From an optimization exercise on the open Yosys and OpenROAD flow, aimed at small area; shortcuts taken in it are not production practice. The RTL was checked by simulation tests, not by an equivalence proof against the original design. The series may have gaps, and a smaller design here may also do less where the tests do not look.

run_1/class_map.png
Fill, decap, tap and diode cells in gray.
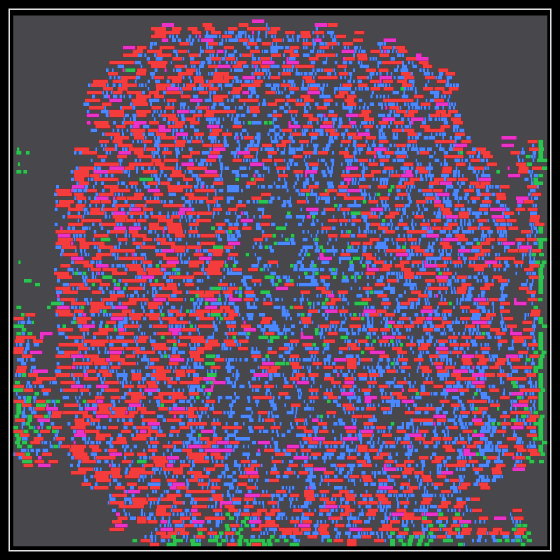
run_1/layers.png
Two of the layers only.
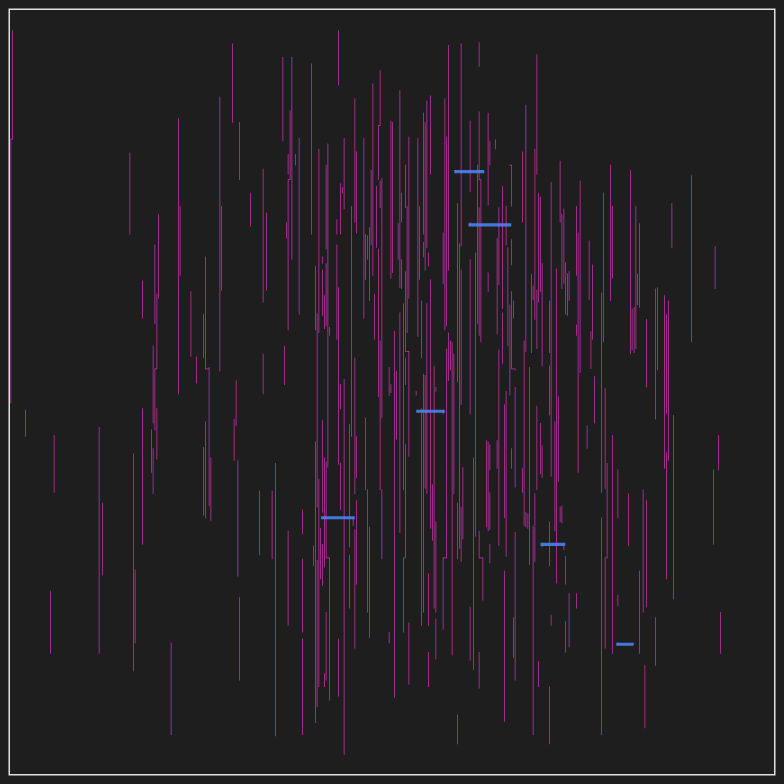
run_1/clock_wires.png
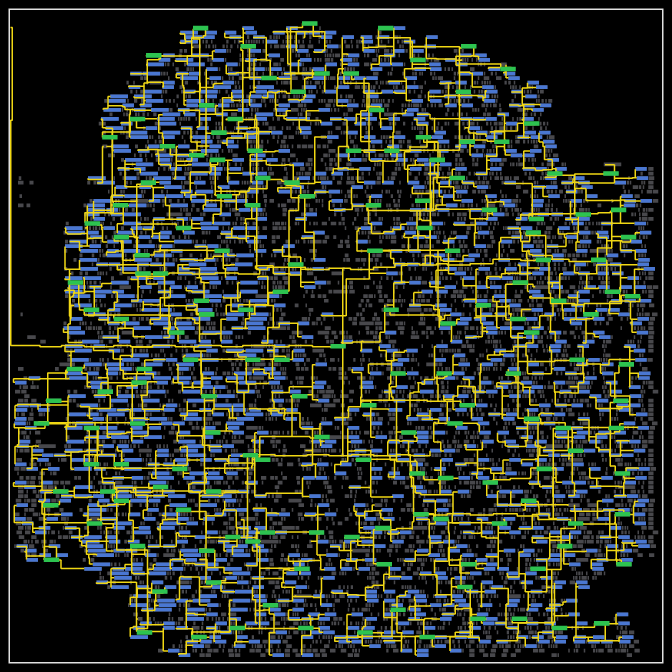
run_1/routed.png
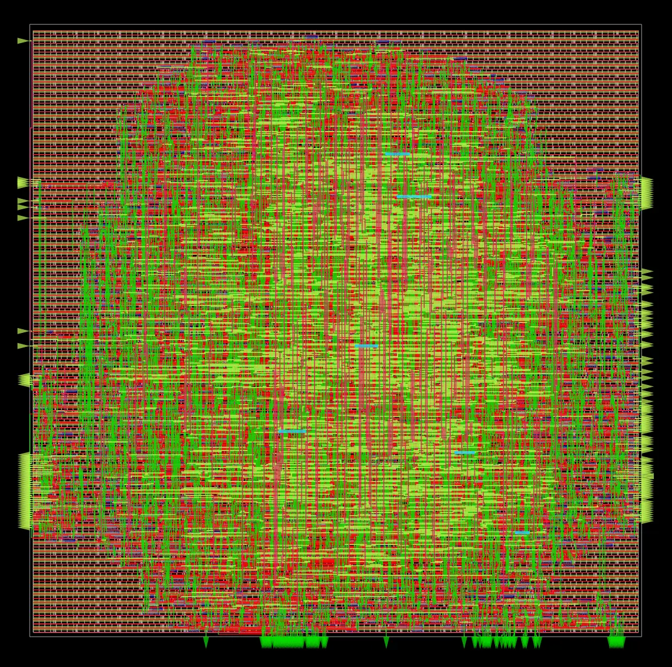
<file path="flow/run.sh">
#!/bin/bash
# synth_recipe.tcl (not shown) runs the flow's synth.tcl, then flattens the netlist and writes it again
# the make line also repeats each setting of config.mk as NAME=value (left out here)
make -C /OpenROAD-flow-scripts/flow DESIGN_CONFIG=/design/flow/config.mk WORK_HOME=/design/flow/orfs CLKGATE_MAP_FILE= SYNTH_SCRIPT=/design/flow/synth_recipe.tcl finish
</file>
<file path="flow/config.mk">
export PLATFORM = sky130hd
export DESIGN_NAME = conv_buffer_5x5
export DESIGN_NICKNAME = conv_buffer_5x5
export VERILOG_FILES = /design/flow/design.v
export SDC_FILE = /design/flow/constraint.sdc
export NUM_CORES = 4
export LEC_CHECK = 0
export CAP_MARGIN = 20
export CORE_MARGIN = 2
export CORE_UTILIZATION = 40
export SLEW_MARGIN = 20
</file>
<file path="flow/constraint.sdc">
create_clock -name core_clock -period 6.0 [get_ports {clk}]
set_input_delay 1.2000 -clock core_clock [delete_from_list [all_inputs] [get_ports {clk}]]
set_output_delay 1.2000 -clock core_clock [all_outputs]
set_load 0.01 [all_outputs]
</file>
<file path="flow/design.v">
module conv_buffer_5x5 (
    input clk,
    input reset,
    input [7:0] pixel_in,
    input valid_in,
    output reg [199:0] window, 
    output reg window_valid
);
reg [7:0] LB0 [31:0]; 
reg [7:0] LB1 [31:0]; 
reg [7:0] LB2 [31:0]; 
reg [7:0] LB3 [31:0]; 
reg [7:0] curr_row [31:0]; 
reg [5:0] col_count;
reg [5:0] row_count;
reg [7:0] sr0_0, sr0_1, sr0_2, sr0_3, sr0_4; 
reg [7:0] sr1_0, sr1_1, sr1_2, sr1_3, sr1_4; 
reg [7:0] sr2_0, sr2_1, sr2_2, sr2_3, sr2_4; 
reg [7:0] sr3_0, sr3_1, sr3_2, sr3_3, sr3_4; 
reg [7:0] sr4_0, sr4_1, sr4_2, sr4_3, sr4_4; 
integer i;
always @(posedge clk) begin
    if (reset) begin
        col_count <= 0;
        row_count <= 0;
        window_valid <= 0;
        for(i=0; i<32; i=i+1) begin
            LB0[i] <= 0;
            LB1[i] <= 0;
            LB2[i] <= 0; 
            LB3[i] <= 0;
            curr_row[i] <= 0;
        end
        {sr0_0,sr0_1,sr0_2,sr0_3,sr0_4} <= 0;
        {sr1_0,sr1_1,sr1_2,sr1_3,sr1_4} <= 0;
        {sr2_0,sr2_1,sr2_2,sr2_3,sr2_4} <= 0;
        {sr3_0,sr3_1,sr3_2,sr3_3,sr3_4} <= 0;
        {sr4_0,sr4_1,sr4_2,sr4_3,sr4_4} <= 0;
    end
    else if (valid_in) begin
        curr_row[col_count] <= pixel_in;
        if(row_count >= 4) begin
            sr0_0 <= sr0_1;
             sr0_1 <= sr0_2;
            sr0_2 <= sr0_3;
             sr0_3 <= sr0_4;
            sr0_4 <= LB0[col_count];
        end
        if(row_count >= 3) begin
            sr1_0 <= sr1_1; 
            sr1_1 <= sr1_2;
            sr1_2 <= sr1_3; 
            sr1_3 <= sr1_4;
            sr1_4 <= LB1[col_count];
        end
        if(row_count >= 2) begin
            sr2_0 <= sr2_1;
             sr2_1 <= sr2_2;
            sr2_2 <= sr2_3; 
            sr2_3 <= sr2_4;
            sr2_4 <= LB2[col_count];
        end
        if(row_count >= 1) begin
            sr3_0 <= sr3_1; 
            sr3_1 <= sr3_2;
            sr3_2 <= sr3_3; 
            sr3_3 <= sr3_4;
            sr3_4 <= LB3[col_count];
        end
        if(col_count == 0) begin
            {sr4_0, sr4_1, sr4_2, sr4_3, sr4_4} <= {32'b0, pixel_in};
        end else begin
            sr4_0 <= sr4_1;
            sr4_1 <= sr4_2;
            sr4_2 <= sr4_3;
            sr4_3 <= sr4_4;
            sr4_4 <= pixel_in;
        end
        if(col_count == 31) begin
            col_count <= 0;
            row_count <= (row_count == 31) ? 0 : row_count + 1;
            for(i=0; i<32; i=i+1) begin
                LB0[i] <= LB1[i];
                LB1[i] <= LB2[i];
                LB2[i] <= LB3[i];
                LB3[i] <= curr_row[i];
            end
            LB3[31] <= pixel_in;
        end
        else begin
            col_count <= col_count + 1;
        end
        window_valid <= (row_count >= 4) && (col_count >= 4);
    end
end
always @(*) begin
    window = {sr0_0,sr0_1,sr0_2,sr0_3,sr0_4,
             sr1_0,sr1_1,sr1_2,sr1_3,sr1_4,
             sr2_0,sr2_1,sr2_2,sr2_3,sr2_4,
             sr3_0,sr3_1,sr3_2,sr3_3,sr3_4,
             sr4_0,sr4_1,sr4_2,sr4_3,sr4_4};
end
endmodule
</file>
==> impl_results.md, run 1 <==
* Status: complete, no violations
* CTS resizes at 0
* Most frequent cells in the layout: nand2_1 (2415), dfxtp_1 (1234), a21oi_1 (1187)
* Synthesized instance count at 7056
* Multiplexer share of the synthesized area at slightly above 3%
* CP max stage cell: dfxtp_4
* Crit. End Element: flip-flop
* Critical setup path kind: flip-flop to flip-flop
* Top-count cell post-synth: nand2_1
* Die span in x at between 300 and 400 um
* Met1 wire length at around 110000 um
* Vias in the first global route at a little under 50000
* Final setup margin at 1.39 ns
* Pin count of the biggest net entering global routing at approximately 250
* Slew HR at between 10% and 20%
* Cell area after synthesis at 59700 um^2
* Port bufs at roughly 210
* Initial Util at about two fifths
* Max-slew violations at 0
* Most common cell after layout, fill and taps aside: nand2_1
* Initial drt markers at 8637
* Simple-gate share of the synthesized area at between 20% and 30%
* Max Fclk at between 0.2 and 0.25 GHz
* Routed Antenna Nets at 0
* Met2 routed WL at approximately 110000 um
* Via-to-Cell Ratio at around 6
* Minimum clock period at ~4.6 ns
* Initial antenna violation count at 12
* Max Used Layer: met5
* Final setup viols at 0
* Mapped Nets at approximately 7100
* #FFs+latches synth at between 1000 and 1500
* Setup TNS at 0 ns
* Synth Area in Compound Gates at between 10% and 20%
* Top delay family on crit path: simple AND/OR/NAND/NOR gates
-- class_map.png (at the start) --
color	class	cells	share of their area
red	sequential cells	1485	49%
blue	remaining logic cells	4970	38%
magenta	clock drivers and dummy loads	299	8.3%
green	remaining buffers and delay cells	367	5.3%

-- layers.png (at the start) --
color	layer	wire length
magenta	M4	15500 um
blue	M5	81.0 um

-- clock_wires.png (at the start) --
[blue] flip-flops | count: 1485
[green] clock-net drivers | count: 164
[yellow] clock wires | length: 18800 um
routed clock nets	165
Clock Latency Late Sink: 0.84 ns
Setup Skew: 0.0411 ns

-- routed.png (at the start) --
DR WL met3: 35300 um
Post-Route WL: 267000 um
vias: 54500

run 1: sequential cells by signal, indices dropped and copies added (netlist names), 248 cells and up:
register / count
LB2: 256
LB3: 256
curr_row: 248
LB1: 256
LB0: 256
run 1: path summary, 6_finish.rpt:
kind,from,end,slack (ns),cells after the start
max,col_count[2],sr0_4[2],1.39,8
min,LB3[17][6],LB2[17][6],0.45,2
max reg2reg,col_count[2],sr0_4[2],1.39,8
min reg2reg,LB3[17][6],LB2[17][6],0.45,2
run 1: tightest hold or removal path, cell delays in order, from the launching register on:
cell	delay, ns
dfxtp_1	0.32
nand2_1	0.05
a21oi_1	0.05
run 1: per-layer routing:
| metal | vias to the layer above | global-route usage [%] |
|---|---|---|
| met5 | - | 0 |
| met4 | 12 | 17.5 |
| met3 | 702 | 10.8 |
| met2 | 3502 | 47.8 |
| met1 | 26300 | 46.2 |
| li1 | 24000 | - |
run 1: final cells by class:
class | instances | area [um^2]
clock inverter | 69 | 773
clock buffer | 230 | 4710
inverter | 14 | 52.6
tap | 1930 | 2410
timing repair buffer | 367 | 3530
sequential | 1485 | 32200
multi-input combinational | 4956 | 25100
antenna | 4 | 10.0
fill | 14600 | 79200
run 1: metrics by stage:
stage          instances  util [%]  hold WS (ns)
2_1_floorplan       7056         -         0.432
3_3_place_gp        8749      42.8         0.438
3_5_place_dp        8751      42.8         0.444
4_1_cts             9050      46.5         0.451
5_1_grt             9051      46.5         0.466
6_report            9055      46.5         0.447
run 1: cells by family after synthesis:
kind of cell	count (synthesis)
xor gates and xnor gates	6
AOI/OAI and AO/OA	1805
buffers and inverters	615
muxes	170
and+or+nand+nor	2965
DFF	1485
adders and majority gates	10
run_1/sizing.png
Scale bar: 100 um.
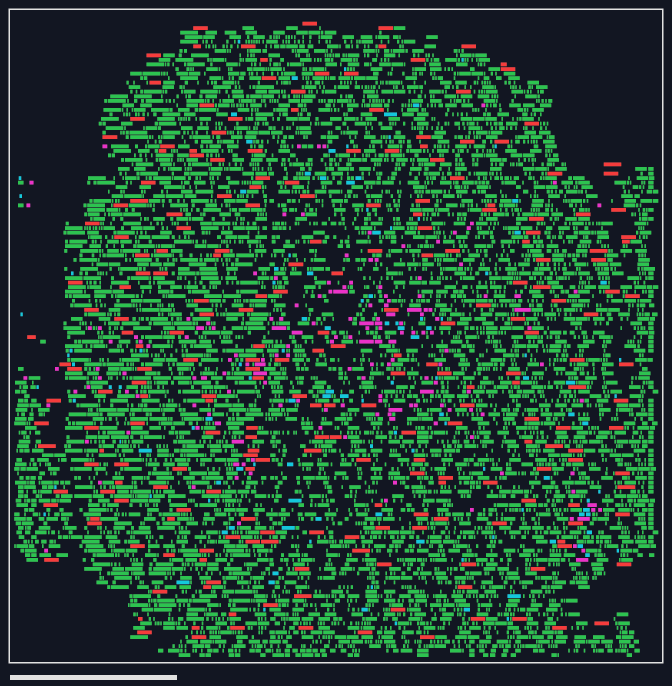

==> run 2: changes to the inputs <==
==> flow/design.v (replaced) <==
module conv_buffer_5x5 (
    input clk,
    input reset,
    input [7:0] pixel_in,
    input valid_in,
    output [199:0] window,
    output reg window_valid
);
localparam N = 4 * 32 + 5;
reg [8*N-1:0] sr;       
reg [9:0] pos;          
always @(posedge clk) begin
    if (valid_in)
        sr <= {sr[8*N-9:0], pixel_in};
end
always @(posedge clk) begin
    if (reset) begin
        pos <= 10'd0;
        window_valid <= 1'b0;
    end else if (valid_in) begin
        pos <= pos + 10'd1;
        window_valid <= (pos[9:7] != 3'd0) && (pos[4:2] != 3'd0);
    end
end
genvar k, j;
generate
    for (k = 0; k < 5; k = k + 1) begin : g_row
        for (j = 0; j < 5; j = j + 1) begin : g_col
            assign window[199 - 8*(5*k + j) -: 8] = sr[8*(32*(4-k) + (4-j)) +: 8];
        end
    end
endgenerate
endmodule
run_2/sizing.png
Scale bar: 100 um.
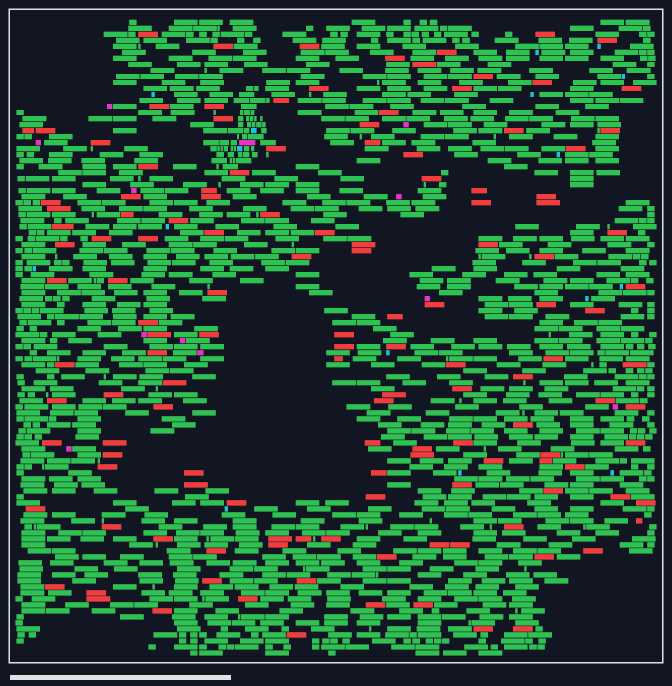
color	size	cells	share
green	x1 and smaller	1377	89%
cyan	x2	16	1.0%
red	x6 and larger	135	8.8%
magenta	x3 and x4	12	0.78%

run_2/layers.png
Two of the layers only.
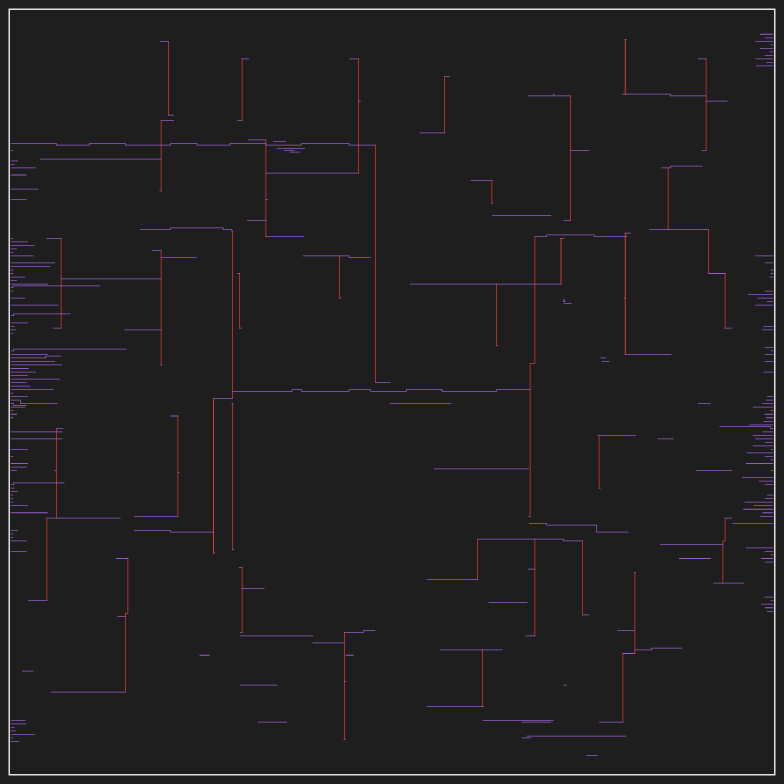
Post-Route WL: 42100 um
Tot GR Track Use: 9.47%
drt wl/cell: 15.8 um

run_2/class_map.png
Fill, decap, tap and diode cells in gray.
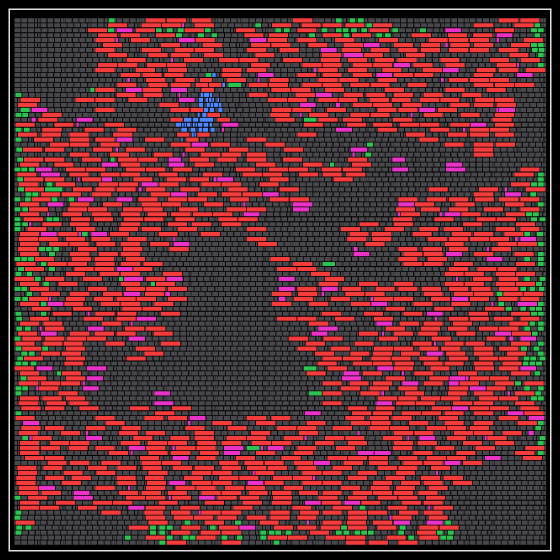
Core Util, Final: 47.3%
fraction of area in registers: 81.1%
Core Area: 83800 um^2
num rows: 106

run_2/placed.png
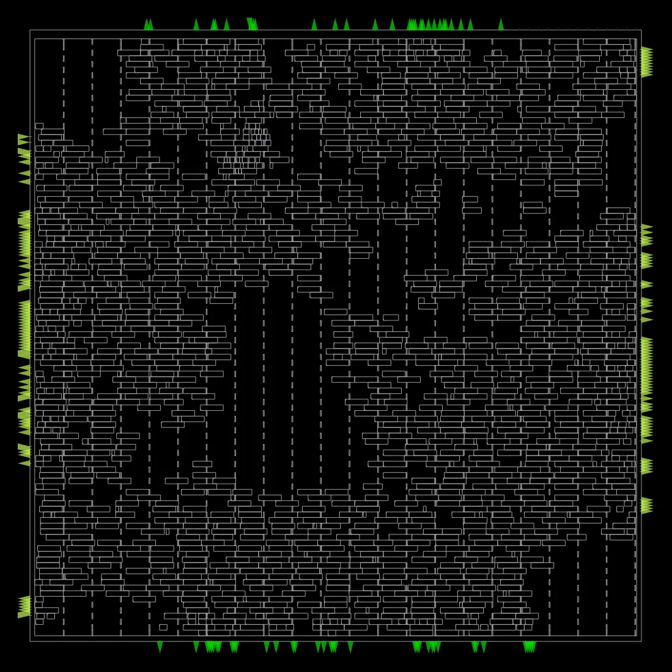
Well Taps: 1134
Layout fillers: 6814
final cell count without fillers: 2674
seq_cells: 1075

==> run 2 against run 1 <==
Effect of this change: still clean on timing, DRC and antenna; critical path depth is 7 lower; maximum frequency is 56% higher; clock skew decreased by 0.019 ns; routed wire length down 84%; synthesized area is 43% lower; largest cell class unchanged.
==> impl_results.md, run 2 <==
* Status: complete, no violations (unchanged)
* Max Fclk at 0.340 GHz (was 0.217 GHz)
* Vias at 11600 (was 54500)
* CTS sink cnt at 1075 (was 1485)
* Critical setup path kind: flip-flop to primary output (was flip-flop to flip-flop)
* Initial antenna violation count at 1 (was 12)
* DP HPWL at 19200 um (was 178000 um)
* Antenna diode count at 0 (was 4)
* Setup Skew at 0.0222 ns (was 0.0411 ns)
* Multiplexer share of the synthesized area at 0.0295% (was 3.02%)
* I/O pin count at 212 (unchanged)
* Largest registers: sr x1064, pos x10, window_valid x1
* Crit. End Element: primary output (was flip-flop)
* Setup TNS at 0 ns (unchanged)
* Synthesized instance count at 1317 (was 7056)
* Die area at 87200 um^2 (was 152000 um^2)
* Minimum clock period at 2.94 ns (was 4.61 ns)
* Post-synth top cells: edfxtp_1 (1064), buf_4 (200), dfxtp_1 (11) (was nand2_1 (2416), dfxtp_1 (1237), a21oi_1 (1188))
* #FFs+latches synth at 1075 (was 1485)
* Simple-gate share of the synthesized area at 0.372% (was 20.5%)
* Initial Util at 40.5% (was 40.3%)
* Buf/Inv on CP at 1 (was 2)
* Initial drt markers at 1104 (was 8637)
* Hold Buf Count CTS at 0 (unchanged)
* Main combinational cell family by area after synthesis: buffers and inverters (was simple AND/OR/NAND/NOR gates)
* CTS resizes at 0 (unchanged)
* Top delay family on crit path: buffers and inverters (was simple AND/OR/NAND/NOR gates)
* Most common cell after layout, fill and taps aside: edfxtp_1 (was nand2_1)
* Cell area after synthesis at 33900 um^2 (was 59700 um^2)
* Max-slew violations at 0 (unchanged)
* Die span in x at 295 um (was 390 um)
* Final setup viols at 0 (unchanged)
* First-pass GRT wire length at 65600 um (was 371000 um)
* Synth Area in Compound Gates at 0.217% (was 17.8%)
* Most frequent cells in the layout: edfxtp_1 (1064), clkdlybuf4s50_1 (210), clkbuf_16 (108) (was nand2_1 (2415), dfxtp_1 (1234), a21oi_1 (1187))
* Routed Antenna Nets at 0 (unchanged)
* Slew HR at 48.7% (was 14.4%)
* CP max stage cell: clkdlybuf4s50_1 (was dfxtp_4)
* Port bufs at 211 (unchanged)
* Crit share post-route at 49.1% (was 76.8%)
* Reg with most FFs: sr
* Max reg flops at about 1100
* Clock Latency Late Sink at 0.67 ns (was 0.84 ns)
* DR pass1 iterations at 4 (was 11)
* Vias in the first global route at 11700 (was 49300)
* Via-to-Cell Ratio at 4.35 (was 6.02)
* Die Ht at 295 um (was 390 um)
* Pin count of the biggest net entering global routing at 149 (was 252)
* Layout cell share with drive strength beyond 1 at 10.6% (was 7.39%)
* GRT overflow at 0 (unchanged)
* Top-count cell post-synth: edfxtp_1 (was nand2_1)
* Mapped Nets at 1329 (was 7077)
[run 2: cell count changes in the layout (fill, tap and decap cells not counted), sizes merged, moves of 49 or more]
cell / previous run / this run
and2: 152 / 0
dfxtp: 1237 / 11
clkbuf: 230 / 131
buf: 162 / 14
o21ai: 94 / 1
a22oi: 205 / 0
o22ai: 49 / 0
nand2: 2419 / 3
a21oi: 1188 / 6
and3: 114 / 0
mux2i: 142 / 1
edfxtp: 248 / 1064
nor2: 123 / 5
[run 2: cell families after synthesis]
group,count (synthesis)
xor+xnor,4
fa+ha+maj,1
buf+inv,204
simple gates,20
flops,1075
compound gates,12
mux,1
[run 2: through the flow]
step	hold slack (ns)	instances	worst slack, ns	area, um^2
2_1_floorplan	0.400	1317	3.80	33900
3_3_place_gp	0.401	2472	2.93	36100
6_report	0.406	2674	3.06	39700
5_1_grt	0.404	2674	2.96	39700
3_5_place_dp	0.405	2472	2.84	36100
4_1_cts	0.402	2673	2.97	39600
[run 2: final timing paths]
path                 from          end  slack [ns]  cells after the start
hold / removal    sr[628]      sr[636]        0.41                      0
setup / recovery  sr[540]  window[108]        3.06                      1
hold reg to reg   sr[628]      sr[636]        0.41                      0
setup reg to reg   pos[2]       pos[9]        4.56                      3
[run 2: area by class of cell]
cell class,count,area [um^2]
Fill cell,6814,44200
Sequential cell,1075,32200
Clock buffer,131,2790
Timing Repair Buffer,224,2310
Tap cell,1134,1420
Clock inverter,70,712
Multi-Input combinational cell,38,258
Inverter,2,7.51
[run 2: metal layers]
layer / track usage (%) / up-vias / part of all wire (%)
met1: 14.4 / 5949 / 51
met4: 4.49 / 0 / 3.3
met5: 0 / - / 0
met3: 2.92 / 103 / 5.8
li1: - / 5252 / -
met2: 12.3 / 318 / 40
run_2/clock_wires.png
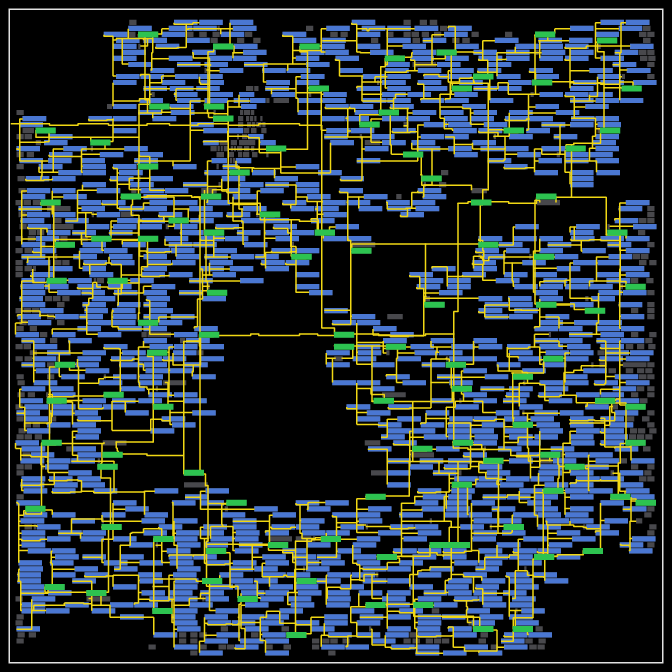

==> run 3: changes to the inputs <==
--- a/flow/design.v
+++ b/flow/design.v
@@ -1 +1,47 @@
+module cb5_nsel (
+    input en,
+    input en_n,
+    input a,
+    input q,
+    output y
+);
+    assign y = ~((q | en) & (a | en_n));
+endmodule
+module cb5_nsel8 (
+    input en,
+    input en_n,
+    input [7:0] a,
+    input [7:0] q,
+    output [7:0] y
+);
+    genvar b;
+    generate
+        for (b = 0; b < 8; b = b + 1) begin : g_bit
+            cb5_nsel u (.en(en), .en_n(en_n), .a(a[b]), .q(q[b]), .y(y[b]));
+        end
+    endgenerate
+endmodule
+module cb5_sel (
+    input en,
+    input en_n,
+    input a,
+    input q,
+    output y
+);
+    assign y = (a & en) | (q & en_n);
+endmodule
+module cb5_sel8 (
+    input en,
+    input en_n,
+    input [7:0] a,
+    input [7:0] q,
+    output [7:0] y
+);
+    genvar b;
+    generate
+        for (b = 0; b < 8; b = b + 1) begin : g_bit
+            cb5_sel u (.en(en), .en_n(en_n), .a(a[b]), .q(q[b]), .y(y[b]));
+        end
+    endgenerate
+endmodule
 module conv_buffer_5x5 (
@@ -9,8 +55,36 @@
 localparam N = 4 * 32 + 5;
-reg [8*N-1:0] sr;       
+reg [8*N-1:0] s;        
+wire [8*N-1:0] s_nx;
+reg flip;
 reg [9:0] pos;          
+wire en = valid_in;
+wire en_n = ~valid_in;
 always @(posedge clk) begin
-    if (valid_in)
-        sr <= {sr[8*N-9:0], pixel_in};
+    if (reset)
+        flip <= 1'b0;
+    else
+        flip <= flip ^ en_n;
 end
+always @(posedge clk)
+    s <= s_nx;
+genvar g;
+generate
+    for (g = 0; g < N; g = g + 1) begin : g_st
+        if (g == 0) begin : g_in
+            cb5_sel8 u (.en(en), .en_n(en_n), .a(pixel_in), .q(s[7:0]), .y(s_nx[7:0]));
+        end else if ((g % 32) < 5 && (g % 32) != 0) begin : g_tap
+            cb5_sel8 u (.en(en), .en_n(en_n), .a(s[8*g-8 +: 8]), .q(s[8*g +: 8]),
+                       .y(s_nx[8*g +: 8]));
+        end else if ((g % 32) == 0) begin : g_exit
+            cb5_sel8 u (.en(en), .en_n(en_n), .a(s[8*g-8 +: 8] ^ {8{~flip}}),
+                       .q(s[8*g +: 8]), .y(s_nx[8*g +: 8]));
+        end else if ((g % 32) == 5) begin : g_enter
+            cb5_nsel8 u (.en(en), .en_n(en_n), .a(s[8*g-8 +: 8] ^ {8{flip}}),
+                        .q(s[8*g +: 8]), .y(s_nx[8*g +: 8]));
+        end else begin : g_seg
+            cb5_nsel8 u (.en(en), .en_n(en_n), .a(s[8*g-8 +: 8]), .q(s[8*g +: 8]),
+                        .y(s_nx[8*g +: 8]));
+        end
+    end
+endgenerate
 always @(posedge clk) begin
@@ -28,3 +102,3 @@
         for (j = 0; j < 5; j = j + 1) begin : g_col
-            assign window[199 - 8*(5*k + j) -: 8] = sr[8*(32*(4-k) + (4-j)) +: 8];
+            assign window[199 - 8*(5*k + j) -: 8] = s[8*(32*(4-k) + (4-j)) +: 8];
         end
--- a/flow/config.mk
+++ b/flow/config.mk
@@ -10,2 +10,5 @@
 export CORE_UTILIZATION = 40
+export CTS_BUF_LIST = sky130_fd_sc_hd__clkbuf_4
 export SLEW_MARGIN = 20
+export SYNTH_HIERARCHICAL = 1
+export SYNTH_MINIMUM_KEEP_SIZE = 0
run_3/clock_wires.png
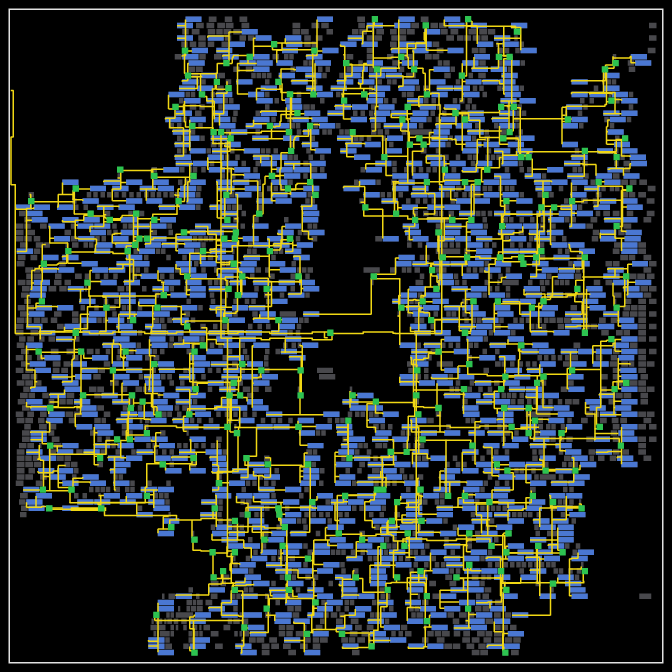
[yellow] clock wires | length: 13000 um
[green] clock-net drivers | count: 291
[blue] flip-flops | count: 1076
routed clock nets	292
flops lie	all over the die
Setup Skew: 0.0748 ns
Clock Latency Late Sink: 1.03 ns

run_3/class_map.png
Fill, decap, tap and diode cells in gray.
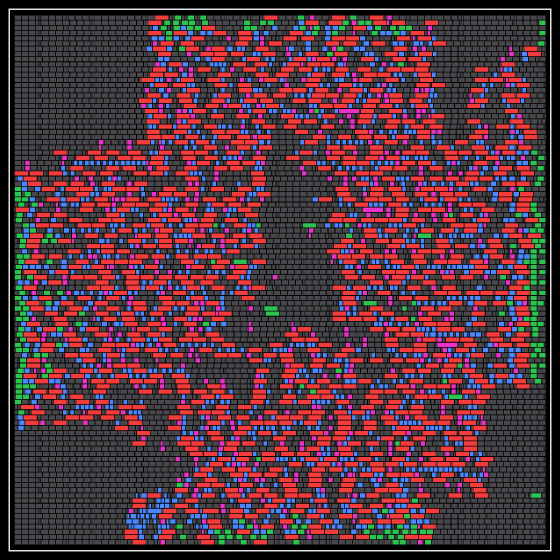
color	class	cells	share of their area
magenta	clock drivers and dummy loads	464	9.4%
red	sequential cells	1076	61%
green	remaining buffers and delay cells	232	6.7%
blue	remaining logic cells	1171	23%
Core Area: 77200 um^2
num rows: 102
Core Util, Final: 47.3%
fin area: 36500 um^2

run_3/routed.png
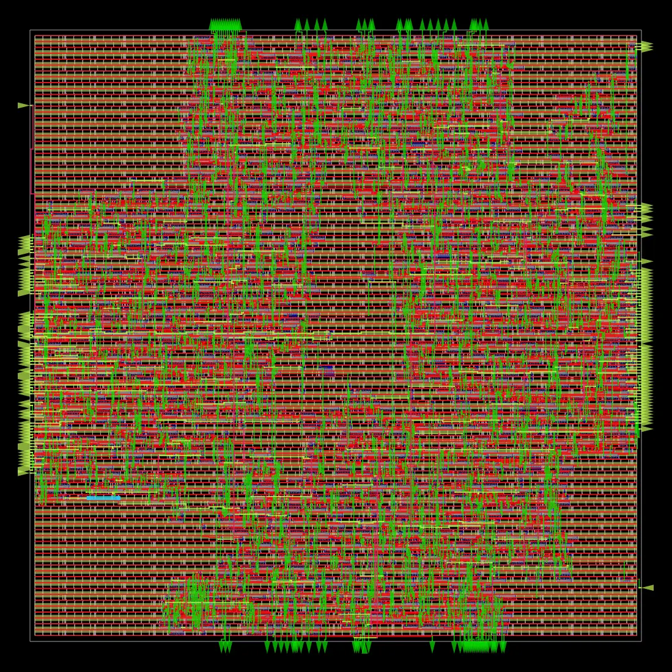
drt wl/cell: 13.5 um
met1 wire length: 25600 um
DR WL met3: 3160 um

run_3/placed.png
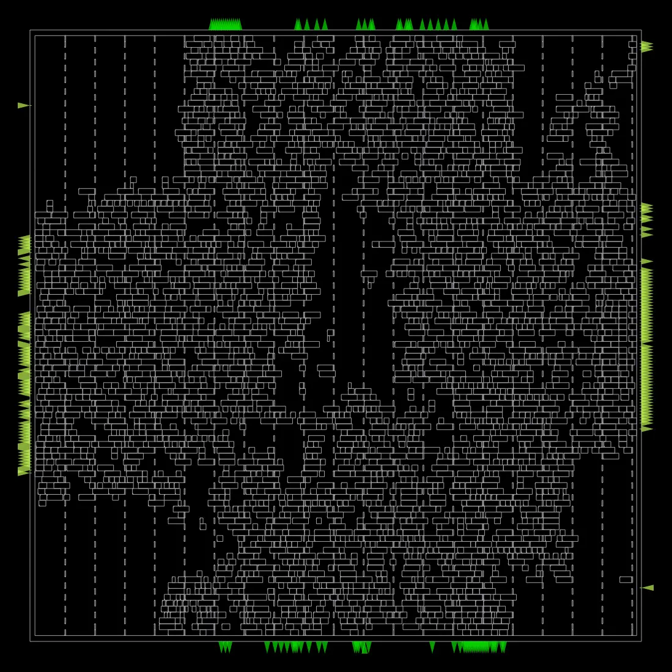
Well Taps: 1040
final cell count without fillers: 3984
seq_cells: 1076
fraction of area in registers: 59.0%

==> run 3 against run 2 <==
Effect of this change: critical path type unchanged; first-iteration DRC count is 18% lower; worst setup slack worse by 0.38 ns; sequential share of layout area is 22 points lower; core utilization hardly changed; register-to-register slack worse by 0.63 ns; global-route usage is 3.8 points higher; die area is 8.3% lower; maximum frequency is 11% lower.
==> impl_results.md, run 3 <==
* Status: complete, no violations (unchanged)
* Synth Area in Compound Gates at 23.2% (was 0.217%)
* First-pass GRT wire length at 90700 um (was 65600 um)
* CP max stage cell: clkdlybuf4s50_1 (unchanged)
* Max Fclk at 0.301 GHz (was 0.340 GHz)
* Via-to-Cell Ratio at 5.14 (was 4.35)
* Top-count cell post-synth: dfxtp_1 (was edfxtp_1)
* Simple-gate share of the synthesized area at 0.443% (was 0.372%)
* Final setup viols at 0 (unchanged)
* CTS resizes at 0 (unchanged)
* Minimum clock period at 3.33 ns (was 2.94 ns)
* Hold Buf Count CTS at 0 (unchanged)
* Synth area leaders: dfxtp_1 (69%), o22ai_1 (17%), a22o_1 (5.6%), buf_4 (4.9%), xor2_1 (1.0%) (was edfxtp_1 (94%), buf_4 (4.4%), dfxtp_1 (0.65%), a21oi_1 (0.088%), o31ai_1 (0.088%))
* Max reg flops at 1064 (unchanged)
* Reg with most FFs: s (was sr)
* Post-synth top cells: dfxtp_1 (1076), o22ai_1 (864), buf_4 (201) (was edfxtp_1 (1064), buf_4 (200), dfxtp_1 (11))
* DR pass1 iterations at 4 (unchanged)
* Most frequent cells in the layout: dfxtp_1 (1075), o22ai_1 (864), clkbuf_4 (400) (was edfxtp_1 (1064), clkdlybuf4s50_1 (210), clkbuf_16 (108))
* Initial drt markers at 902 (was 1104)
* Slew HR at 33.7% (was 48.7%)
* Max-slew violations at 0 (unchanged)
* Initial antenna violation count at 2 (was 1)
* Largest registers: s x1064, pos x10 (was sr x1064, pos x10, window_valid x1)
* Buf/Inv on CP at 1 (unchanged)
* Cell area after synthesis at 31100 um^2 (was 33900 um^2)
* I/O pin count at 212 (unchanged)
* Final setup margin at 2.67 ns (was 3.06 ns)
* Vias at 20500 (was 11600)
* Crit share post-route at 55.5% (was 49.1%)
* Die Ht at 283 um (was 295 um)
* Main combinational cell family by area after synthesis: compound AO/OA/AOI/OAI gates (was buffers and inverters)
* Routed Antenna Nets at 0 (unchanged)
* Tot GR Track Use at 13.3% (was 9.47%)
* Mapped Nets at 2469 (was 1329)
* DP Worst Slack at 2.19 ns (was 2.84 ns)
* Initial Util at 40.3% (was 40.5%)
* Fin Hold WS at 0.380 ns (was 0.406 ns)
* # DRC at 0 (unchanged)
* Synthesized instance count at 2457 (was 1317)
* Crit. End Element: primary output (unchanged)
* GRT overflow at 0 (unchanged)
* Post-Route WL at 53900 um (was 42100 um)
* Yosys cell types at 23 (was 22)
* Multiplexer share of the synthesized area at 0.0322% (was 0.0295%)
* Layout cell share with drive strength beyond 1 at 15.0% (was 10.6%)
* Worst hold path type: flip-flop to flip-flop (unchanged)
* Setup TNS at 0 ns (unchanged)
* Die span in x at 283 um (was 295 um)
* Most common cell after layout, fill and taps aside: dfxtp_1 (was edfxtp_1)
* Vias in the first global route at 20200 (was 11700)
* DP HPWL at 28400 um (was 19200 um)
* Pin count of the biggest net entering global routing at 234 (was 149)
* CTS sink cnt at 1076 (was 1075)
* Critical setup path kind: flip-flop to primary output (unchanged)
* #FFs+latches synth at 1076 (was 1075)
* Die area at 80000 um^2 (was 87200 um^2)
## run 3: metrics by stage
step	instance area (um^2)	instances
2_1_floorplan	31100	2457
3_3_place_gp	33200	3519
3_5_place_dp	33200	3519
4_1_cts	36500	3983
5_1_grt	36500	3984
6_report	36500	3984
## run 3: path summary, 6_finish.rpt
path / start / end / slack (ns) / depth (start not counted)
max: s[545] / window[113] / 2.67 / 1
min: s[58] / s[66] / 0.38 / 1
max reg2reg: flip / s[262] / 3.93 / 3
min reg2reg: s[58] / s[66] / 0.38 / 1
## run 3: routing by layer
metal | routed length, um | vias to the layer above | global-route usage [%]
met1 | 25600 | 9656 | 16.2
li1 | - | 10400 | -
met2 | 24000 | 387 | 20.5
met4 | 1120 | 2 | 6.82
met5 | 13 | - | 0
met3 | 3160 | 91 | 4.99
## run 3: layout make-up
cell class	count	area (um^2)
antenna	1	2.50
sequential	1076	21500
multi-input combinational	1170	7990
clock inverter	64	325
tap	1040	1300
clock buffer	400	3000
timing repair buffer	232	2360
inverter	1	7.51
fill	7028	40700
## run 3: logic make-up after synthesis
group                      Yosys count
and+or+nand+nor                     23
DFF                               1076
AOI/OAI and AO/OA                 1076
buffers and inverters              211
adders and majority gates            1
muxes                                1
xor gates and xnor gates            69
## run 3: modules after synthesis (local to each module, per instance), excerpt
| module | flops+latches | cells inside |
|---|---|---|
| conv_buffer_5x5 | 1076 | 1393 |
| cb5_sel | 0 | 1 |
| cb5_nsel | 0 | 1 |
run_3/sizing.png
Scale bar: 100 um.
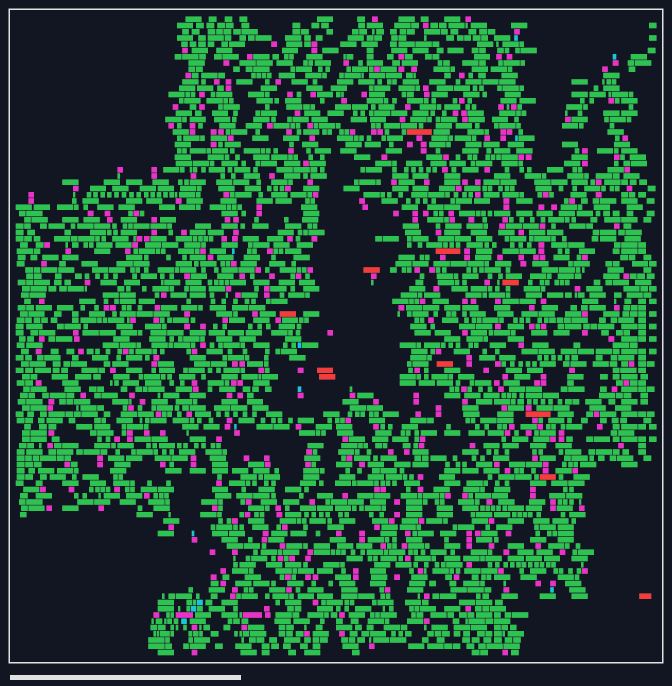

==> run 4: changes to the inputs <==
--- a/flow/config.mk
+++ b/flow/config.mk
@@ -10,3 +10,3 @@
 export CORE_UTILIZATION = 40
-export CTS_BUF_LIST = sky130_fd_sc_hd__clkbuf_4
+export CTS_BUF_LIST = sky130_fd_sc_hd__clkbuf_2 sky130_fd_sc_hd__clkbuf_4 sky130_fd_sc_hd__clkbuf_8
 export SLEW_MARGIN = 20
run_4/sizing.png
Scale bar: 100 um.
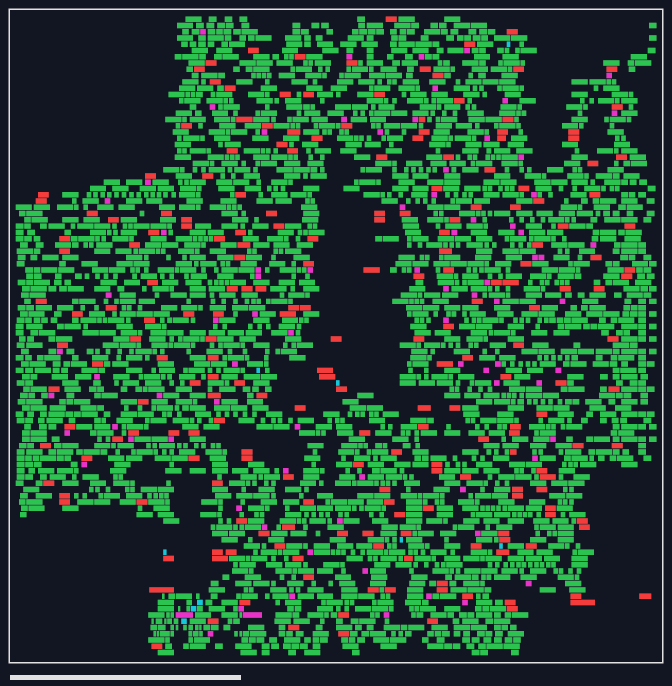
color	size	cells	share
cyan	x2	9	0.33%
green	x1 and smaller	2451	89%
magenta	x3 and x4	81	2.9%
red	x6 and larger	216	7.8%

run_4/clock_wires.png
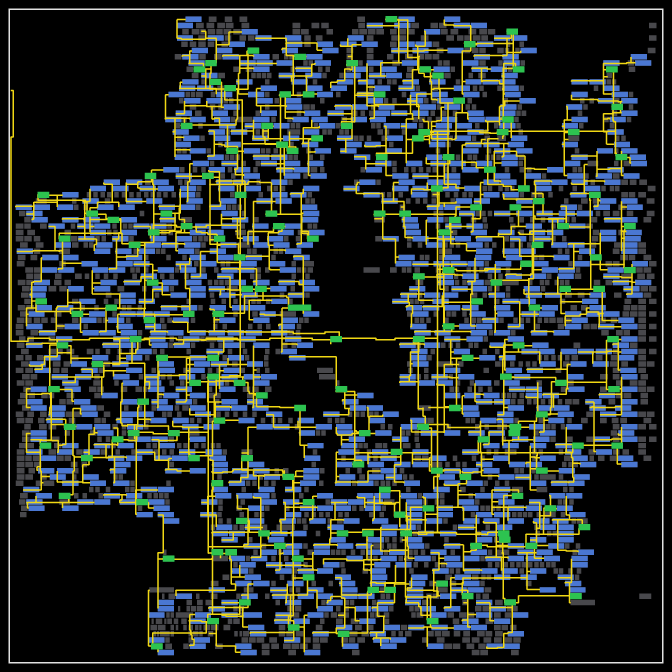
Setup Skew: 0.0321 ns
Clock Latency Late Sink: 0.79 ns

run_4/class_map.png
Fill, decap, tap and diode cells in gray.
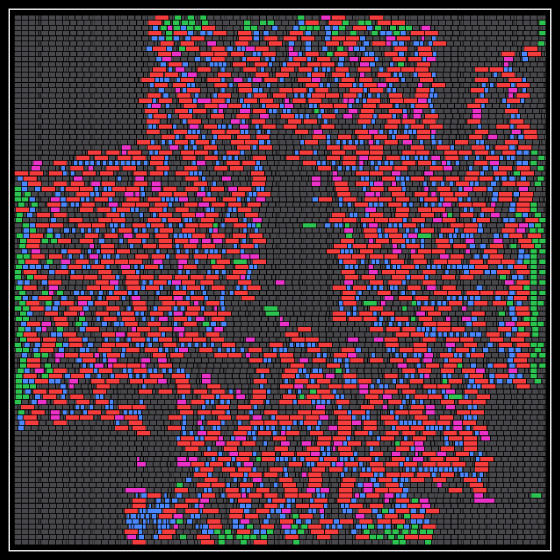
color	class	cells	share of their area
green	remaining buffers and delay cells	232	6.7%
red	sequential cells	1076	61%
blue	remaining logic cells	1171	23%
magenta	clock drivers and dummy loads	278	9.7%
fin area: 36600 um^2
Core Util, Final: 47.4%
fraction of area in registers: 58.8%

run_4/routed.png
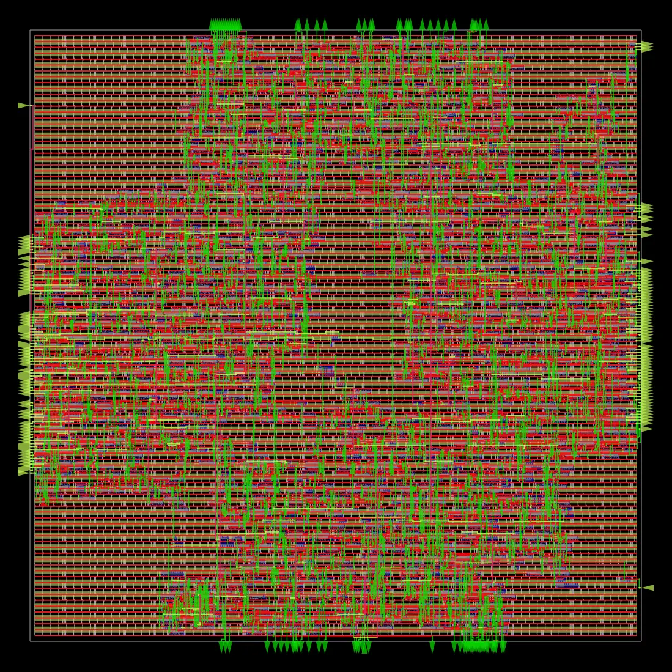
met1 wire length: 25500 um
Max Used Layer: met4
met2 routed WL: 23400 um

==> run 4 against run 3 <==
Effect of this change: register-to-register slack is essentially flat; sequential share of layout area shrank 0.15 points; synthesized area is the same; final area grew 0.25%; cell count shrank 4.7%; synthesized cell count is the same; first-iteration DRC count grew 4.5%; largest cell class unchanged.
==> impl_results.md, run 4 <==
* Status: complete, no violations (unchanged)
* DP Worst Slack at 2.19 ns (unchanged)
* Critical setup path kind: flip-flop to primary output (unchanged)
* DR pass1 iterations at 6 (was 4)
* #FFs+latches synth at 1076 (unchanged)
* Layout fillers at 6871 (was 7028)
* Worst hold path type: flip-flop to flip-flop (unchanged)
* Yosys cell types at 23 (unchanged)
* Area post-placement at 33200 um^2 (unchanged)
* Fin Hold WS at 0.417 ns (was 0.380 ns)
* Initial Util at 40.3% (unchanged)
* Critical hold path startpoint: s[645] (was s[58])
* Slew HR at 33.8% (was 33.7%)
* GRT overflow at 0 (unchanged)
* Synth area leaders: dfxtp_1 (69%), o22ai_1 (17%), a22o_1 (5.6%), buf_4 (4.9%), xor2_1 (1.0%) (unchanged)
* Initial antenna violation count at 0 (was 2)
* Largest registers: s x1064, pos x10 (unchanged)
* Max reg flops at 1064 (unchanged)
* First-pass GRT wire length at 88800 um (was 90700 um)
* Top delay family on crit path: buffers and inverters (unchanged)
* CTS resizes at 0 (unchanged)
* Via-to-Cell Ratio at 5.21 (was 5.14)
* Synthesized instance count at 2457 (unchanged)
* Reg with most FFs: s (unchanged)
* CP max stage cell: clkdlybuf4s50_1 (unchanged)
* Routed Antenna Nets at 0 (unchanged)
* Hold Buf Count CTS at 0 (unchanged)
* Worst R2R Start: flip (unchanged)
* Pin count of the biggest net entering global routing at 234 (unchanged)
* Post-Route WL at 52700 um (was 53900 um)
* CTS sink cnt at 1076 (unchanged)
* Mapped Nets at 2469 (unchanged)
* Minimum clock period at 3.16 ns (was 3.33 ns)
* Core Area at 77200 um^2 (unchanged)
* Die area at 80000 um^2 (unchanged)
## run 4: kinds of logic (layout without fill, tap and decap cells)
| logic type | Yosys count | in the layout | synth area share [%] |
|---|---|---|---|
| AOI/OAI and AO/OA | 1076 | 1076 | 23.2 |
| DFF | 1076 | 1076 | 69.3 |
| buffers and inverters | 211 | 511 | 5.00 |
| xor gates and xnor gates | 69 | 69 | 1.94 |
| and+or+nand+nor | 23 | 23 | 0.443 |
| adders and majority gates | 1 | 1 | 0.0402 |
| muxes | 1 | 1 | 0.0322 |
| other | 0 | 1 | 0 |
## run 4: per-module statistics from Yosys (local to each module, per instance), excerpt
module | copies in the design | flops+latches
cb5_nsel | 864 | 0
cb5_sel | 200 | 0
conv_buffer_5x5 | 1 | 1076
## run 4: final timing paths
path	to	slack, ns	cells past startpoint
setup / recovery	window[113]	2.84	1
hold / removal	s[653]	0.42	1
setup reg to reg	s[262]	3.94	3
hold reg to reg	s[653]	0.42	1
## run 4: area by class of cell
| cell class | instances | area share [%] |
|---|---|---|
| clock buffers | 255 | 8.52 |
| multi-input cells | 1170 | 21.8 |
| diodes | 1 | 0.00683 |
| well taps | 1040 | 3.55 |
| repair buffers | 232 | 6.45 |
| flip-flops and latches | 1076 | 58.8 |
| inverters | 1 | 0.0205 |
| clock inverters | 23 | 0.816 |
## run 4: layer usage
| layer | vias up | GRT usage [%] |
|---|---|---|
| met2 | 351 | 20.6 |
| met5 | - | 0 |
| met1 | 9371 | 16.3 |
| met3 | 107 | 4.03 |
| met4 | 0 | 5.86 |
| li1 | 9970 | - |
## run 4: per-stage QoR
step	cells
finish	3798
global route	3797
CTS	3797
detailed placement	3519
global placement	3519
floorplan	2457
run_4/placed.png
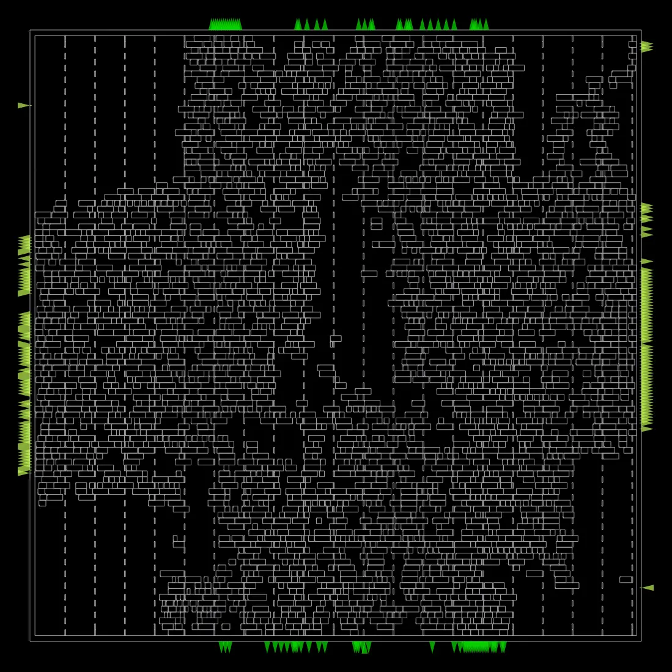

==> run 5: changes to the inputs <==
==> flow/flow/run.sh (new file) <==
#!/bin/bash
# Standard layout, with buf_1 port buffers and a clock tree of small buffers
# without dummy loads. make's full output goes to flow.log.
set -euo pipefail
export BUFFER_PORTS_ARGS="-buffer_cell sky130_fd_sc_hd__buf_1"
export CTS_ARGS="-sink_clustering_enable -repair_clock_nets -dont_use_dummy_load -buf_list {sky130_fd_sc_hd__clkbuf_8} -sink_clustering_size 20 -sink_clustering_max_diameter 40"
bash standard.sh > flow.log 2>&1
==> flow/standard.sh (new file) <==
#!/bin/bash
# synth_recipe.tcl (not shown) runs the flow's synth.tcl, then flattens the netlist and writes it again
# the make line also repeats each setting of config.mk as NAME=value (left out here)
make -C /OpenROAD-flow-scripts/flow DESIGN_CONFIG=/design/flow/config.mk WORK_HOME=/design/flow/orfs CLKGATE_MAP_FILE= SYNTH_SCRIPT=/design/flow/synth_recipe.tcl "${@:-finish}"
--- a/flow/config.mk
+++ b/flow/config.mk
@@ -10,3 +10,2 @@
 export CORE_UTILIZATION = 40
-export CTS_BUF_LIST = sky130_fd_sc_hd__clkbuf_2 sky130_fd_sc_hd__clkbuf_4 sky130_fd_sc_hd__clkbuf_8
 export SLEW_MARGIN = 20
removed: flow/run.sh
run_5/placed.png
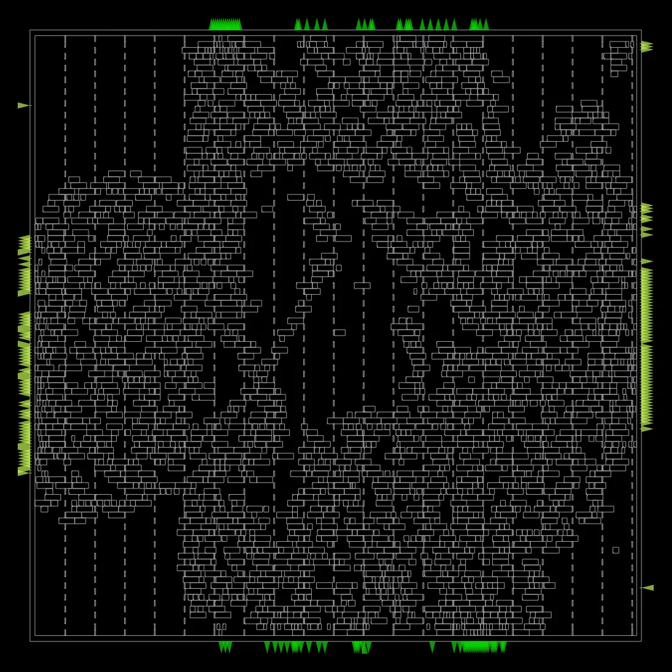
final cell count without fillers: 3640
Core Util, Final: 43.4%
Layout fillers: 7147

run_5/layers.png
Two of the layers only.
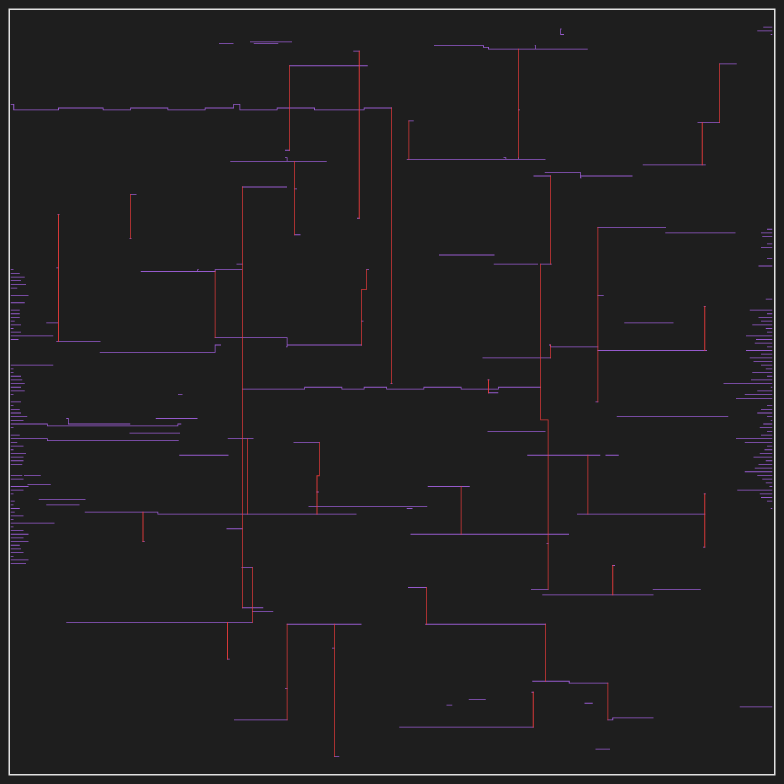
color	layer	wire length
red	M4	1150 um
purple	M3	2510 um
drt wl/cell: 14.2 um
vias: 19400

==> run 5 against run 4 <==
Effect of this change: first-iteration DRC count up 6.7%; worst hold slack worse by 0.062 ns; synthesized cell count unchanged; final area down 8.4%; still clean; cell count down 4.2%; via count down 1.9%; clock skew up 0.075 ns; sequential share of layout area up 5.4 points; global-route usage down 0.48 points; worst setup slack worse by 0.063 ns; critical path depth up 4.
==> impl_results.md, run 5 <==
* Status: complete, no violations (unchanged)
* Max Fclk at 0.310 GHz (was 0.316 GHz)
* Routed Antenna Nets at 0 (unchanged)
* Synth area leaders: dfxtp_1 (69%), o22ai_1 (17%), a22o_1 (5.6%), buf_4 (4.9%), xor2_1 (1.0%) (unchanged)
* Top-count cell post-synth: dfxtp_1 (unchanged)
* Setup Skew at 0.107 ns (was 0.0321 ns)
* # DRC at 0 (unchanged)
* CTS resizes at 0 (unchanged)
* DP HPWL at 28500 um (was 28400 um)
* Layout cell share with drive strength beyond 1 at 5.69% (was 11.1%)
* Post-synthesis sequential area ratio at 69.3% (unchanged)
* Crit. End Element: flip-flop (was primary output)
* Die area at 80000 um^2 (unchanged)
* Initial drt markers at 1006 (was 943)
* Synthesized instance count at 2457 (unchanged)
* Storage cell area at 21500 um^2 (unchanged)
* #FFs+latches synth at 1076 (unchanged)
* Most frequent cells in the layout: dfxtp_1 (1075), o22ai_1 (864), buf_1 (210) (was dfxtp_1 (1075), o22ai_1 (864), clkdlybuf4s50_1 (210))
* CTS sink cnt at 1076 (unchanged)
* Max reg flops at 1064 (unchanged)
* Hold Buf Count CTS at 0 (unchanged)
* Cell area after synthesis at 31100 um^2 (unchanged)
* Critical setup path kind: input port to flip-flop (was flip-flop to primary output)
* Setup TNS at 0 ns (unchanged)
* Fin Hold WS at 0.355 ns (was 0.417 ns)
* Mapped Nets at 2469 (unchanged)
* I/O pin count at 212 (unchanged)
* Most common cell after layout, fill and taps aside: dfxtp_1 (unchanged)
* Port bufs at 211 (unchanged)
* Core Area at 77200 um^2 (unchanged)
* Initial Util at 40.3% (unchanged)
* Max-slew violations at 0 (unchanged)
* Worst hold path type: flip-flop to flip-flop (unchanged)
* Reg with most FFs: s (unchanged)
* DR pass1 iterations at 4 (was 6)
* Routability cong. at 0.686 (was 0.693)
* Crit share post-route at 53.7% (was 52.7%)
* Dpl cells at 3522 (was 3519)
* Die span in x at 283 um (unchanged)
* Initial antenna violation count at 0 (unchanged)
* Minimum clock period at 3.22 ns (was 3.16 ns)
* Tot GR Track Use at 12.5% (was 13.0%)
* Pin count of the biggest net entering global routing at 239 (was 234)
* Die Ht at 283 um (unchanged)
* Slew HR at 23.6% (was 33.8%)
* Final setup viols at 0 (unchanged)
* Post-synth top cells: dfxtp_1 (1076), o22ai_1 (864), buf_4 (201) (unchanged)
* Via-to-Cell Ratio at 5.34 (was 5.21)
* Yosys cell types at 23 (unchanged)
run_5/routed.png
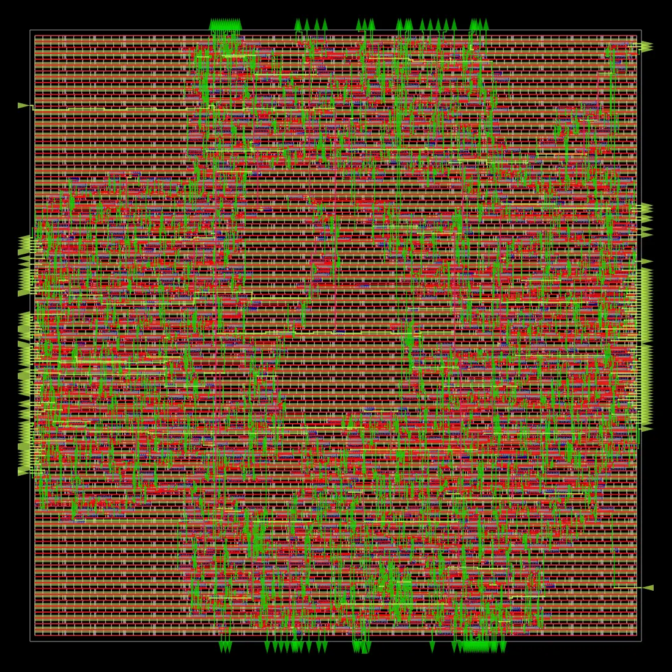
met2 routed WL: 22900 um
DR WL met3: 2510 um
Post-Route WL: 51700 um

run_5/clock_wires.png
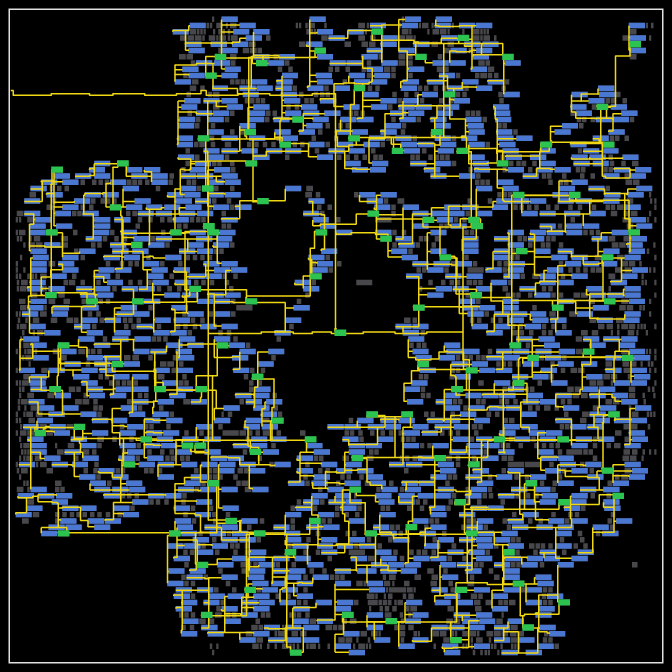
Clock Latency Late Sink: 0.72 ns

-- run 5: cell counts after synthesis --
Identical to the previous run, type by type.
-- run 5: Yosys stat by module (local to each module, per instance), a selection --
module / cells / times used / flops+latches / cell area, um^2
conv_buffer_5x5: 1393 / 1 / 1076 / 23900
cb5_nsel: 1 / 864 / 0 / 6.26
cb5_sel: 1 / 200 / 0 / 8.76
-- run 5: critical path, stage by stage --
cell        delay [ns]
clkbuf_4          0.53
clkinvlp_4        0.99
buf_4             0.60
buf_4             0.24
o22ai_1           0.14
-- run 5: final timing paths --
kind         startpoint  endpoint  slack (ns)  depth (start not counted)
max            valid_in    s[394]        2.78                          5
min              s[451]    s[459]        0.35                          1
max reg2reg        flip    s[262]        3.89                          3
min reg2reg      s[451]    s[459]        0.35                          1
-- run 5: final cells by class --
type                    count  share of cell area [%]
flip-flops and latches   1076                    64.2
multi-input cells        1170                    23.8
clock buffers             117                    4.80
well taps                1040                    3.88
repair buffers            235                    3.25
inverters                   1                  0.0224
diodes                      1                 0.00746
-- run 5: per-layer routing --
layer	share of wire, %	routed length [um]	global-route usage [%]
met5	0	0	0
met1	49	25100	16.2
met2	44	22900	20.4
met3	4.9	2510	2.94
met4	2.2	1150	4.61
-- run 5: cells by family after synthesis --
logic type | count (synthesis) | synth area share [%]
adder cells (fa/ha/maj) | 1 | 0.0402
multiplexers | 1 | 0.0322
flip-flops | 1076 | 69.3
buffers and inverters | 211 | 5.00
AO/OA/AOI/OAI | 1076 | 23.2
XOR/XNOR | 69 | 1.94
AND/OR/NAND/NOR | 23 | 0.443
-- run 5: through the flow --
stage               instance area, um^2  utilization [%]  worst slack (ns)
global route                      33500             43.4              2.63
finish                            33500             43.4              2.78
detailed placement                31900             41.4              2.14
floorplan                         31100                -             -6.18
global placement                  31900             41.4              2.26
CTS                               33500             43.4              2.90
run_5/class_map.png
Fill, decap, tap and diode cells in gray.
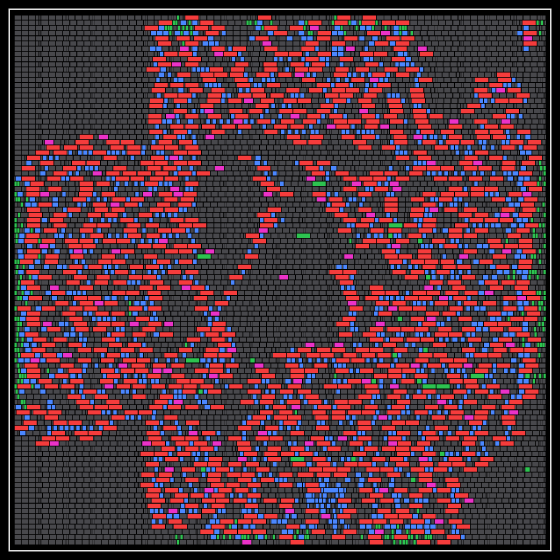

==> run 6: changes to the inputs <==
==> flow/flow/run.sh (replaced) <==
#!/bin/bash
# Standard layout, with buf_1 port buffers and a clock tree of small buffers
# without dummy loads. make's full output goes to flow.log.
set -euo pipefail
export BUFFER_PORTS_ARGS="-buffer_cell sky130_fd_sc_hd__buf_1"
export CTS_ARGS="-sink_clustering_enable -repair_clock_nets -dont_use_dummy_load -buf_list {sky130_fd_sc_hd__clkbuf_8} -sink_clustering_size 24 -sink_clustering_max_diameter 30"
bash standard.sh > flow.log 2>&1
--- a/flow/config.mk
+++ b/flow/config.mk
@@ -9,3 +9,4 @@
 export CORE_MARGIN = 2
-export CORE_UTILIZATION = 40
+export CORE_UTILIZATION = 65
+export PLACE_DENSITY = 0.75
 export SLEW_MARGIN = 20
run_6/class_map.png
Fill, decap, tap and diode cells in gray.
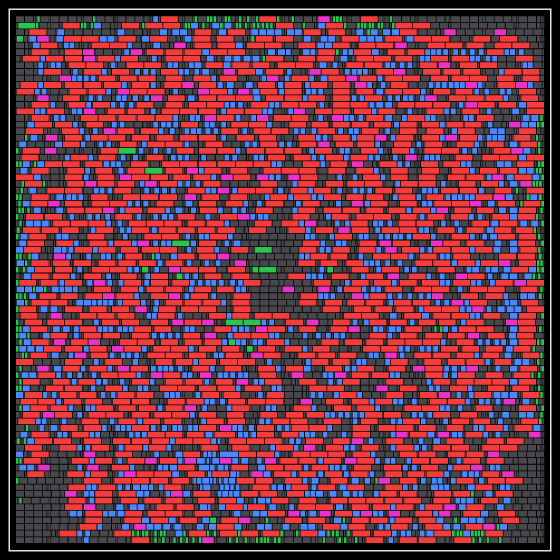
color	class	cells	share of their area
magenta	clock-net drivers	147	6.2%
green	remaining buffers and delay cells	226	3.1%
blue	remaining logic cells	1171	25%
red	sequential cells	1076	66%
num rows: 80
fin area: 33300 um^2
Core Util, Final: 70.3%
Core Area: 47400 um^2
fraction of area in registers: 64.6%

run_6/placed.png
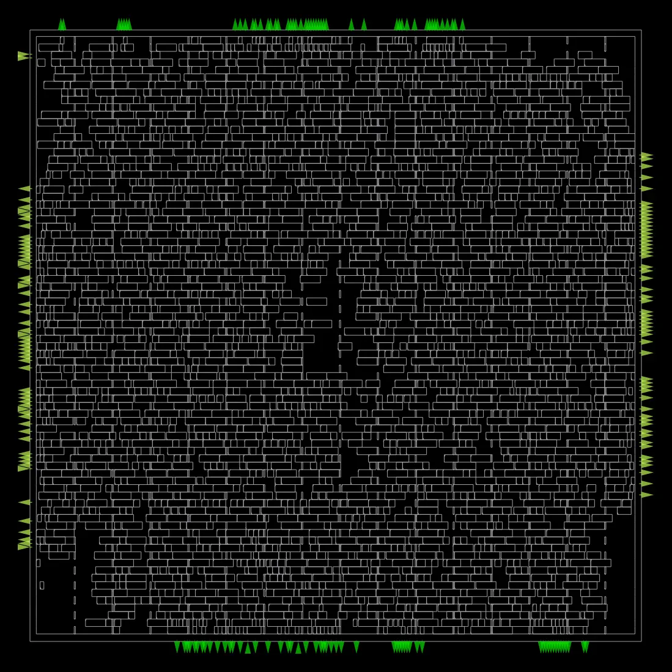
Well Taps: 615
Layout fillers: 3441
final cell count without fillers: 3235

==> run 6 against run 5 <==
Effect of this change: via count grew 0.13%; die area shrank 38%; synthesized cell count is the same; largest cell class unchanged; global-route usage grew 7.4 points; final area shrank 0.60%; synthesized area is the same; clock skew shrank 0.066 ns.
==> impl_results.md, run 6 <==
* Dpl cells at 3088 (was 3522)
* Worst hold path type: flip-flop to flip-flop (unchanged)
* Max reg flops at 1064 (unchanged)
* Slew HR at 21.5% (was 23.6%)
* Most common cell after layout, fill and taps aside: dfxtp_1 (unchanged)
* Critical setup path kind: input port to flip-flop (unchanged)
* #FFs+latches synth at 1076 (unchanged)
* Largest registers: s x1064, pos x10 (unchanged)
* Vias in the first global route at 18900 (was 18600)
* Synthesized instance count at 2457 (unchanged)
* Crit. End Element: flip-flop (unchanged)
* Max-slew violations at 0 (unchanged)
* CTS sink cnt at 1076 (unchanged)
* Routed Antenna Nets at 0 (unchanged)
* Via-to-Cell Ratio at 6.01 (was 5.34)
* Final setup viols at 0 (unchanged)
* Port bufs at 211 (unchanged)
* Die Ht at 223 um (was 283 um)
* Synth area leaders: dfxtp_1 (69%), o22ai_1 (17%), a22o_1 (5.6%), buf_4 (4.9%), xor2_1 (1.0%) (unchanged)
* GRT overflow at 0 (unchanged)
* Die area at 49600 um^2 (was 80000 um^2)
* Status: complete, no violations (unchanged)
* Post-synthesis sequential area ratio at 69.3% (unchanged)
* Antenna diode count at 0 (was 1)
* First-pass GRT wire length at 84400 um (was 86600 um)
* Hold Buf Count CTS at 0 (unchanged)
* Mapped Nets at 2469 (unchanged)
* Yosys cell types at 23 (unchanged)
* Initial Util at 65.5% (was 40.3%)
* Most frequent cells in the layout: dfxtp_1 (1075), o22ai_1 (864), buf_1 (210) (unchanged)
* CTS resizes at 0 (unchanged)
run_6/layers.png
Two of the layers only.
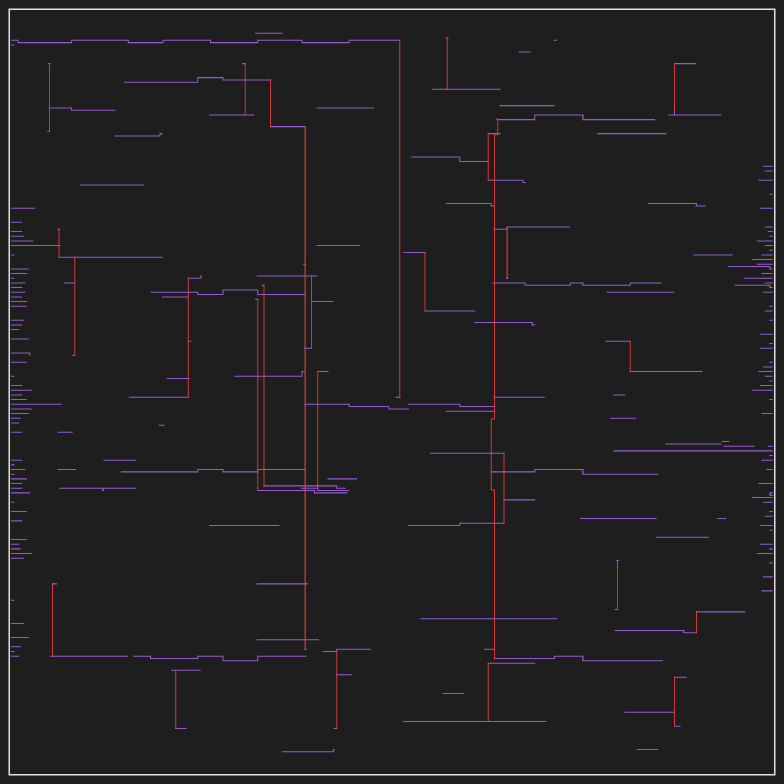
drt wl/cell: 15.4 um
vias: 19500

run_6/clock_wires.png
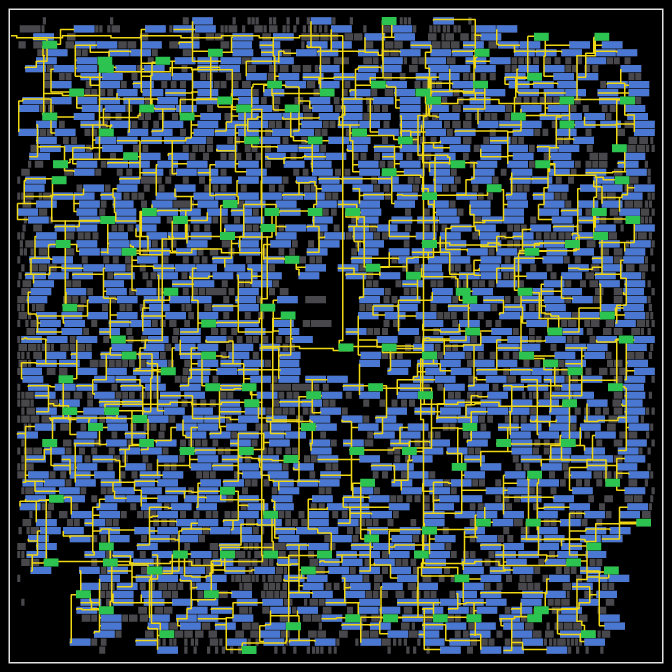
[blue] flip-flops | count: 1076
[yellow] clock wires | length: 10400 um
[green] clock-net drivers | count: 147
routed clock nets	148
Setup Skew: 0.0414 ns
Clock Latency Late Sink: 0.77 ns

==> run 6: final cells by class <==
type | instances | area [um^2] | share of cell area [%]
inverters | 1 | 7.51 | 0.0225
well taps | 615 | 769 | 2.31
multi-input cells | 1170 | 7990 | 24.0
clock buffers | 147 | 2020 | 6.07
repair buffers | 226 | 1010 | 3.02
flip-flops and latches | 1076 | 21500 | 64.6
==> run 6: per-stage QoR <==
stage	hold slack, ns	area, um^2	setup slack (ns)
floorplan	0.412	31100	-6.18
global placement	0.419	31300	2.48
detailed placement	0.425	31300	2.36
CTS	0.399	33300	3.19
global route	0.406	33300	2.92
finish	0.401	33300	3.04
==> run 6: cells by family (layout without fill, tap and decap cells) <==
logic type	Yosys count	in the layout	synth area share (%)
muxes	1	1	0.0322
and+or+nand+nor	23	23	0.443
AOI/OAI and AO/OA	1076	1076	23.2
DFF	1076	1076	69.3
xor gates and xnor gates	69	69	1.94
buffers and inverters	211	374	5.00
adders and majority gates	1	1	0.0402
==> run 6: final timing paths <==
path                               end  cells after the start  slack (ns)     start
worst max-delay path            s[429]                      4        3.04  valid_in
worst min-delay path            s[631]                      1        0.40    s[623]
worst max register to register  s[772]                      3        3.99      flip
worst min register to register  s[631]                      1        0.40    s[623]
==> run 6: modules after synthesis, one instance, submodules excluded, excerpt <==
module	cell area (um^2)	cells inside	times used	flops+latches
cb5_nsel	6.26	1	864	0
conv_buffer_5x5	23900	1393	1	1076
cb5_sel	8.76	1	200	0
==> run 6: metal layers <==
| metal | GRT usage, % | wire (um) | up-vias |
|---|---|---|---|
| li1 | - | - | 9814 |
| met1 | 24.4 | 23300 | 9281 |
| met2 | 33.4 | 23400 | 290 |
| met3 | 5.53 | 2070 | 71 |
| met4 | 7.95 | 920 | 0 |
| met5 | 0 | 0 | - |
==> run 6: worst max-delay path, cell delays in order <==
cell and delay (ns):
clkbuf_4 0.37, buf_12 0.72, buf_4 0.77, o22ai_1 0.23
run_6/routed.png
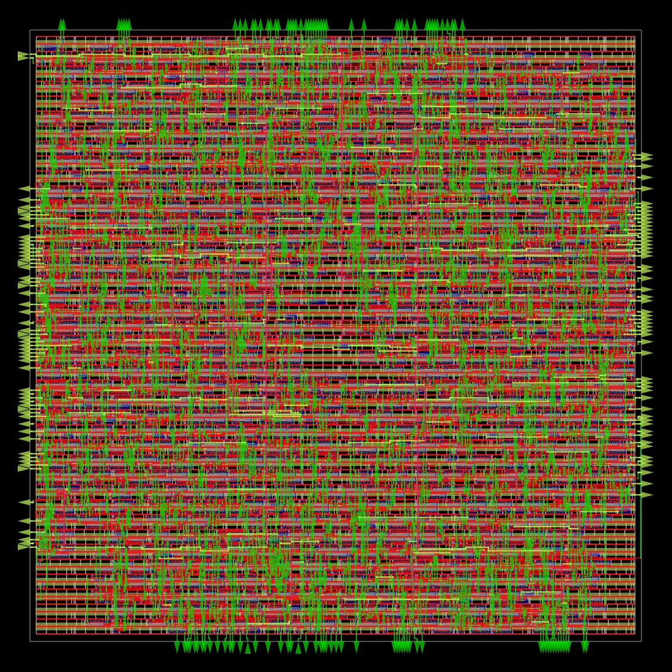

==> run 7: changes to the inputs <==
==> flow/flow/run.sh (replaced) <==
#!/bin/bash
# Standard layout, with buf_1 port buffers and a clock tree of small buffers
# without dummy loads. make's full output goes to flow.log.
set -euo pipefail
export BUFFER_PORTS_ARGS="-buffer_cell sky130_fd_sc_hd__buf_1"
export CTS_ARGS="-sink_clustering_enable -repair_clock_nets -dont_use_dummy_load -buf_list {sky130_fd_sc_hd__clkbuf_16} -sink_clustering_size 48 -sink_clustering_max_diameter 40"
bash standard.sh > flow.log 2>&1
run_7/routed.png
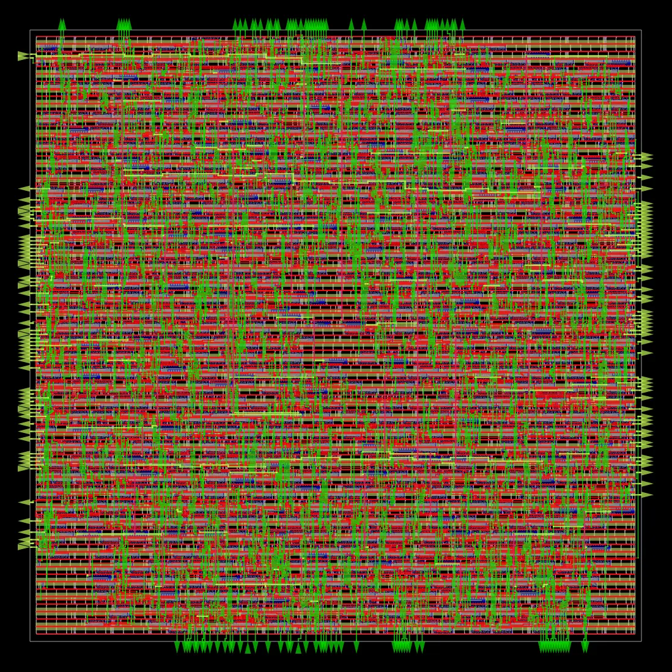
Post-Route WL: 49400 um
met2 routed WL: 23600 um
met1 wire length: 23100 um
vias: 19300
drt wl/cell: 15.5 um

run_7/layers.png
Two of the layers only.
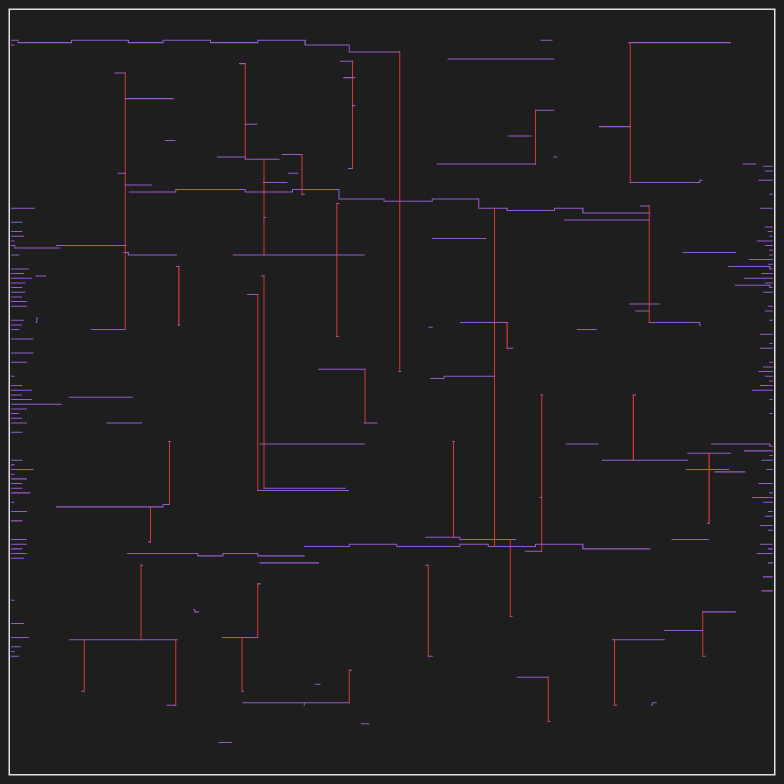
Tot GR Track Use: 19.6%

==> run 7 against run 6 <==
Effect of this change: worst hold slack improved by 0.012 ns; routed wire length decreased by 0.57%; die area stayed put; count of clock-buffer cells in the layout shrank 45; clock skew down 0.0020 ns; still clean on timing, DRC and antenna; synthesized area did not move; worst setup slack got worse by 0.11 ns.
==> impl_results.md, run 7 <==
* First-pass GRT wire length at 84400 um (about the same)
* Routed Antenna Nets at 0 (unchanged)
* #FFs+latches synth at 1076 (unchanged)
* Max reg flops at 1064 (unchanged)
* Largest registers: s x1064, pos x10 (unchanged)
* Synth area leaders: dfxtp_1 (69%), o22ai_1 (17%), a22o_1 (5.6%), buf_4 (4.9%), xor2_1 (1.0%) (unchanged)
* Layout fillers at 3327 (was 3441)
* Num rows at 80 (unchanged)
* Worst path cell trace: clkbuf_4 > buf_12 > buf_4 > o22ai_1 (unchanged)
* # DRC at 0 (unchanged)
* Vias in the first global route at 18700 (was 18900)
* Fin Hold WS at 0.413 ns (was 0.401 ns)
* Fin area at 33900 um^2 (was 33300 um^2)
* Core Area at 47400 um^2 (unchanged)
* Via-to-Cell Ratio at 6.06 (was 6.01)
* Dpl cells at 3088 (unchanged)
* Critical hold path startpoint: s[944] (was s[623])
* Critical setup path kind: input port to flip-flop (unchanged)
* CTS resizes at 0 (unchanged)
* Layout cell share with drive strength beyond 1 at 4.82% (was 6.45%)
* Top delay family on crit path: buffers and inverters (unchanged)
* Buf/Inv on CP at 3 (unchanged)
* Slew HR at 22.8% (was 21.5%)
* Die span in x at 223 um (unchanged)
* Mapped Nets at 2469 (unchanged)
* Status: complete, no violations (unchanged)
* Worst R2R Start: flip (unchanged)
* GRT overflow at 0 (unchanged)
* Final setup margin at 2.93 ns (was 3.04 ns)
run_7/class_map.png
Fill, decap, tap and diode cells in gray.
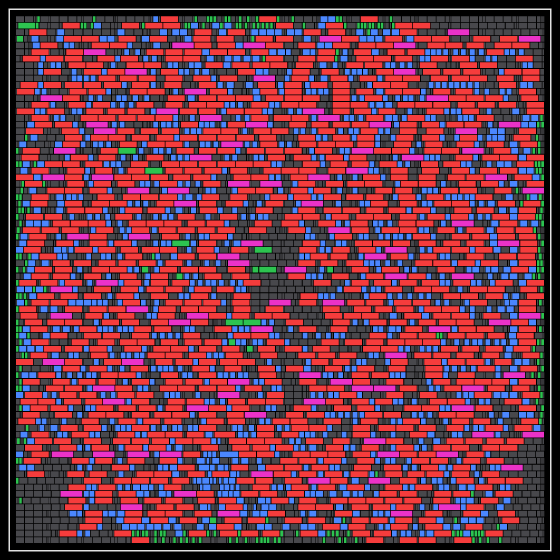
color	class	cells	share of their area
green	remaining buffers and delay cells	226	3.0%
blue	remaining logic cells	1171	24%
red	sequential cells	1076	65%
magenta	clock-net drivers	102	7.7%
fraction of area in registers: 63.6%
Core Util, Final: 71.4%

run_7/clock_wires.png
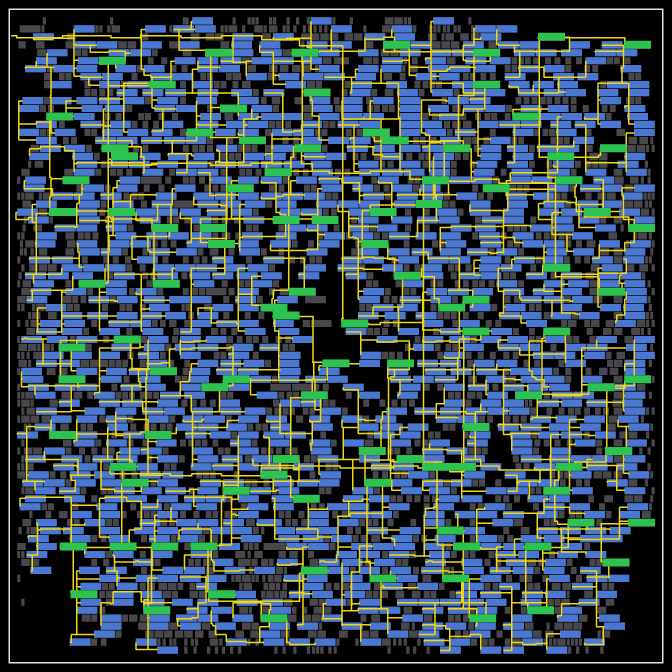
[green] clock-net drivers | count: 102
[blue] flip-flops | count: 1076
[yellow] clock wires | length: 9700 um
routed clock nets	103
flops lie	all over the die
Clock Latency Late Sink: 0.63 ns
Setup Skew: 0.0394 ns

-- run 7: cell counts after synthesis --
Identical to the previous run, type by type.
-- run 7: modules after synthesis, one instance, submodules excluded, a selection --
| module | times used | flip-flops and latches | cells |
|---|---|---|---|
| conv_buffer_5x5 | 1 | 1076 | 1393 |
| cb5_sel | 200 | 0 | 1 |
| cb5_nsel | 864 | 0 | 1 |
-- run 7: logic make-up after synthesis --
| kind of cell | synth area share, % |
|---|---|
| fa+ha+maj | 0.0402 |
| mux | 0.0322 |
| simple gates | 0.443 |
| xor+xnor | 1.94 |
| compound gates | 23.2 |
| flops | 69.3 |
| buf+inv | 5.00 |
-- run 7: layout make-up --
cell class                 instances  area, um^2  area share, %
multi-input combinational       1170        7990           23.6
timing repair buffer             226        1010           2.98
inverter                           1        7.51         0.0222
clock buffer                     102        2550           7.54
tap                              615         769           2.27
sequential                      1076       21500           63.6
-- run 7: path summary, 6_finish.rpt --
check             endpoint  slack, ns  depth (start not counted)
hold reg to reg     s[952]       0.41                          1
setup reg to reg   s[1025]       3.96                          3
hold / removal      s[952]       0.41                          1
setup / recovery    s[760]       2.93                          4
-- run 7: through the flow --
step	TNS [ns]	utilization [%]
5_1_grt	0	71.4
6_report	0	71.4
3_3_place_gp	0	66.0
3_5_place_dp	0	66.0
2_1_floorplan	-6310.54	-
4_1_cts	0	71.4
-- run 7: metal layers --
metal / track usage, % / part of all wire [%]
met5: 0 / 0
met4: 5.59 / 2.0
met3: 4.24 / 3.4
met2: 34.1 / 48
met1: 24.6 / 47
run_7/sizing.png
Scale bar: 50 um.
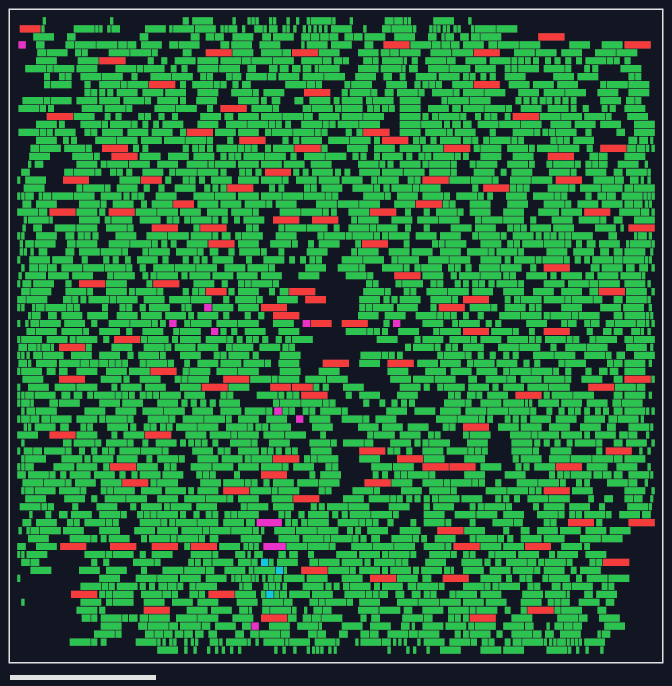

==> run 8: changes to the inputs <==
==> flow/flow/run.sh (replaced) <==
#!/bin/bash
# Standard layout, with buf_1 port buffers and a clock tree of small buffers
# without dummy loads. make's full output goes to flow.log.
set -euo pipefail
export BUFFER_PORTS_ARGS="-buffer_cell sky130_fd_sc_hd__buf_1"
export CTS_ARGS="-sink_clustering_enable -repair_clock_nets -dont_use_dummy_load -buf_list {sky130_fd_sc_hd__clkbuf_4 sky130_fd_sc_hd__clkbuf_8 sky130_fd_sc_hd__clkbuf_16} -sink_clustering_size 16 -sink_clustering_max_diameter 40"
bash standard.sh > flow.log 2>&1
--- a/flow/config.mk
+++ b/flow/config.mk
@@ -9,4 +9,3 @@
 export CORE_MARGIN = 2
-export CORE_UTILIZATION = 65
-export PLACE_DENSITY = 0.75
+export CORE_UTILIZATION = 40
 export SLEW_MARGIN = 20
run_8/sizing.png
Scale bar: 100 um.
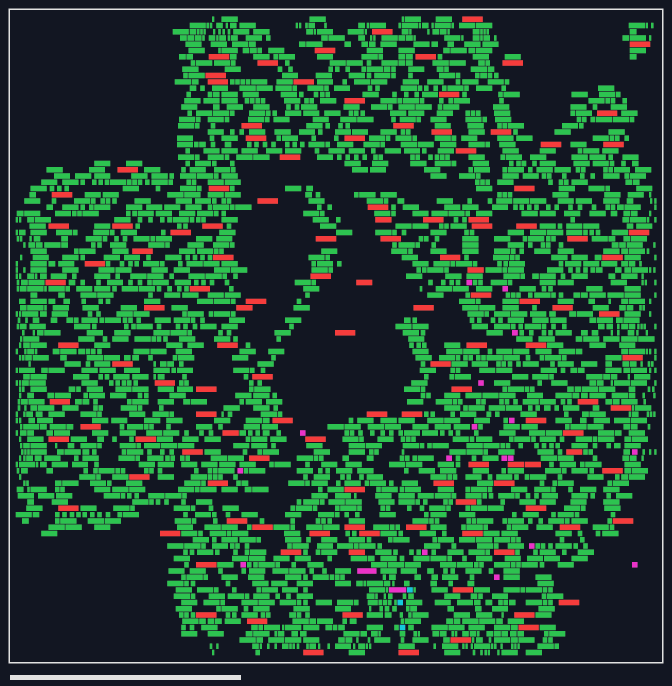
color	size	cells	share
magenta	x3 and x4	19	0.73%
red	x6 and larger	126	4.8%
green	x1 and smaller	2451	94%
cyan	x2	3	0.12%
final setup margin: 2.71 ns
Layout area overhead: 12.1%

run_8/class_map.png
Fill, decap, tap and diode cells in gray.
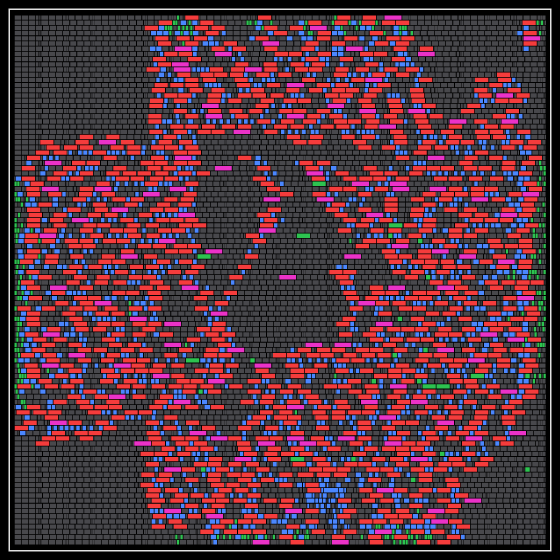
color	class	cells	share of their area
red	sequential cells	1076	64%
blue	remaining logic cells	1171	24%
magenta	clock-net drivers	117	8.7%
green	remaining buffers and delay cells	235	3.2%
Core Area: 77200 um^2
fraction of area in registers: 61.8%
Core Util, Final: 45.1%

run_8/placed.png
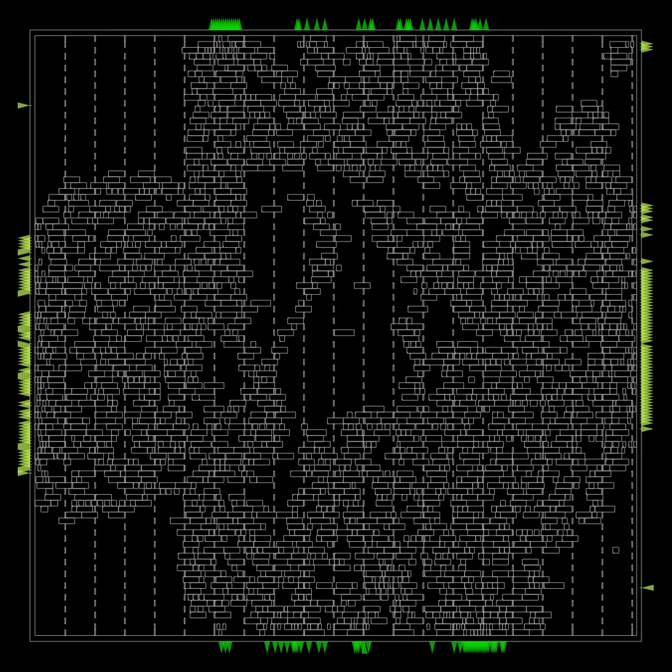
Well Taps: 1040
final cell count without fillers: 3639
Layout fillers: 6997

run_8/clock_wires.png
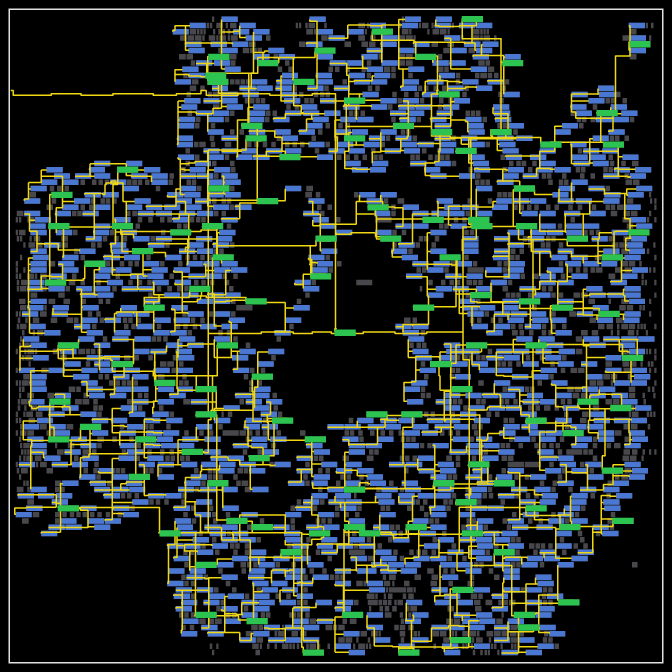
[yellow] clock wires | length: 11000 um
[green] clock-net drivers | count: 117
[blue] flip-flops | count: 1076
routed clock nets	118
flops lie	all over the die
Setup Skew: 0.0900 ns
Clock Latency Late Sink: 0.66 ns

==> run 8 against run 7 <==
Effect of this change: synthesized area stayed put; synthesized cell count stayed put; final area is 2.9% higher.
==> impl_results.md, run 8 <==
* Area post-placement at 31900 um^2 (was 31300 um^2)
* Status: complete, no violations (unchanged)
* # DRC at 0 (unchanged)
* Reg2reg end: s[261] (was s[1025])
* Most common cell after layout, fill and taps aside: dfxtp_1 (unchanged)
* Die Ht at 283 um (was 223 um)
* Routed Antenna Nets at 0 (unchanged)
* Initial Util at 40.3% (was 65.5%)
* Cell area after synthesis at 31100 um^2 (unchanged)
* DR WL met3 at 2460 um (was 1700 um)
* Critical hold path startpoint: s[451] (was s[944])
* Initial antenna violation count at 0 (unchanged)
* Crit. End Element: flip-flop (unchanged)
* Dpl cells at 3522 (was 3088)
* Post-synth top cells: dfxtp_1 (1076), o22ai_1 (864), buf_4 (201) (unchanged)
* Most frequent cells in the layout: dfxtp_1 (1075), o22ai_1 (864), buf_1 (210) (unchanged)
* Worst Setup EP: s[394] (was s[760])
* Max Fclk at 0.304 GHz (was 0.325 GHz)
* Synthesized instance count at 2457 (unchanged)
* Synth area leaders: dfxtp_1 (69%), o22ai_1 (17%), a22o_1 (5.6%), buf_4 (4.9%), xor2_1 (1.0%) (unchanged)
* Yosys cell types at 23 (unchanged)
* Via-to-Cell Ratio at 5.35 (was 6.06)
* Die area at 80000 um^2 (was 49600 um^2)
* Cell depth of the worst flop-to-flop path at 3 (unchanged)
* Mapped Nets at 2469 (unchanged)
* Slew HR at 16.9% (was 22.8%)
* Tot GR Track Use at 12.7% (was 19.6%)
* Fin Hold WS at 0.369 ns (was 0.413 ns)
* CTS resizes at 0 (unchanged)
* Largest registers: s x1064, pos x10 (unchanged)
* Pin count of the biggest net entering global routing at 239 (was 274)
* Met2 routed WL at 23400 um (was 23600 um)
* Fin area at 34900 um^2 (was 33900 um^2)
* Final setup viols at 0 (unchanged)
* First-pass GRT wire length at 87500 um (was 84400 um)
* Crit share post-route at 54.8% (was 51.2%)
* I/O pin count at 212 (unchanged)
* Routability cong. at 0.686 (was 0.718)
* Critical setup path kind: input port to flip-flop (unchanged)
* Post-Route WL at 52000 um (was 49400 um)
* Num rows at 102 (was 80)
==> run 8: cell counts after synthesis <==
No cell type changed its count.
==> run 8: cells by family (layout without fill, tap and decap cells) <==
family	count (synthesis)	in the layout	synth area share [%]
mux	1	1	0.0322
flops	1076	1076	69.3
simple gates	23	23	0.443
buf+inv	211	353	5.00
fa+ha+maj	1	1	0.0402
xor+xnor	69	69	1.94
compound gates	1076	1076	23.2
==> run 8: through the flow <==
| stage | utilization (%) |
|---|---|
| global route | 45.1 |
| floorplan | - |
| finish | 45.1 |
| global placement | 41.4 |
| detailed placement | 41.4 |
| CTS | 45.1 |
==> run 8: how the worst min path moves through the flow <==
stage	endpoint	cells after the start
after floorplan	s[1000]	1
after global placement	s[946]	1
after detailed placement	s[98]	1
after CTS	s[459]	1
after global routing	s[459]	1
final	s[459]	1
==> run 8: per-layer routing <==
metal | vias to the layer above | track usage (%)
met2 | 307 | 20.7
met1 | 9283 | 16.3
li1 | 9790 | -
met5 | - | 0
met3 | 86 | 2.91
met4 | 0 | 4.68
==> run 8: worst max-delay path, cell delays in order <==
cell	delay (ns)
clkbuf_4	0.53
clkinvlp_4	0.99
buf_4	0.60
buf_4	0.24
o22ai_1	0.14
==> run 8: modules after synthesis (local to each module, per instance), a selection <==
module | copies in the design | area (um^2) | flip-flops and latches | cells inside
cb5_nsel | 864 | 6.26 | 0 | 1
cb5_sel | 200 | 8.76 | 0 | 1
conv_buffer_5x5 | 1 | 23900 | 1076 | 1393
==> run 8: area by class of cell <==
type                       instances  area [um^2]  share of cell area, %
sequential                      1076        21500                   61.8
multi-input combinational       1170         7990                   22.9
clock buffer                     117         2930                   8.40
timing repair buffer             235         1090                   3.12
inverter                           1         7.51                 0.0215
tap                             1040         1300                   3.73
run_8/layers.png
Two of the layers only.
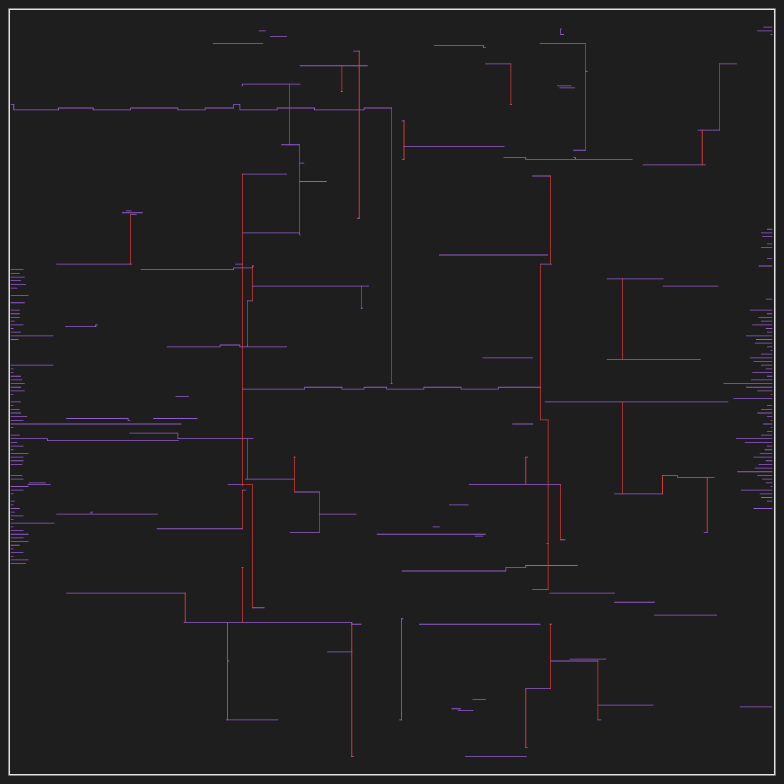

==> run 9: changes to the inputs <==
==> flow/flow/run.sh (replaced) <==
#!/bin/bash
# Standard layout, with buf_1 port buffers and a clock tree of small buffers
# without dummy loads. make's full output goes to flow.log.
set -euo pipefail
export BUFFER_PORTS_ARGS="-buffer_cell sky130_fd_sc_hd__buf_1"
export CTS_ARGS="-sink_clustering_enable -repair_clock_nets -dont_use_dummy_load -buf_list {sky130_fd_sc_hd__clkbuf_4} -sink_clustering_size 11 -sink_clustering_max_diameter 90"
bash standard.sh > flow.log 2>&1
run_9/layers.png
Two of the layers only.
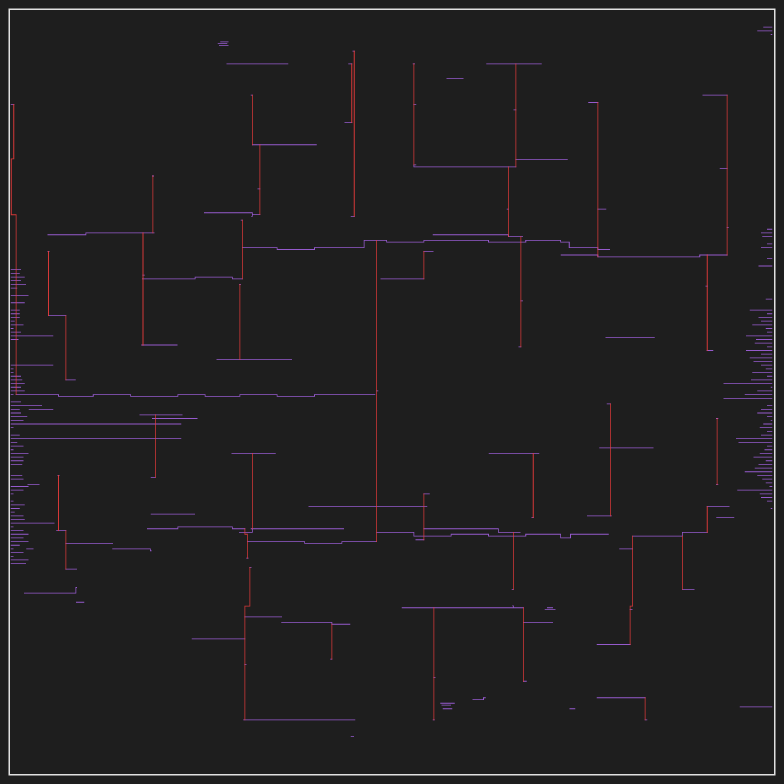
color	layer	wire length
purple	M3	2220 um
red	M4	1260 um

run_9/placed.png
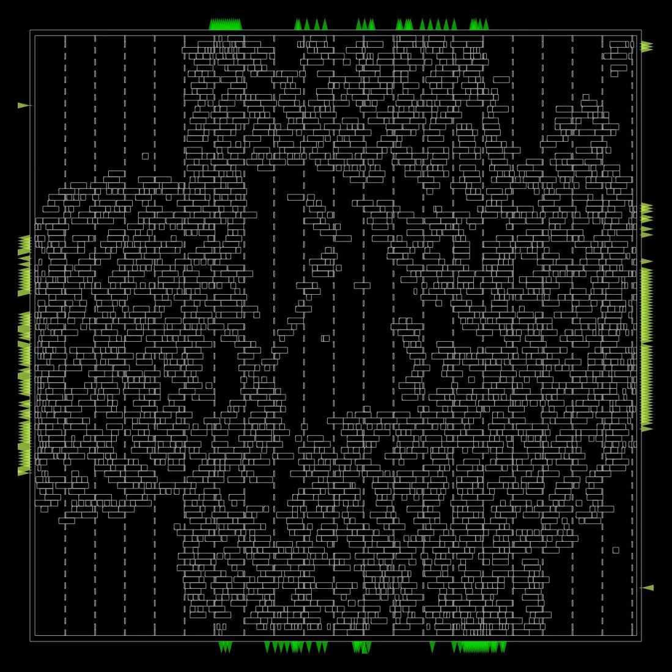
num rows: 102
Layout fillers: 7209
Core Util, Final: 42.4%
fraction of area in registers: 65.8%

run_9/class_map.png
Fill, decap, tap and diode cells in gray.
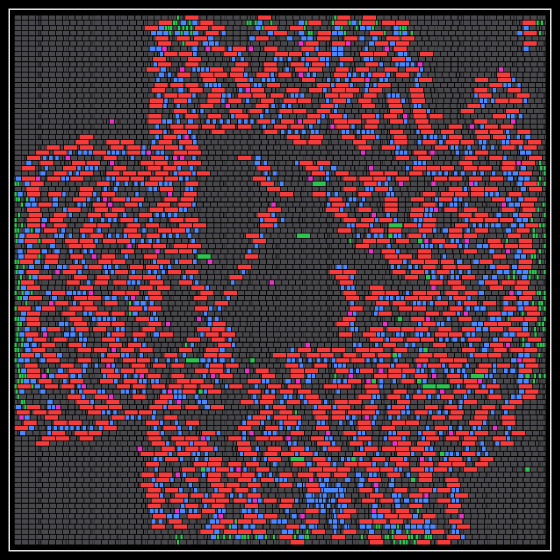
color	class	cells	share of their area
red	sequential cells	1076	69%
magenta	clock-net drivers	108	2.6%
green	remaining buffers and delay cells	235	3.5%
blue	remaining logic cells	1171	25%

run_9/clock_wires.png
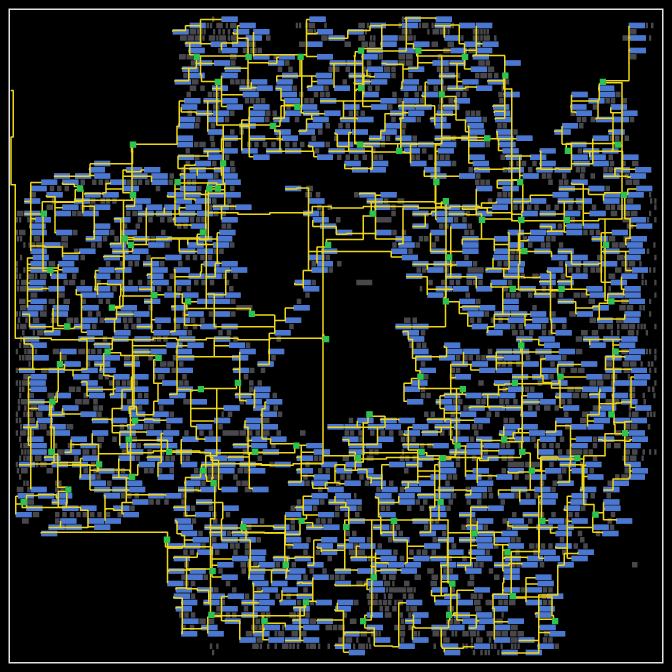
[green] clock-net drivers | count: 108
[blue] flip-flops | count: 1076
[yellow] clock wires | length: 11000 um
routed clock nets	109

==> run 9 against run 8 <==
Effect of this change: still clean; first-iteration DRC count fell by 5.3%; global-route usage fell by 0.11 points; register-to-register slack barely moved; worst hold slack improved by 0.014 ns; die area did not move.
==> impl_results.md, run 9 <==
* Initial Util at 40.3% (unchanged)
* Core Area at 77200 um^2 (unchanged)
* R2r setup slk at 3.92 ns (about the same)
* Synthesized instance count at 2457 (unchanged)
* Crit. End Element: flip-flop (unchanged)
* Pin count of the biggest net entering global routing at 239 (unchanged)
* Mapped Nets at 2469 (unchanged)
* Initial antenna violation count at 2 (was 0)
* Area post-placement at 31900 um^2 (unchanged)
* #FFs+latches synth at 1076 (unchanged)
* Layout area overhead at 5.36% (was 12.1%)
* Fin Hold WS at 0.383 ns (was 0.369 ns)
* Post-synthesis sequential area ratio at 69.3% (unchanged)
* Status: complete, no violations (unchanged)
* Vias in the first global route at 18500 (was 18700)
* Final setup margin at 2.96 ns (was 2.71 ns)
* DP Worst Slack at 2.14 ns (unchanged)
* Routed Antenna Nets at 0 (unchanged)
* Routability cong. at 0.686 (unchanged)
* Fin area at 32800 um^2 (was 34900 um^2)
* Via-to-Cell Ratio at 5.33 (was 5.35)
* Worst hold path type: flip-flop to flip-flop (unchanged)
* First-pass GRT wire length at 86600 um (was 87500 um)
* Port bufs at 211 (unchanged)
* Vias at 19400 (was 19500)
* GRT overflow at 0 (unchanged)
* Most common cell after layout, fill and taps aside: dfxtp_1 (unchanged)
* Storage cell area at 21500 um^2 (unchanged)
run 9: cell type report:
cell class	instances	share of cell area, %
repair buffers	235	3.32
well taps	1040	3.97
flip-flops and latches	1076	65.8
multi-input cells	1170	24.4
clock buffers	108	2.48
inverters	1	0.0229
diodes	4	0.0306
run 9: metal layers:
metal  track usage [%]  share of wire, %  up-vias
met5                 0                 0        -
met4              4.22               2.4        0
met3              3.01               4.3      101
met2              20.4                44      292
met1              16.4                49     9171
li1                  -                 -     9811
run 9: path summary, 6_finish.rpt:
check	from	endpoint	depth (start not counted)
setup / recovery	valid_in	s[2]	4
setup reg to reg	flip	s[263]	3
hold reg to reg	s[89]	s[97]	1
hold / removal	s[89]	s[97]	1
run 9: kinds of logic after synthesis:
family                     after synthesis
and+or+nand+nor                         23
DFF                                   1076
AOI/OAI and AO/OA                     1076
buffers and inverters                  211
xor gates and xnor gates                69
muxes                                    1
adders and majority gates                1
run 9: critical path, stage by stage:
cell,delay (ns)
clkbuf_4,0.52
clkinvlp_4,0.98
buf_12,0.53
a22o_1,0.27
run 9: modules after synthesis (local to each module, per instance), excerpt:
module / cell area [um^2] / copies in the design / flip-flops and latches
cb5_nsel: 6.26 / 864 / 0
cb5_sel: 8.76 / 200 / 0
conv_buffer_5x5: 23900 / 1 / 1076
run_9/routed.png
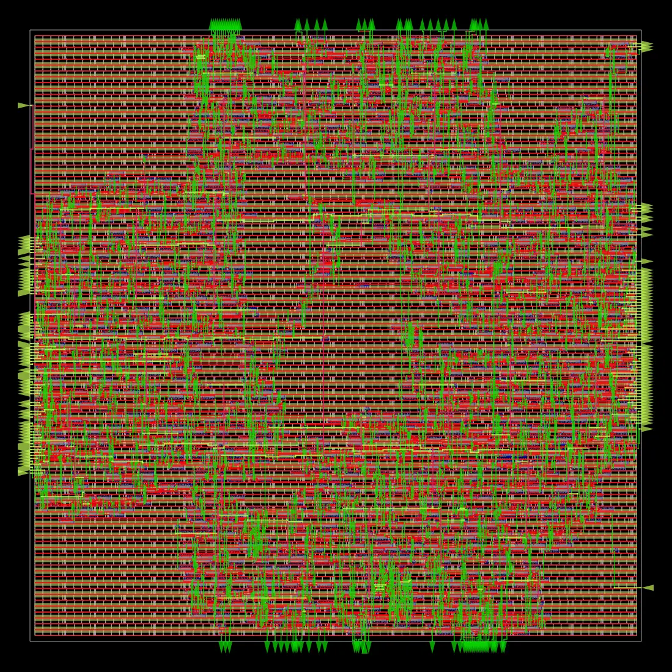

==> run 10: changes to the inputs <==
==> flow/flow/run.sh (replaced) <==
#!/bin/bash
# Standard layout, with buf_1 port buffers and a clock tree of small buffers
# without dummy loads. make's full output goes to flow.log.
set -euo pipefail
export BUFFER_PORTS_ARGS="-buffer_cell sky130_fd_sc_hd__buf_1"
export CTS_ARGS="-sink_clustering_enable -repair_clock_nets -dont_use_dummy_load -buf_list {sky130_fd_sc_hd__clkbuf_4} -sink_clustering_size 10 -sink_clustering_max_diameter 30"
bash standard.sh > flow.log 2>&1
run_10/routed.png
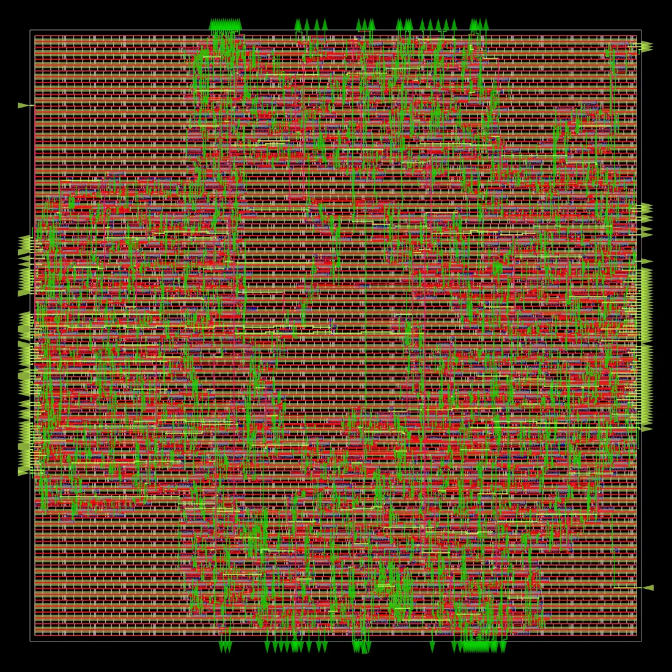
drt wl/cell: 14.1 um
met1 wire length: 24900 um
Tot GR Track Use: 12.8%

run_10/class_map.png
Fill, decap, tap and diode cells in gray.
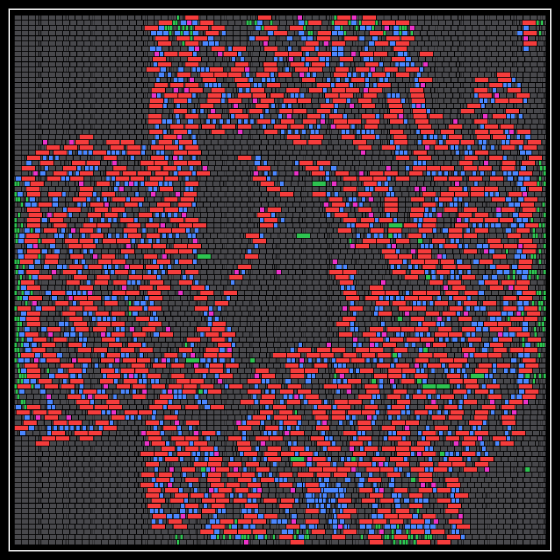
color	class	cells	share of their area
green	remaining buffers and delay cells	235	3.4%
magenta	clock-net drivers	179	4.2%
blue	remaining logic cells	1171	25%
red	sequential cells	1076	67%
fraction of area in registers: 64.7%
fin area: 33300 um^2
Core Util, Final: 43.1%

==> run 10 against run 9 <==
Effect of this change: via count increased by 2.0%; critical endpoint is now s[433]; final area increased by 1.6%; register-to-register slack got worse by 0.03 ns; worst setup slack improved by 0.050 ns; synthesized area is the same; first-iteration DRC count decreased by 4.9%; cell count rose by 2.0%.
==> impl_results.md, run 10 <==
* Status: complete, no violations (unchanged)
* Synthesized instance count at 2457 (unchanged)
* DP HPWL at 28500 um (unchanged)
* Reg with most FFs: s (unchanged)
* XOR/XNOR Fraction of Synth Area at 1.94% (unchanged)
* Largest registers: s x1064, pos x10 (unchanged)
* Critical setup path kind: input port to flip-flop (unchanged)
* Initial antenna violation count at 1 (was 2)
* Synth Area in Compound Gates at 23.2% (unchanged)
* DR pass1 iterations at 4 (unchanged)
* Post-synthesis sequential area ratio at 69.3% (unchanged)
* GRT overflow at 0 (unchanged)
* Multiplexer share of the synthesized area at 0.0322% (unchanged)
* Max Fclk at 0.335 GHz (was 0.329 GHz)
* Mapped Nets at 2469 (unchanged)
* DP Worst Slack at 2.14 ns (unchanged)
* Setup TNS at 0 ns (unchanged)
* Core Area at 77200 um^2 (unchanged)
* Initial Util at 40.3% (unchanged)
* Adder-cell area share of the yosys netlist at 0.0402% (unchanged)
* Vias at 19800 (was 19400)
* Post-Route WL at 52100 um (was 51600 um)
* Hold Buf Count CTS at 0 (unchanged)
* Most frequent cells in the layout: dfxtp_1 (1075), o22ai_1 (864), buf_1 (210) (unchanged)
* Crit share post-route at 49.8% (was 50.6%)
* Routability cong. at 0.686 (unchanged)
* Worst hold path type: flip-flop to flip-flop (unchanged)
* Max-slew violations at 0 (unchanged)
* Routed Antenna Nets at 0 (unchanged)
* Layout cell share with drive strength beyond 1 at 7.89% (was 5.37%)
* Max reg flops at 1064 (unchanged)
* R2r setup slk at 3.89 ns (was 3.92 ns)
* Area post-placement at 31900 um^2 (unchanged)
* Main combinational cell family by area after synthesis: compound AO/OA/AOI/OAI gates (unchanged)
* Slew HR at 23.3% (was 19.9%)
* CTS resizes at 0 (unchanged)
* Cell area after synthesis at 31100 um^2 (unchanged)
* Minimum clock period at 2.99 ns (was 3.04 ns)
* First-pass GRT wire length at 87500 um (was 86600 um)
* Die span in x at 283 um (unchanged)
* Final setup viols at 0 (unchanged)
* CTS sink cnt at 1076 (unchanged)
* Yosys cell types at 23 (unchanged)
* Initial drt markers at 878 (was 923)
* #FFs+latches synth at 1076 (unchanged)
* Top-count cell post-synth: dfxtp_1 (unchanged)
* # DRC at 0 (unchanged)
* Num rows at 102 (unchanged)
* Pin count of the biggest net entering global routing at 239 (unchanged)
* Clock Latency Late Sink at 0.99 ns (was 0.90 ns)
run_10/placed.png
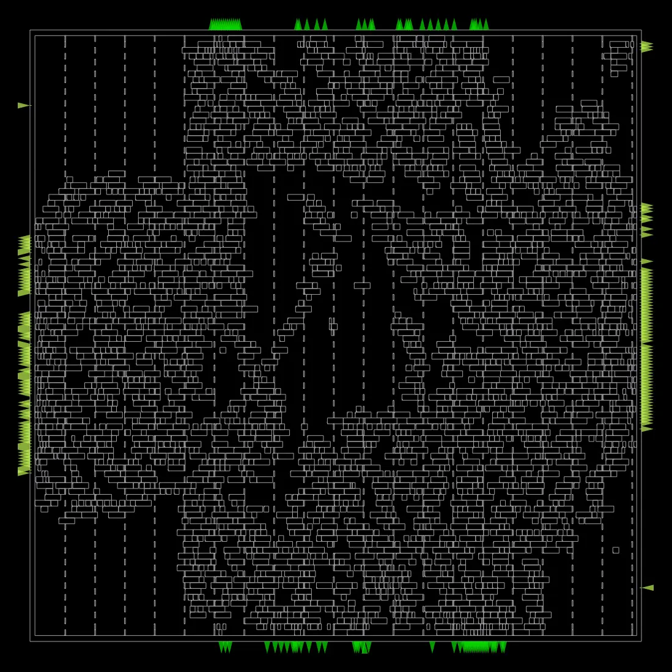
Layout fillers: 7201
final cell count without fillers: 3705

run_10/sizing.png
Scale bar: 100 um.
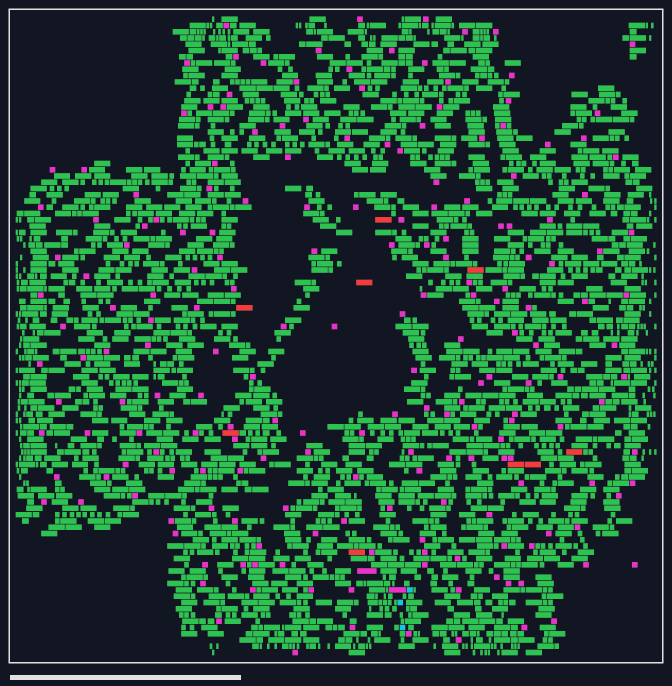
Signal buffers: 235
Layout area overhead: 7.08%
final setup margin: 3.01 ns

[run 10: cell count changes in the layout (fill, tap and decap cells not counted), sizes merged]
cell,previous run,this run
clkbuf,109,180
[run 10: final cells by class]
cell class / count / area [um^2] / share of cell area, %
multi-input cells: 1170 / 7990 / 24.0
well taps: 1040 / 1300 / 3.91
flip-flops and latches: 1076 / 21500 / 64.7
diodes: 4 / 10.0 / 0.0301
clock buffers: 179 / 1340 / 4.04
inverters: 1 / 7.51 / 0.0226
repair buffers: 235 / 1090 / 3.27
[run 10: modules after synthesis (local to each module, per instance), a selection]
module           cell area, um^2  copies in the design  cells
cb5_nsel                    6.26                   864      1
cb5_sel                     8.76                   200      1
conv_buffer_5x5            23900                     1   1393
[run 10: through the flow]
step           hold slack [ns]  std cells  util, %
4_1_cts                  0.222       3701     43.1
2_1_floorplan            0.412       2457        -
3_3_place_gp             0.417       3522     41.4
5_1_grt                  0.285       3704     43.1
6_report                 0.332       3705     43.1
3_5_place_dp             0.425       3522     41.4
[run 10: worst paths after layout]
check	startpoint	end	cells after the start
worst max-delay path	valid_in	s[433]	5
worst min-delay path	s[388]	s[396]	1
worst max register to register	flip	s[260]	3
worst min register to register	s[388]	s[396]	1
[run 10: cell families (layout without fill, tap and decap cells)]
kind of cell,Yosys count,in the layout
compound gates,1076,1076
xor+xnor,69,69
fa+ha+maj,1,1
buf+inv,211,415
flops,1076,1076
mux,1,1
other cells,0,4
simple gates,23,23
[run 10: per-layer routing]
layer	track usage [%]	up-vias
li1	-	9981
met1	16.0	9293
met2	20.3	355
met3	3.75	129
met4	5.83	0
met5	0	-
[run 10: critical path, cell delays in order]
cell        delay (ns)
clkbuf_4          0.52
clkinvlp_4        0.99
buf_4             0.60
buf_4             0.24
o22ai_1           0.13

## Gallery

Cells by drive strength.
panel A
Scale bar: 100 um.
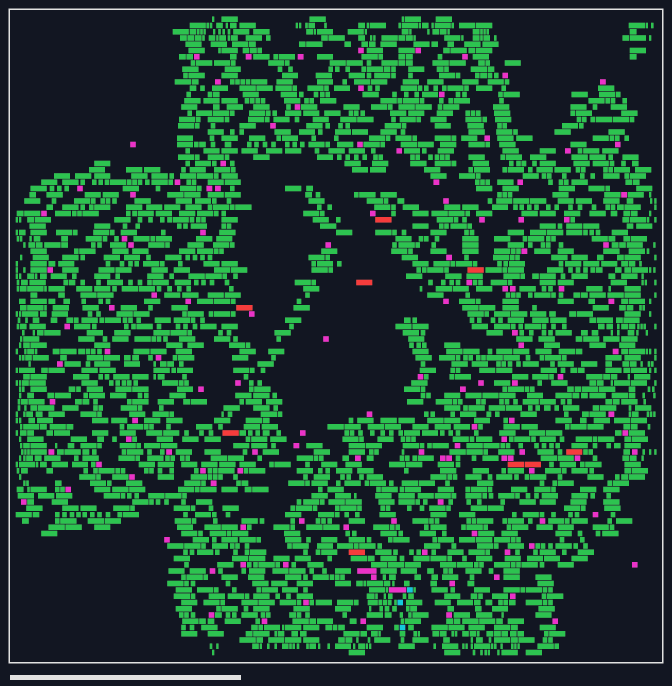
panel B
Scale bar: 50 um.
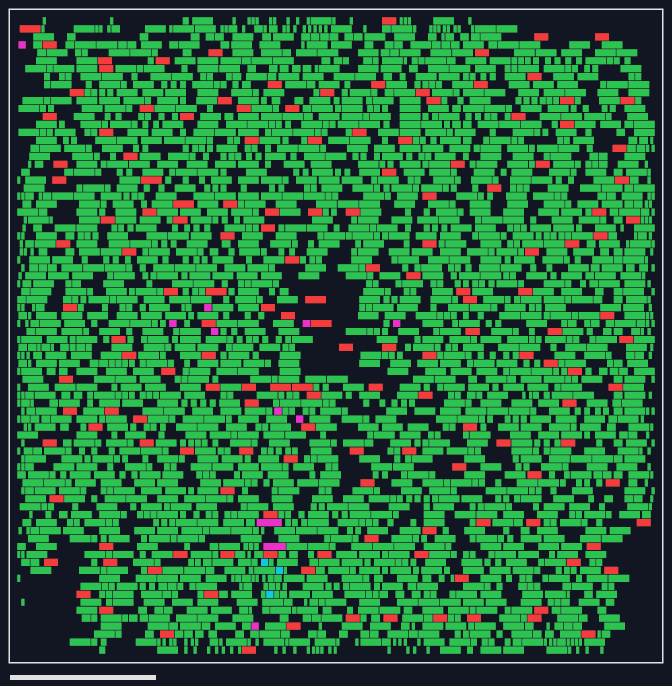
run 9: panel A
run 6: panel B
The one with the largest die is panel A.

Key to panel B:
color	size	cells	share
cyan	x2	3	0.11%
magenta	x3 and x4	11	0.42%
green	x1 and smaller	2451	94%
red	x6 and larger	155	5.9%

port drivers added, routing unchanged:
How much do the figures lean on ideal ports? The routed layouts below were timed once more, with nothing changed but the port constraints. Step 1: set_driving_cell puts a clkbuf_16 on clk and a buf_2 on each other input, an assumption about the parent block. Step 2 also shifts input and output timing later by t, the mid clock arrival at the registers, as if the neighbouring blocks saw the same clock. a / b / c = ideal ports / drivers / drivers and shift; a / b = the first two.
run | t (ns) | setup WS [ns] | cell pins on the clock port's net
run 1 | 0.889 | 1.391 / 1.391 / 1.344 | 1
run 2 | 0.716 | 3.055 / 2.997 / 2.853 | 1
run 3 | 1.048 | 2.673 / 2.617 / 2.082 | 1
run 4 | 0.837 | 2.838 / 2.783 / 2.127 | 1
run 5 | 0.726 | 2.775 / 2.795 / 2.069 | 1
run 6 | 0.802 | 3.038 / 3.071 / 2.269 | 1
run 7 | 0.664 | 2.925 / 2.960 / 2.295 | 1
run 8 | 0.678 | 2.714 / 2.736 / 2.058 | 1
run 9 | 0.900 | 2.965 / 2.981 / 2.081 | 1
run 10 | 0.978 | 3.014 / 3.020 / 2.057 | 1
After both steps every run listed still meets setup and hold. For run 10, which loses most, drivers alone change the setup slack by +0.006 ns; drivers and shift together by -0.957 ns.
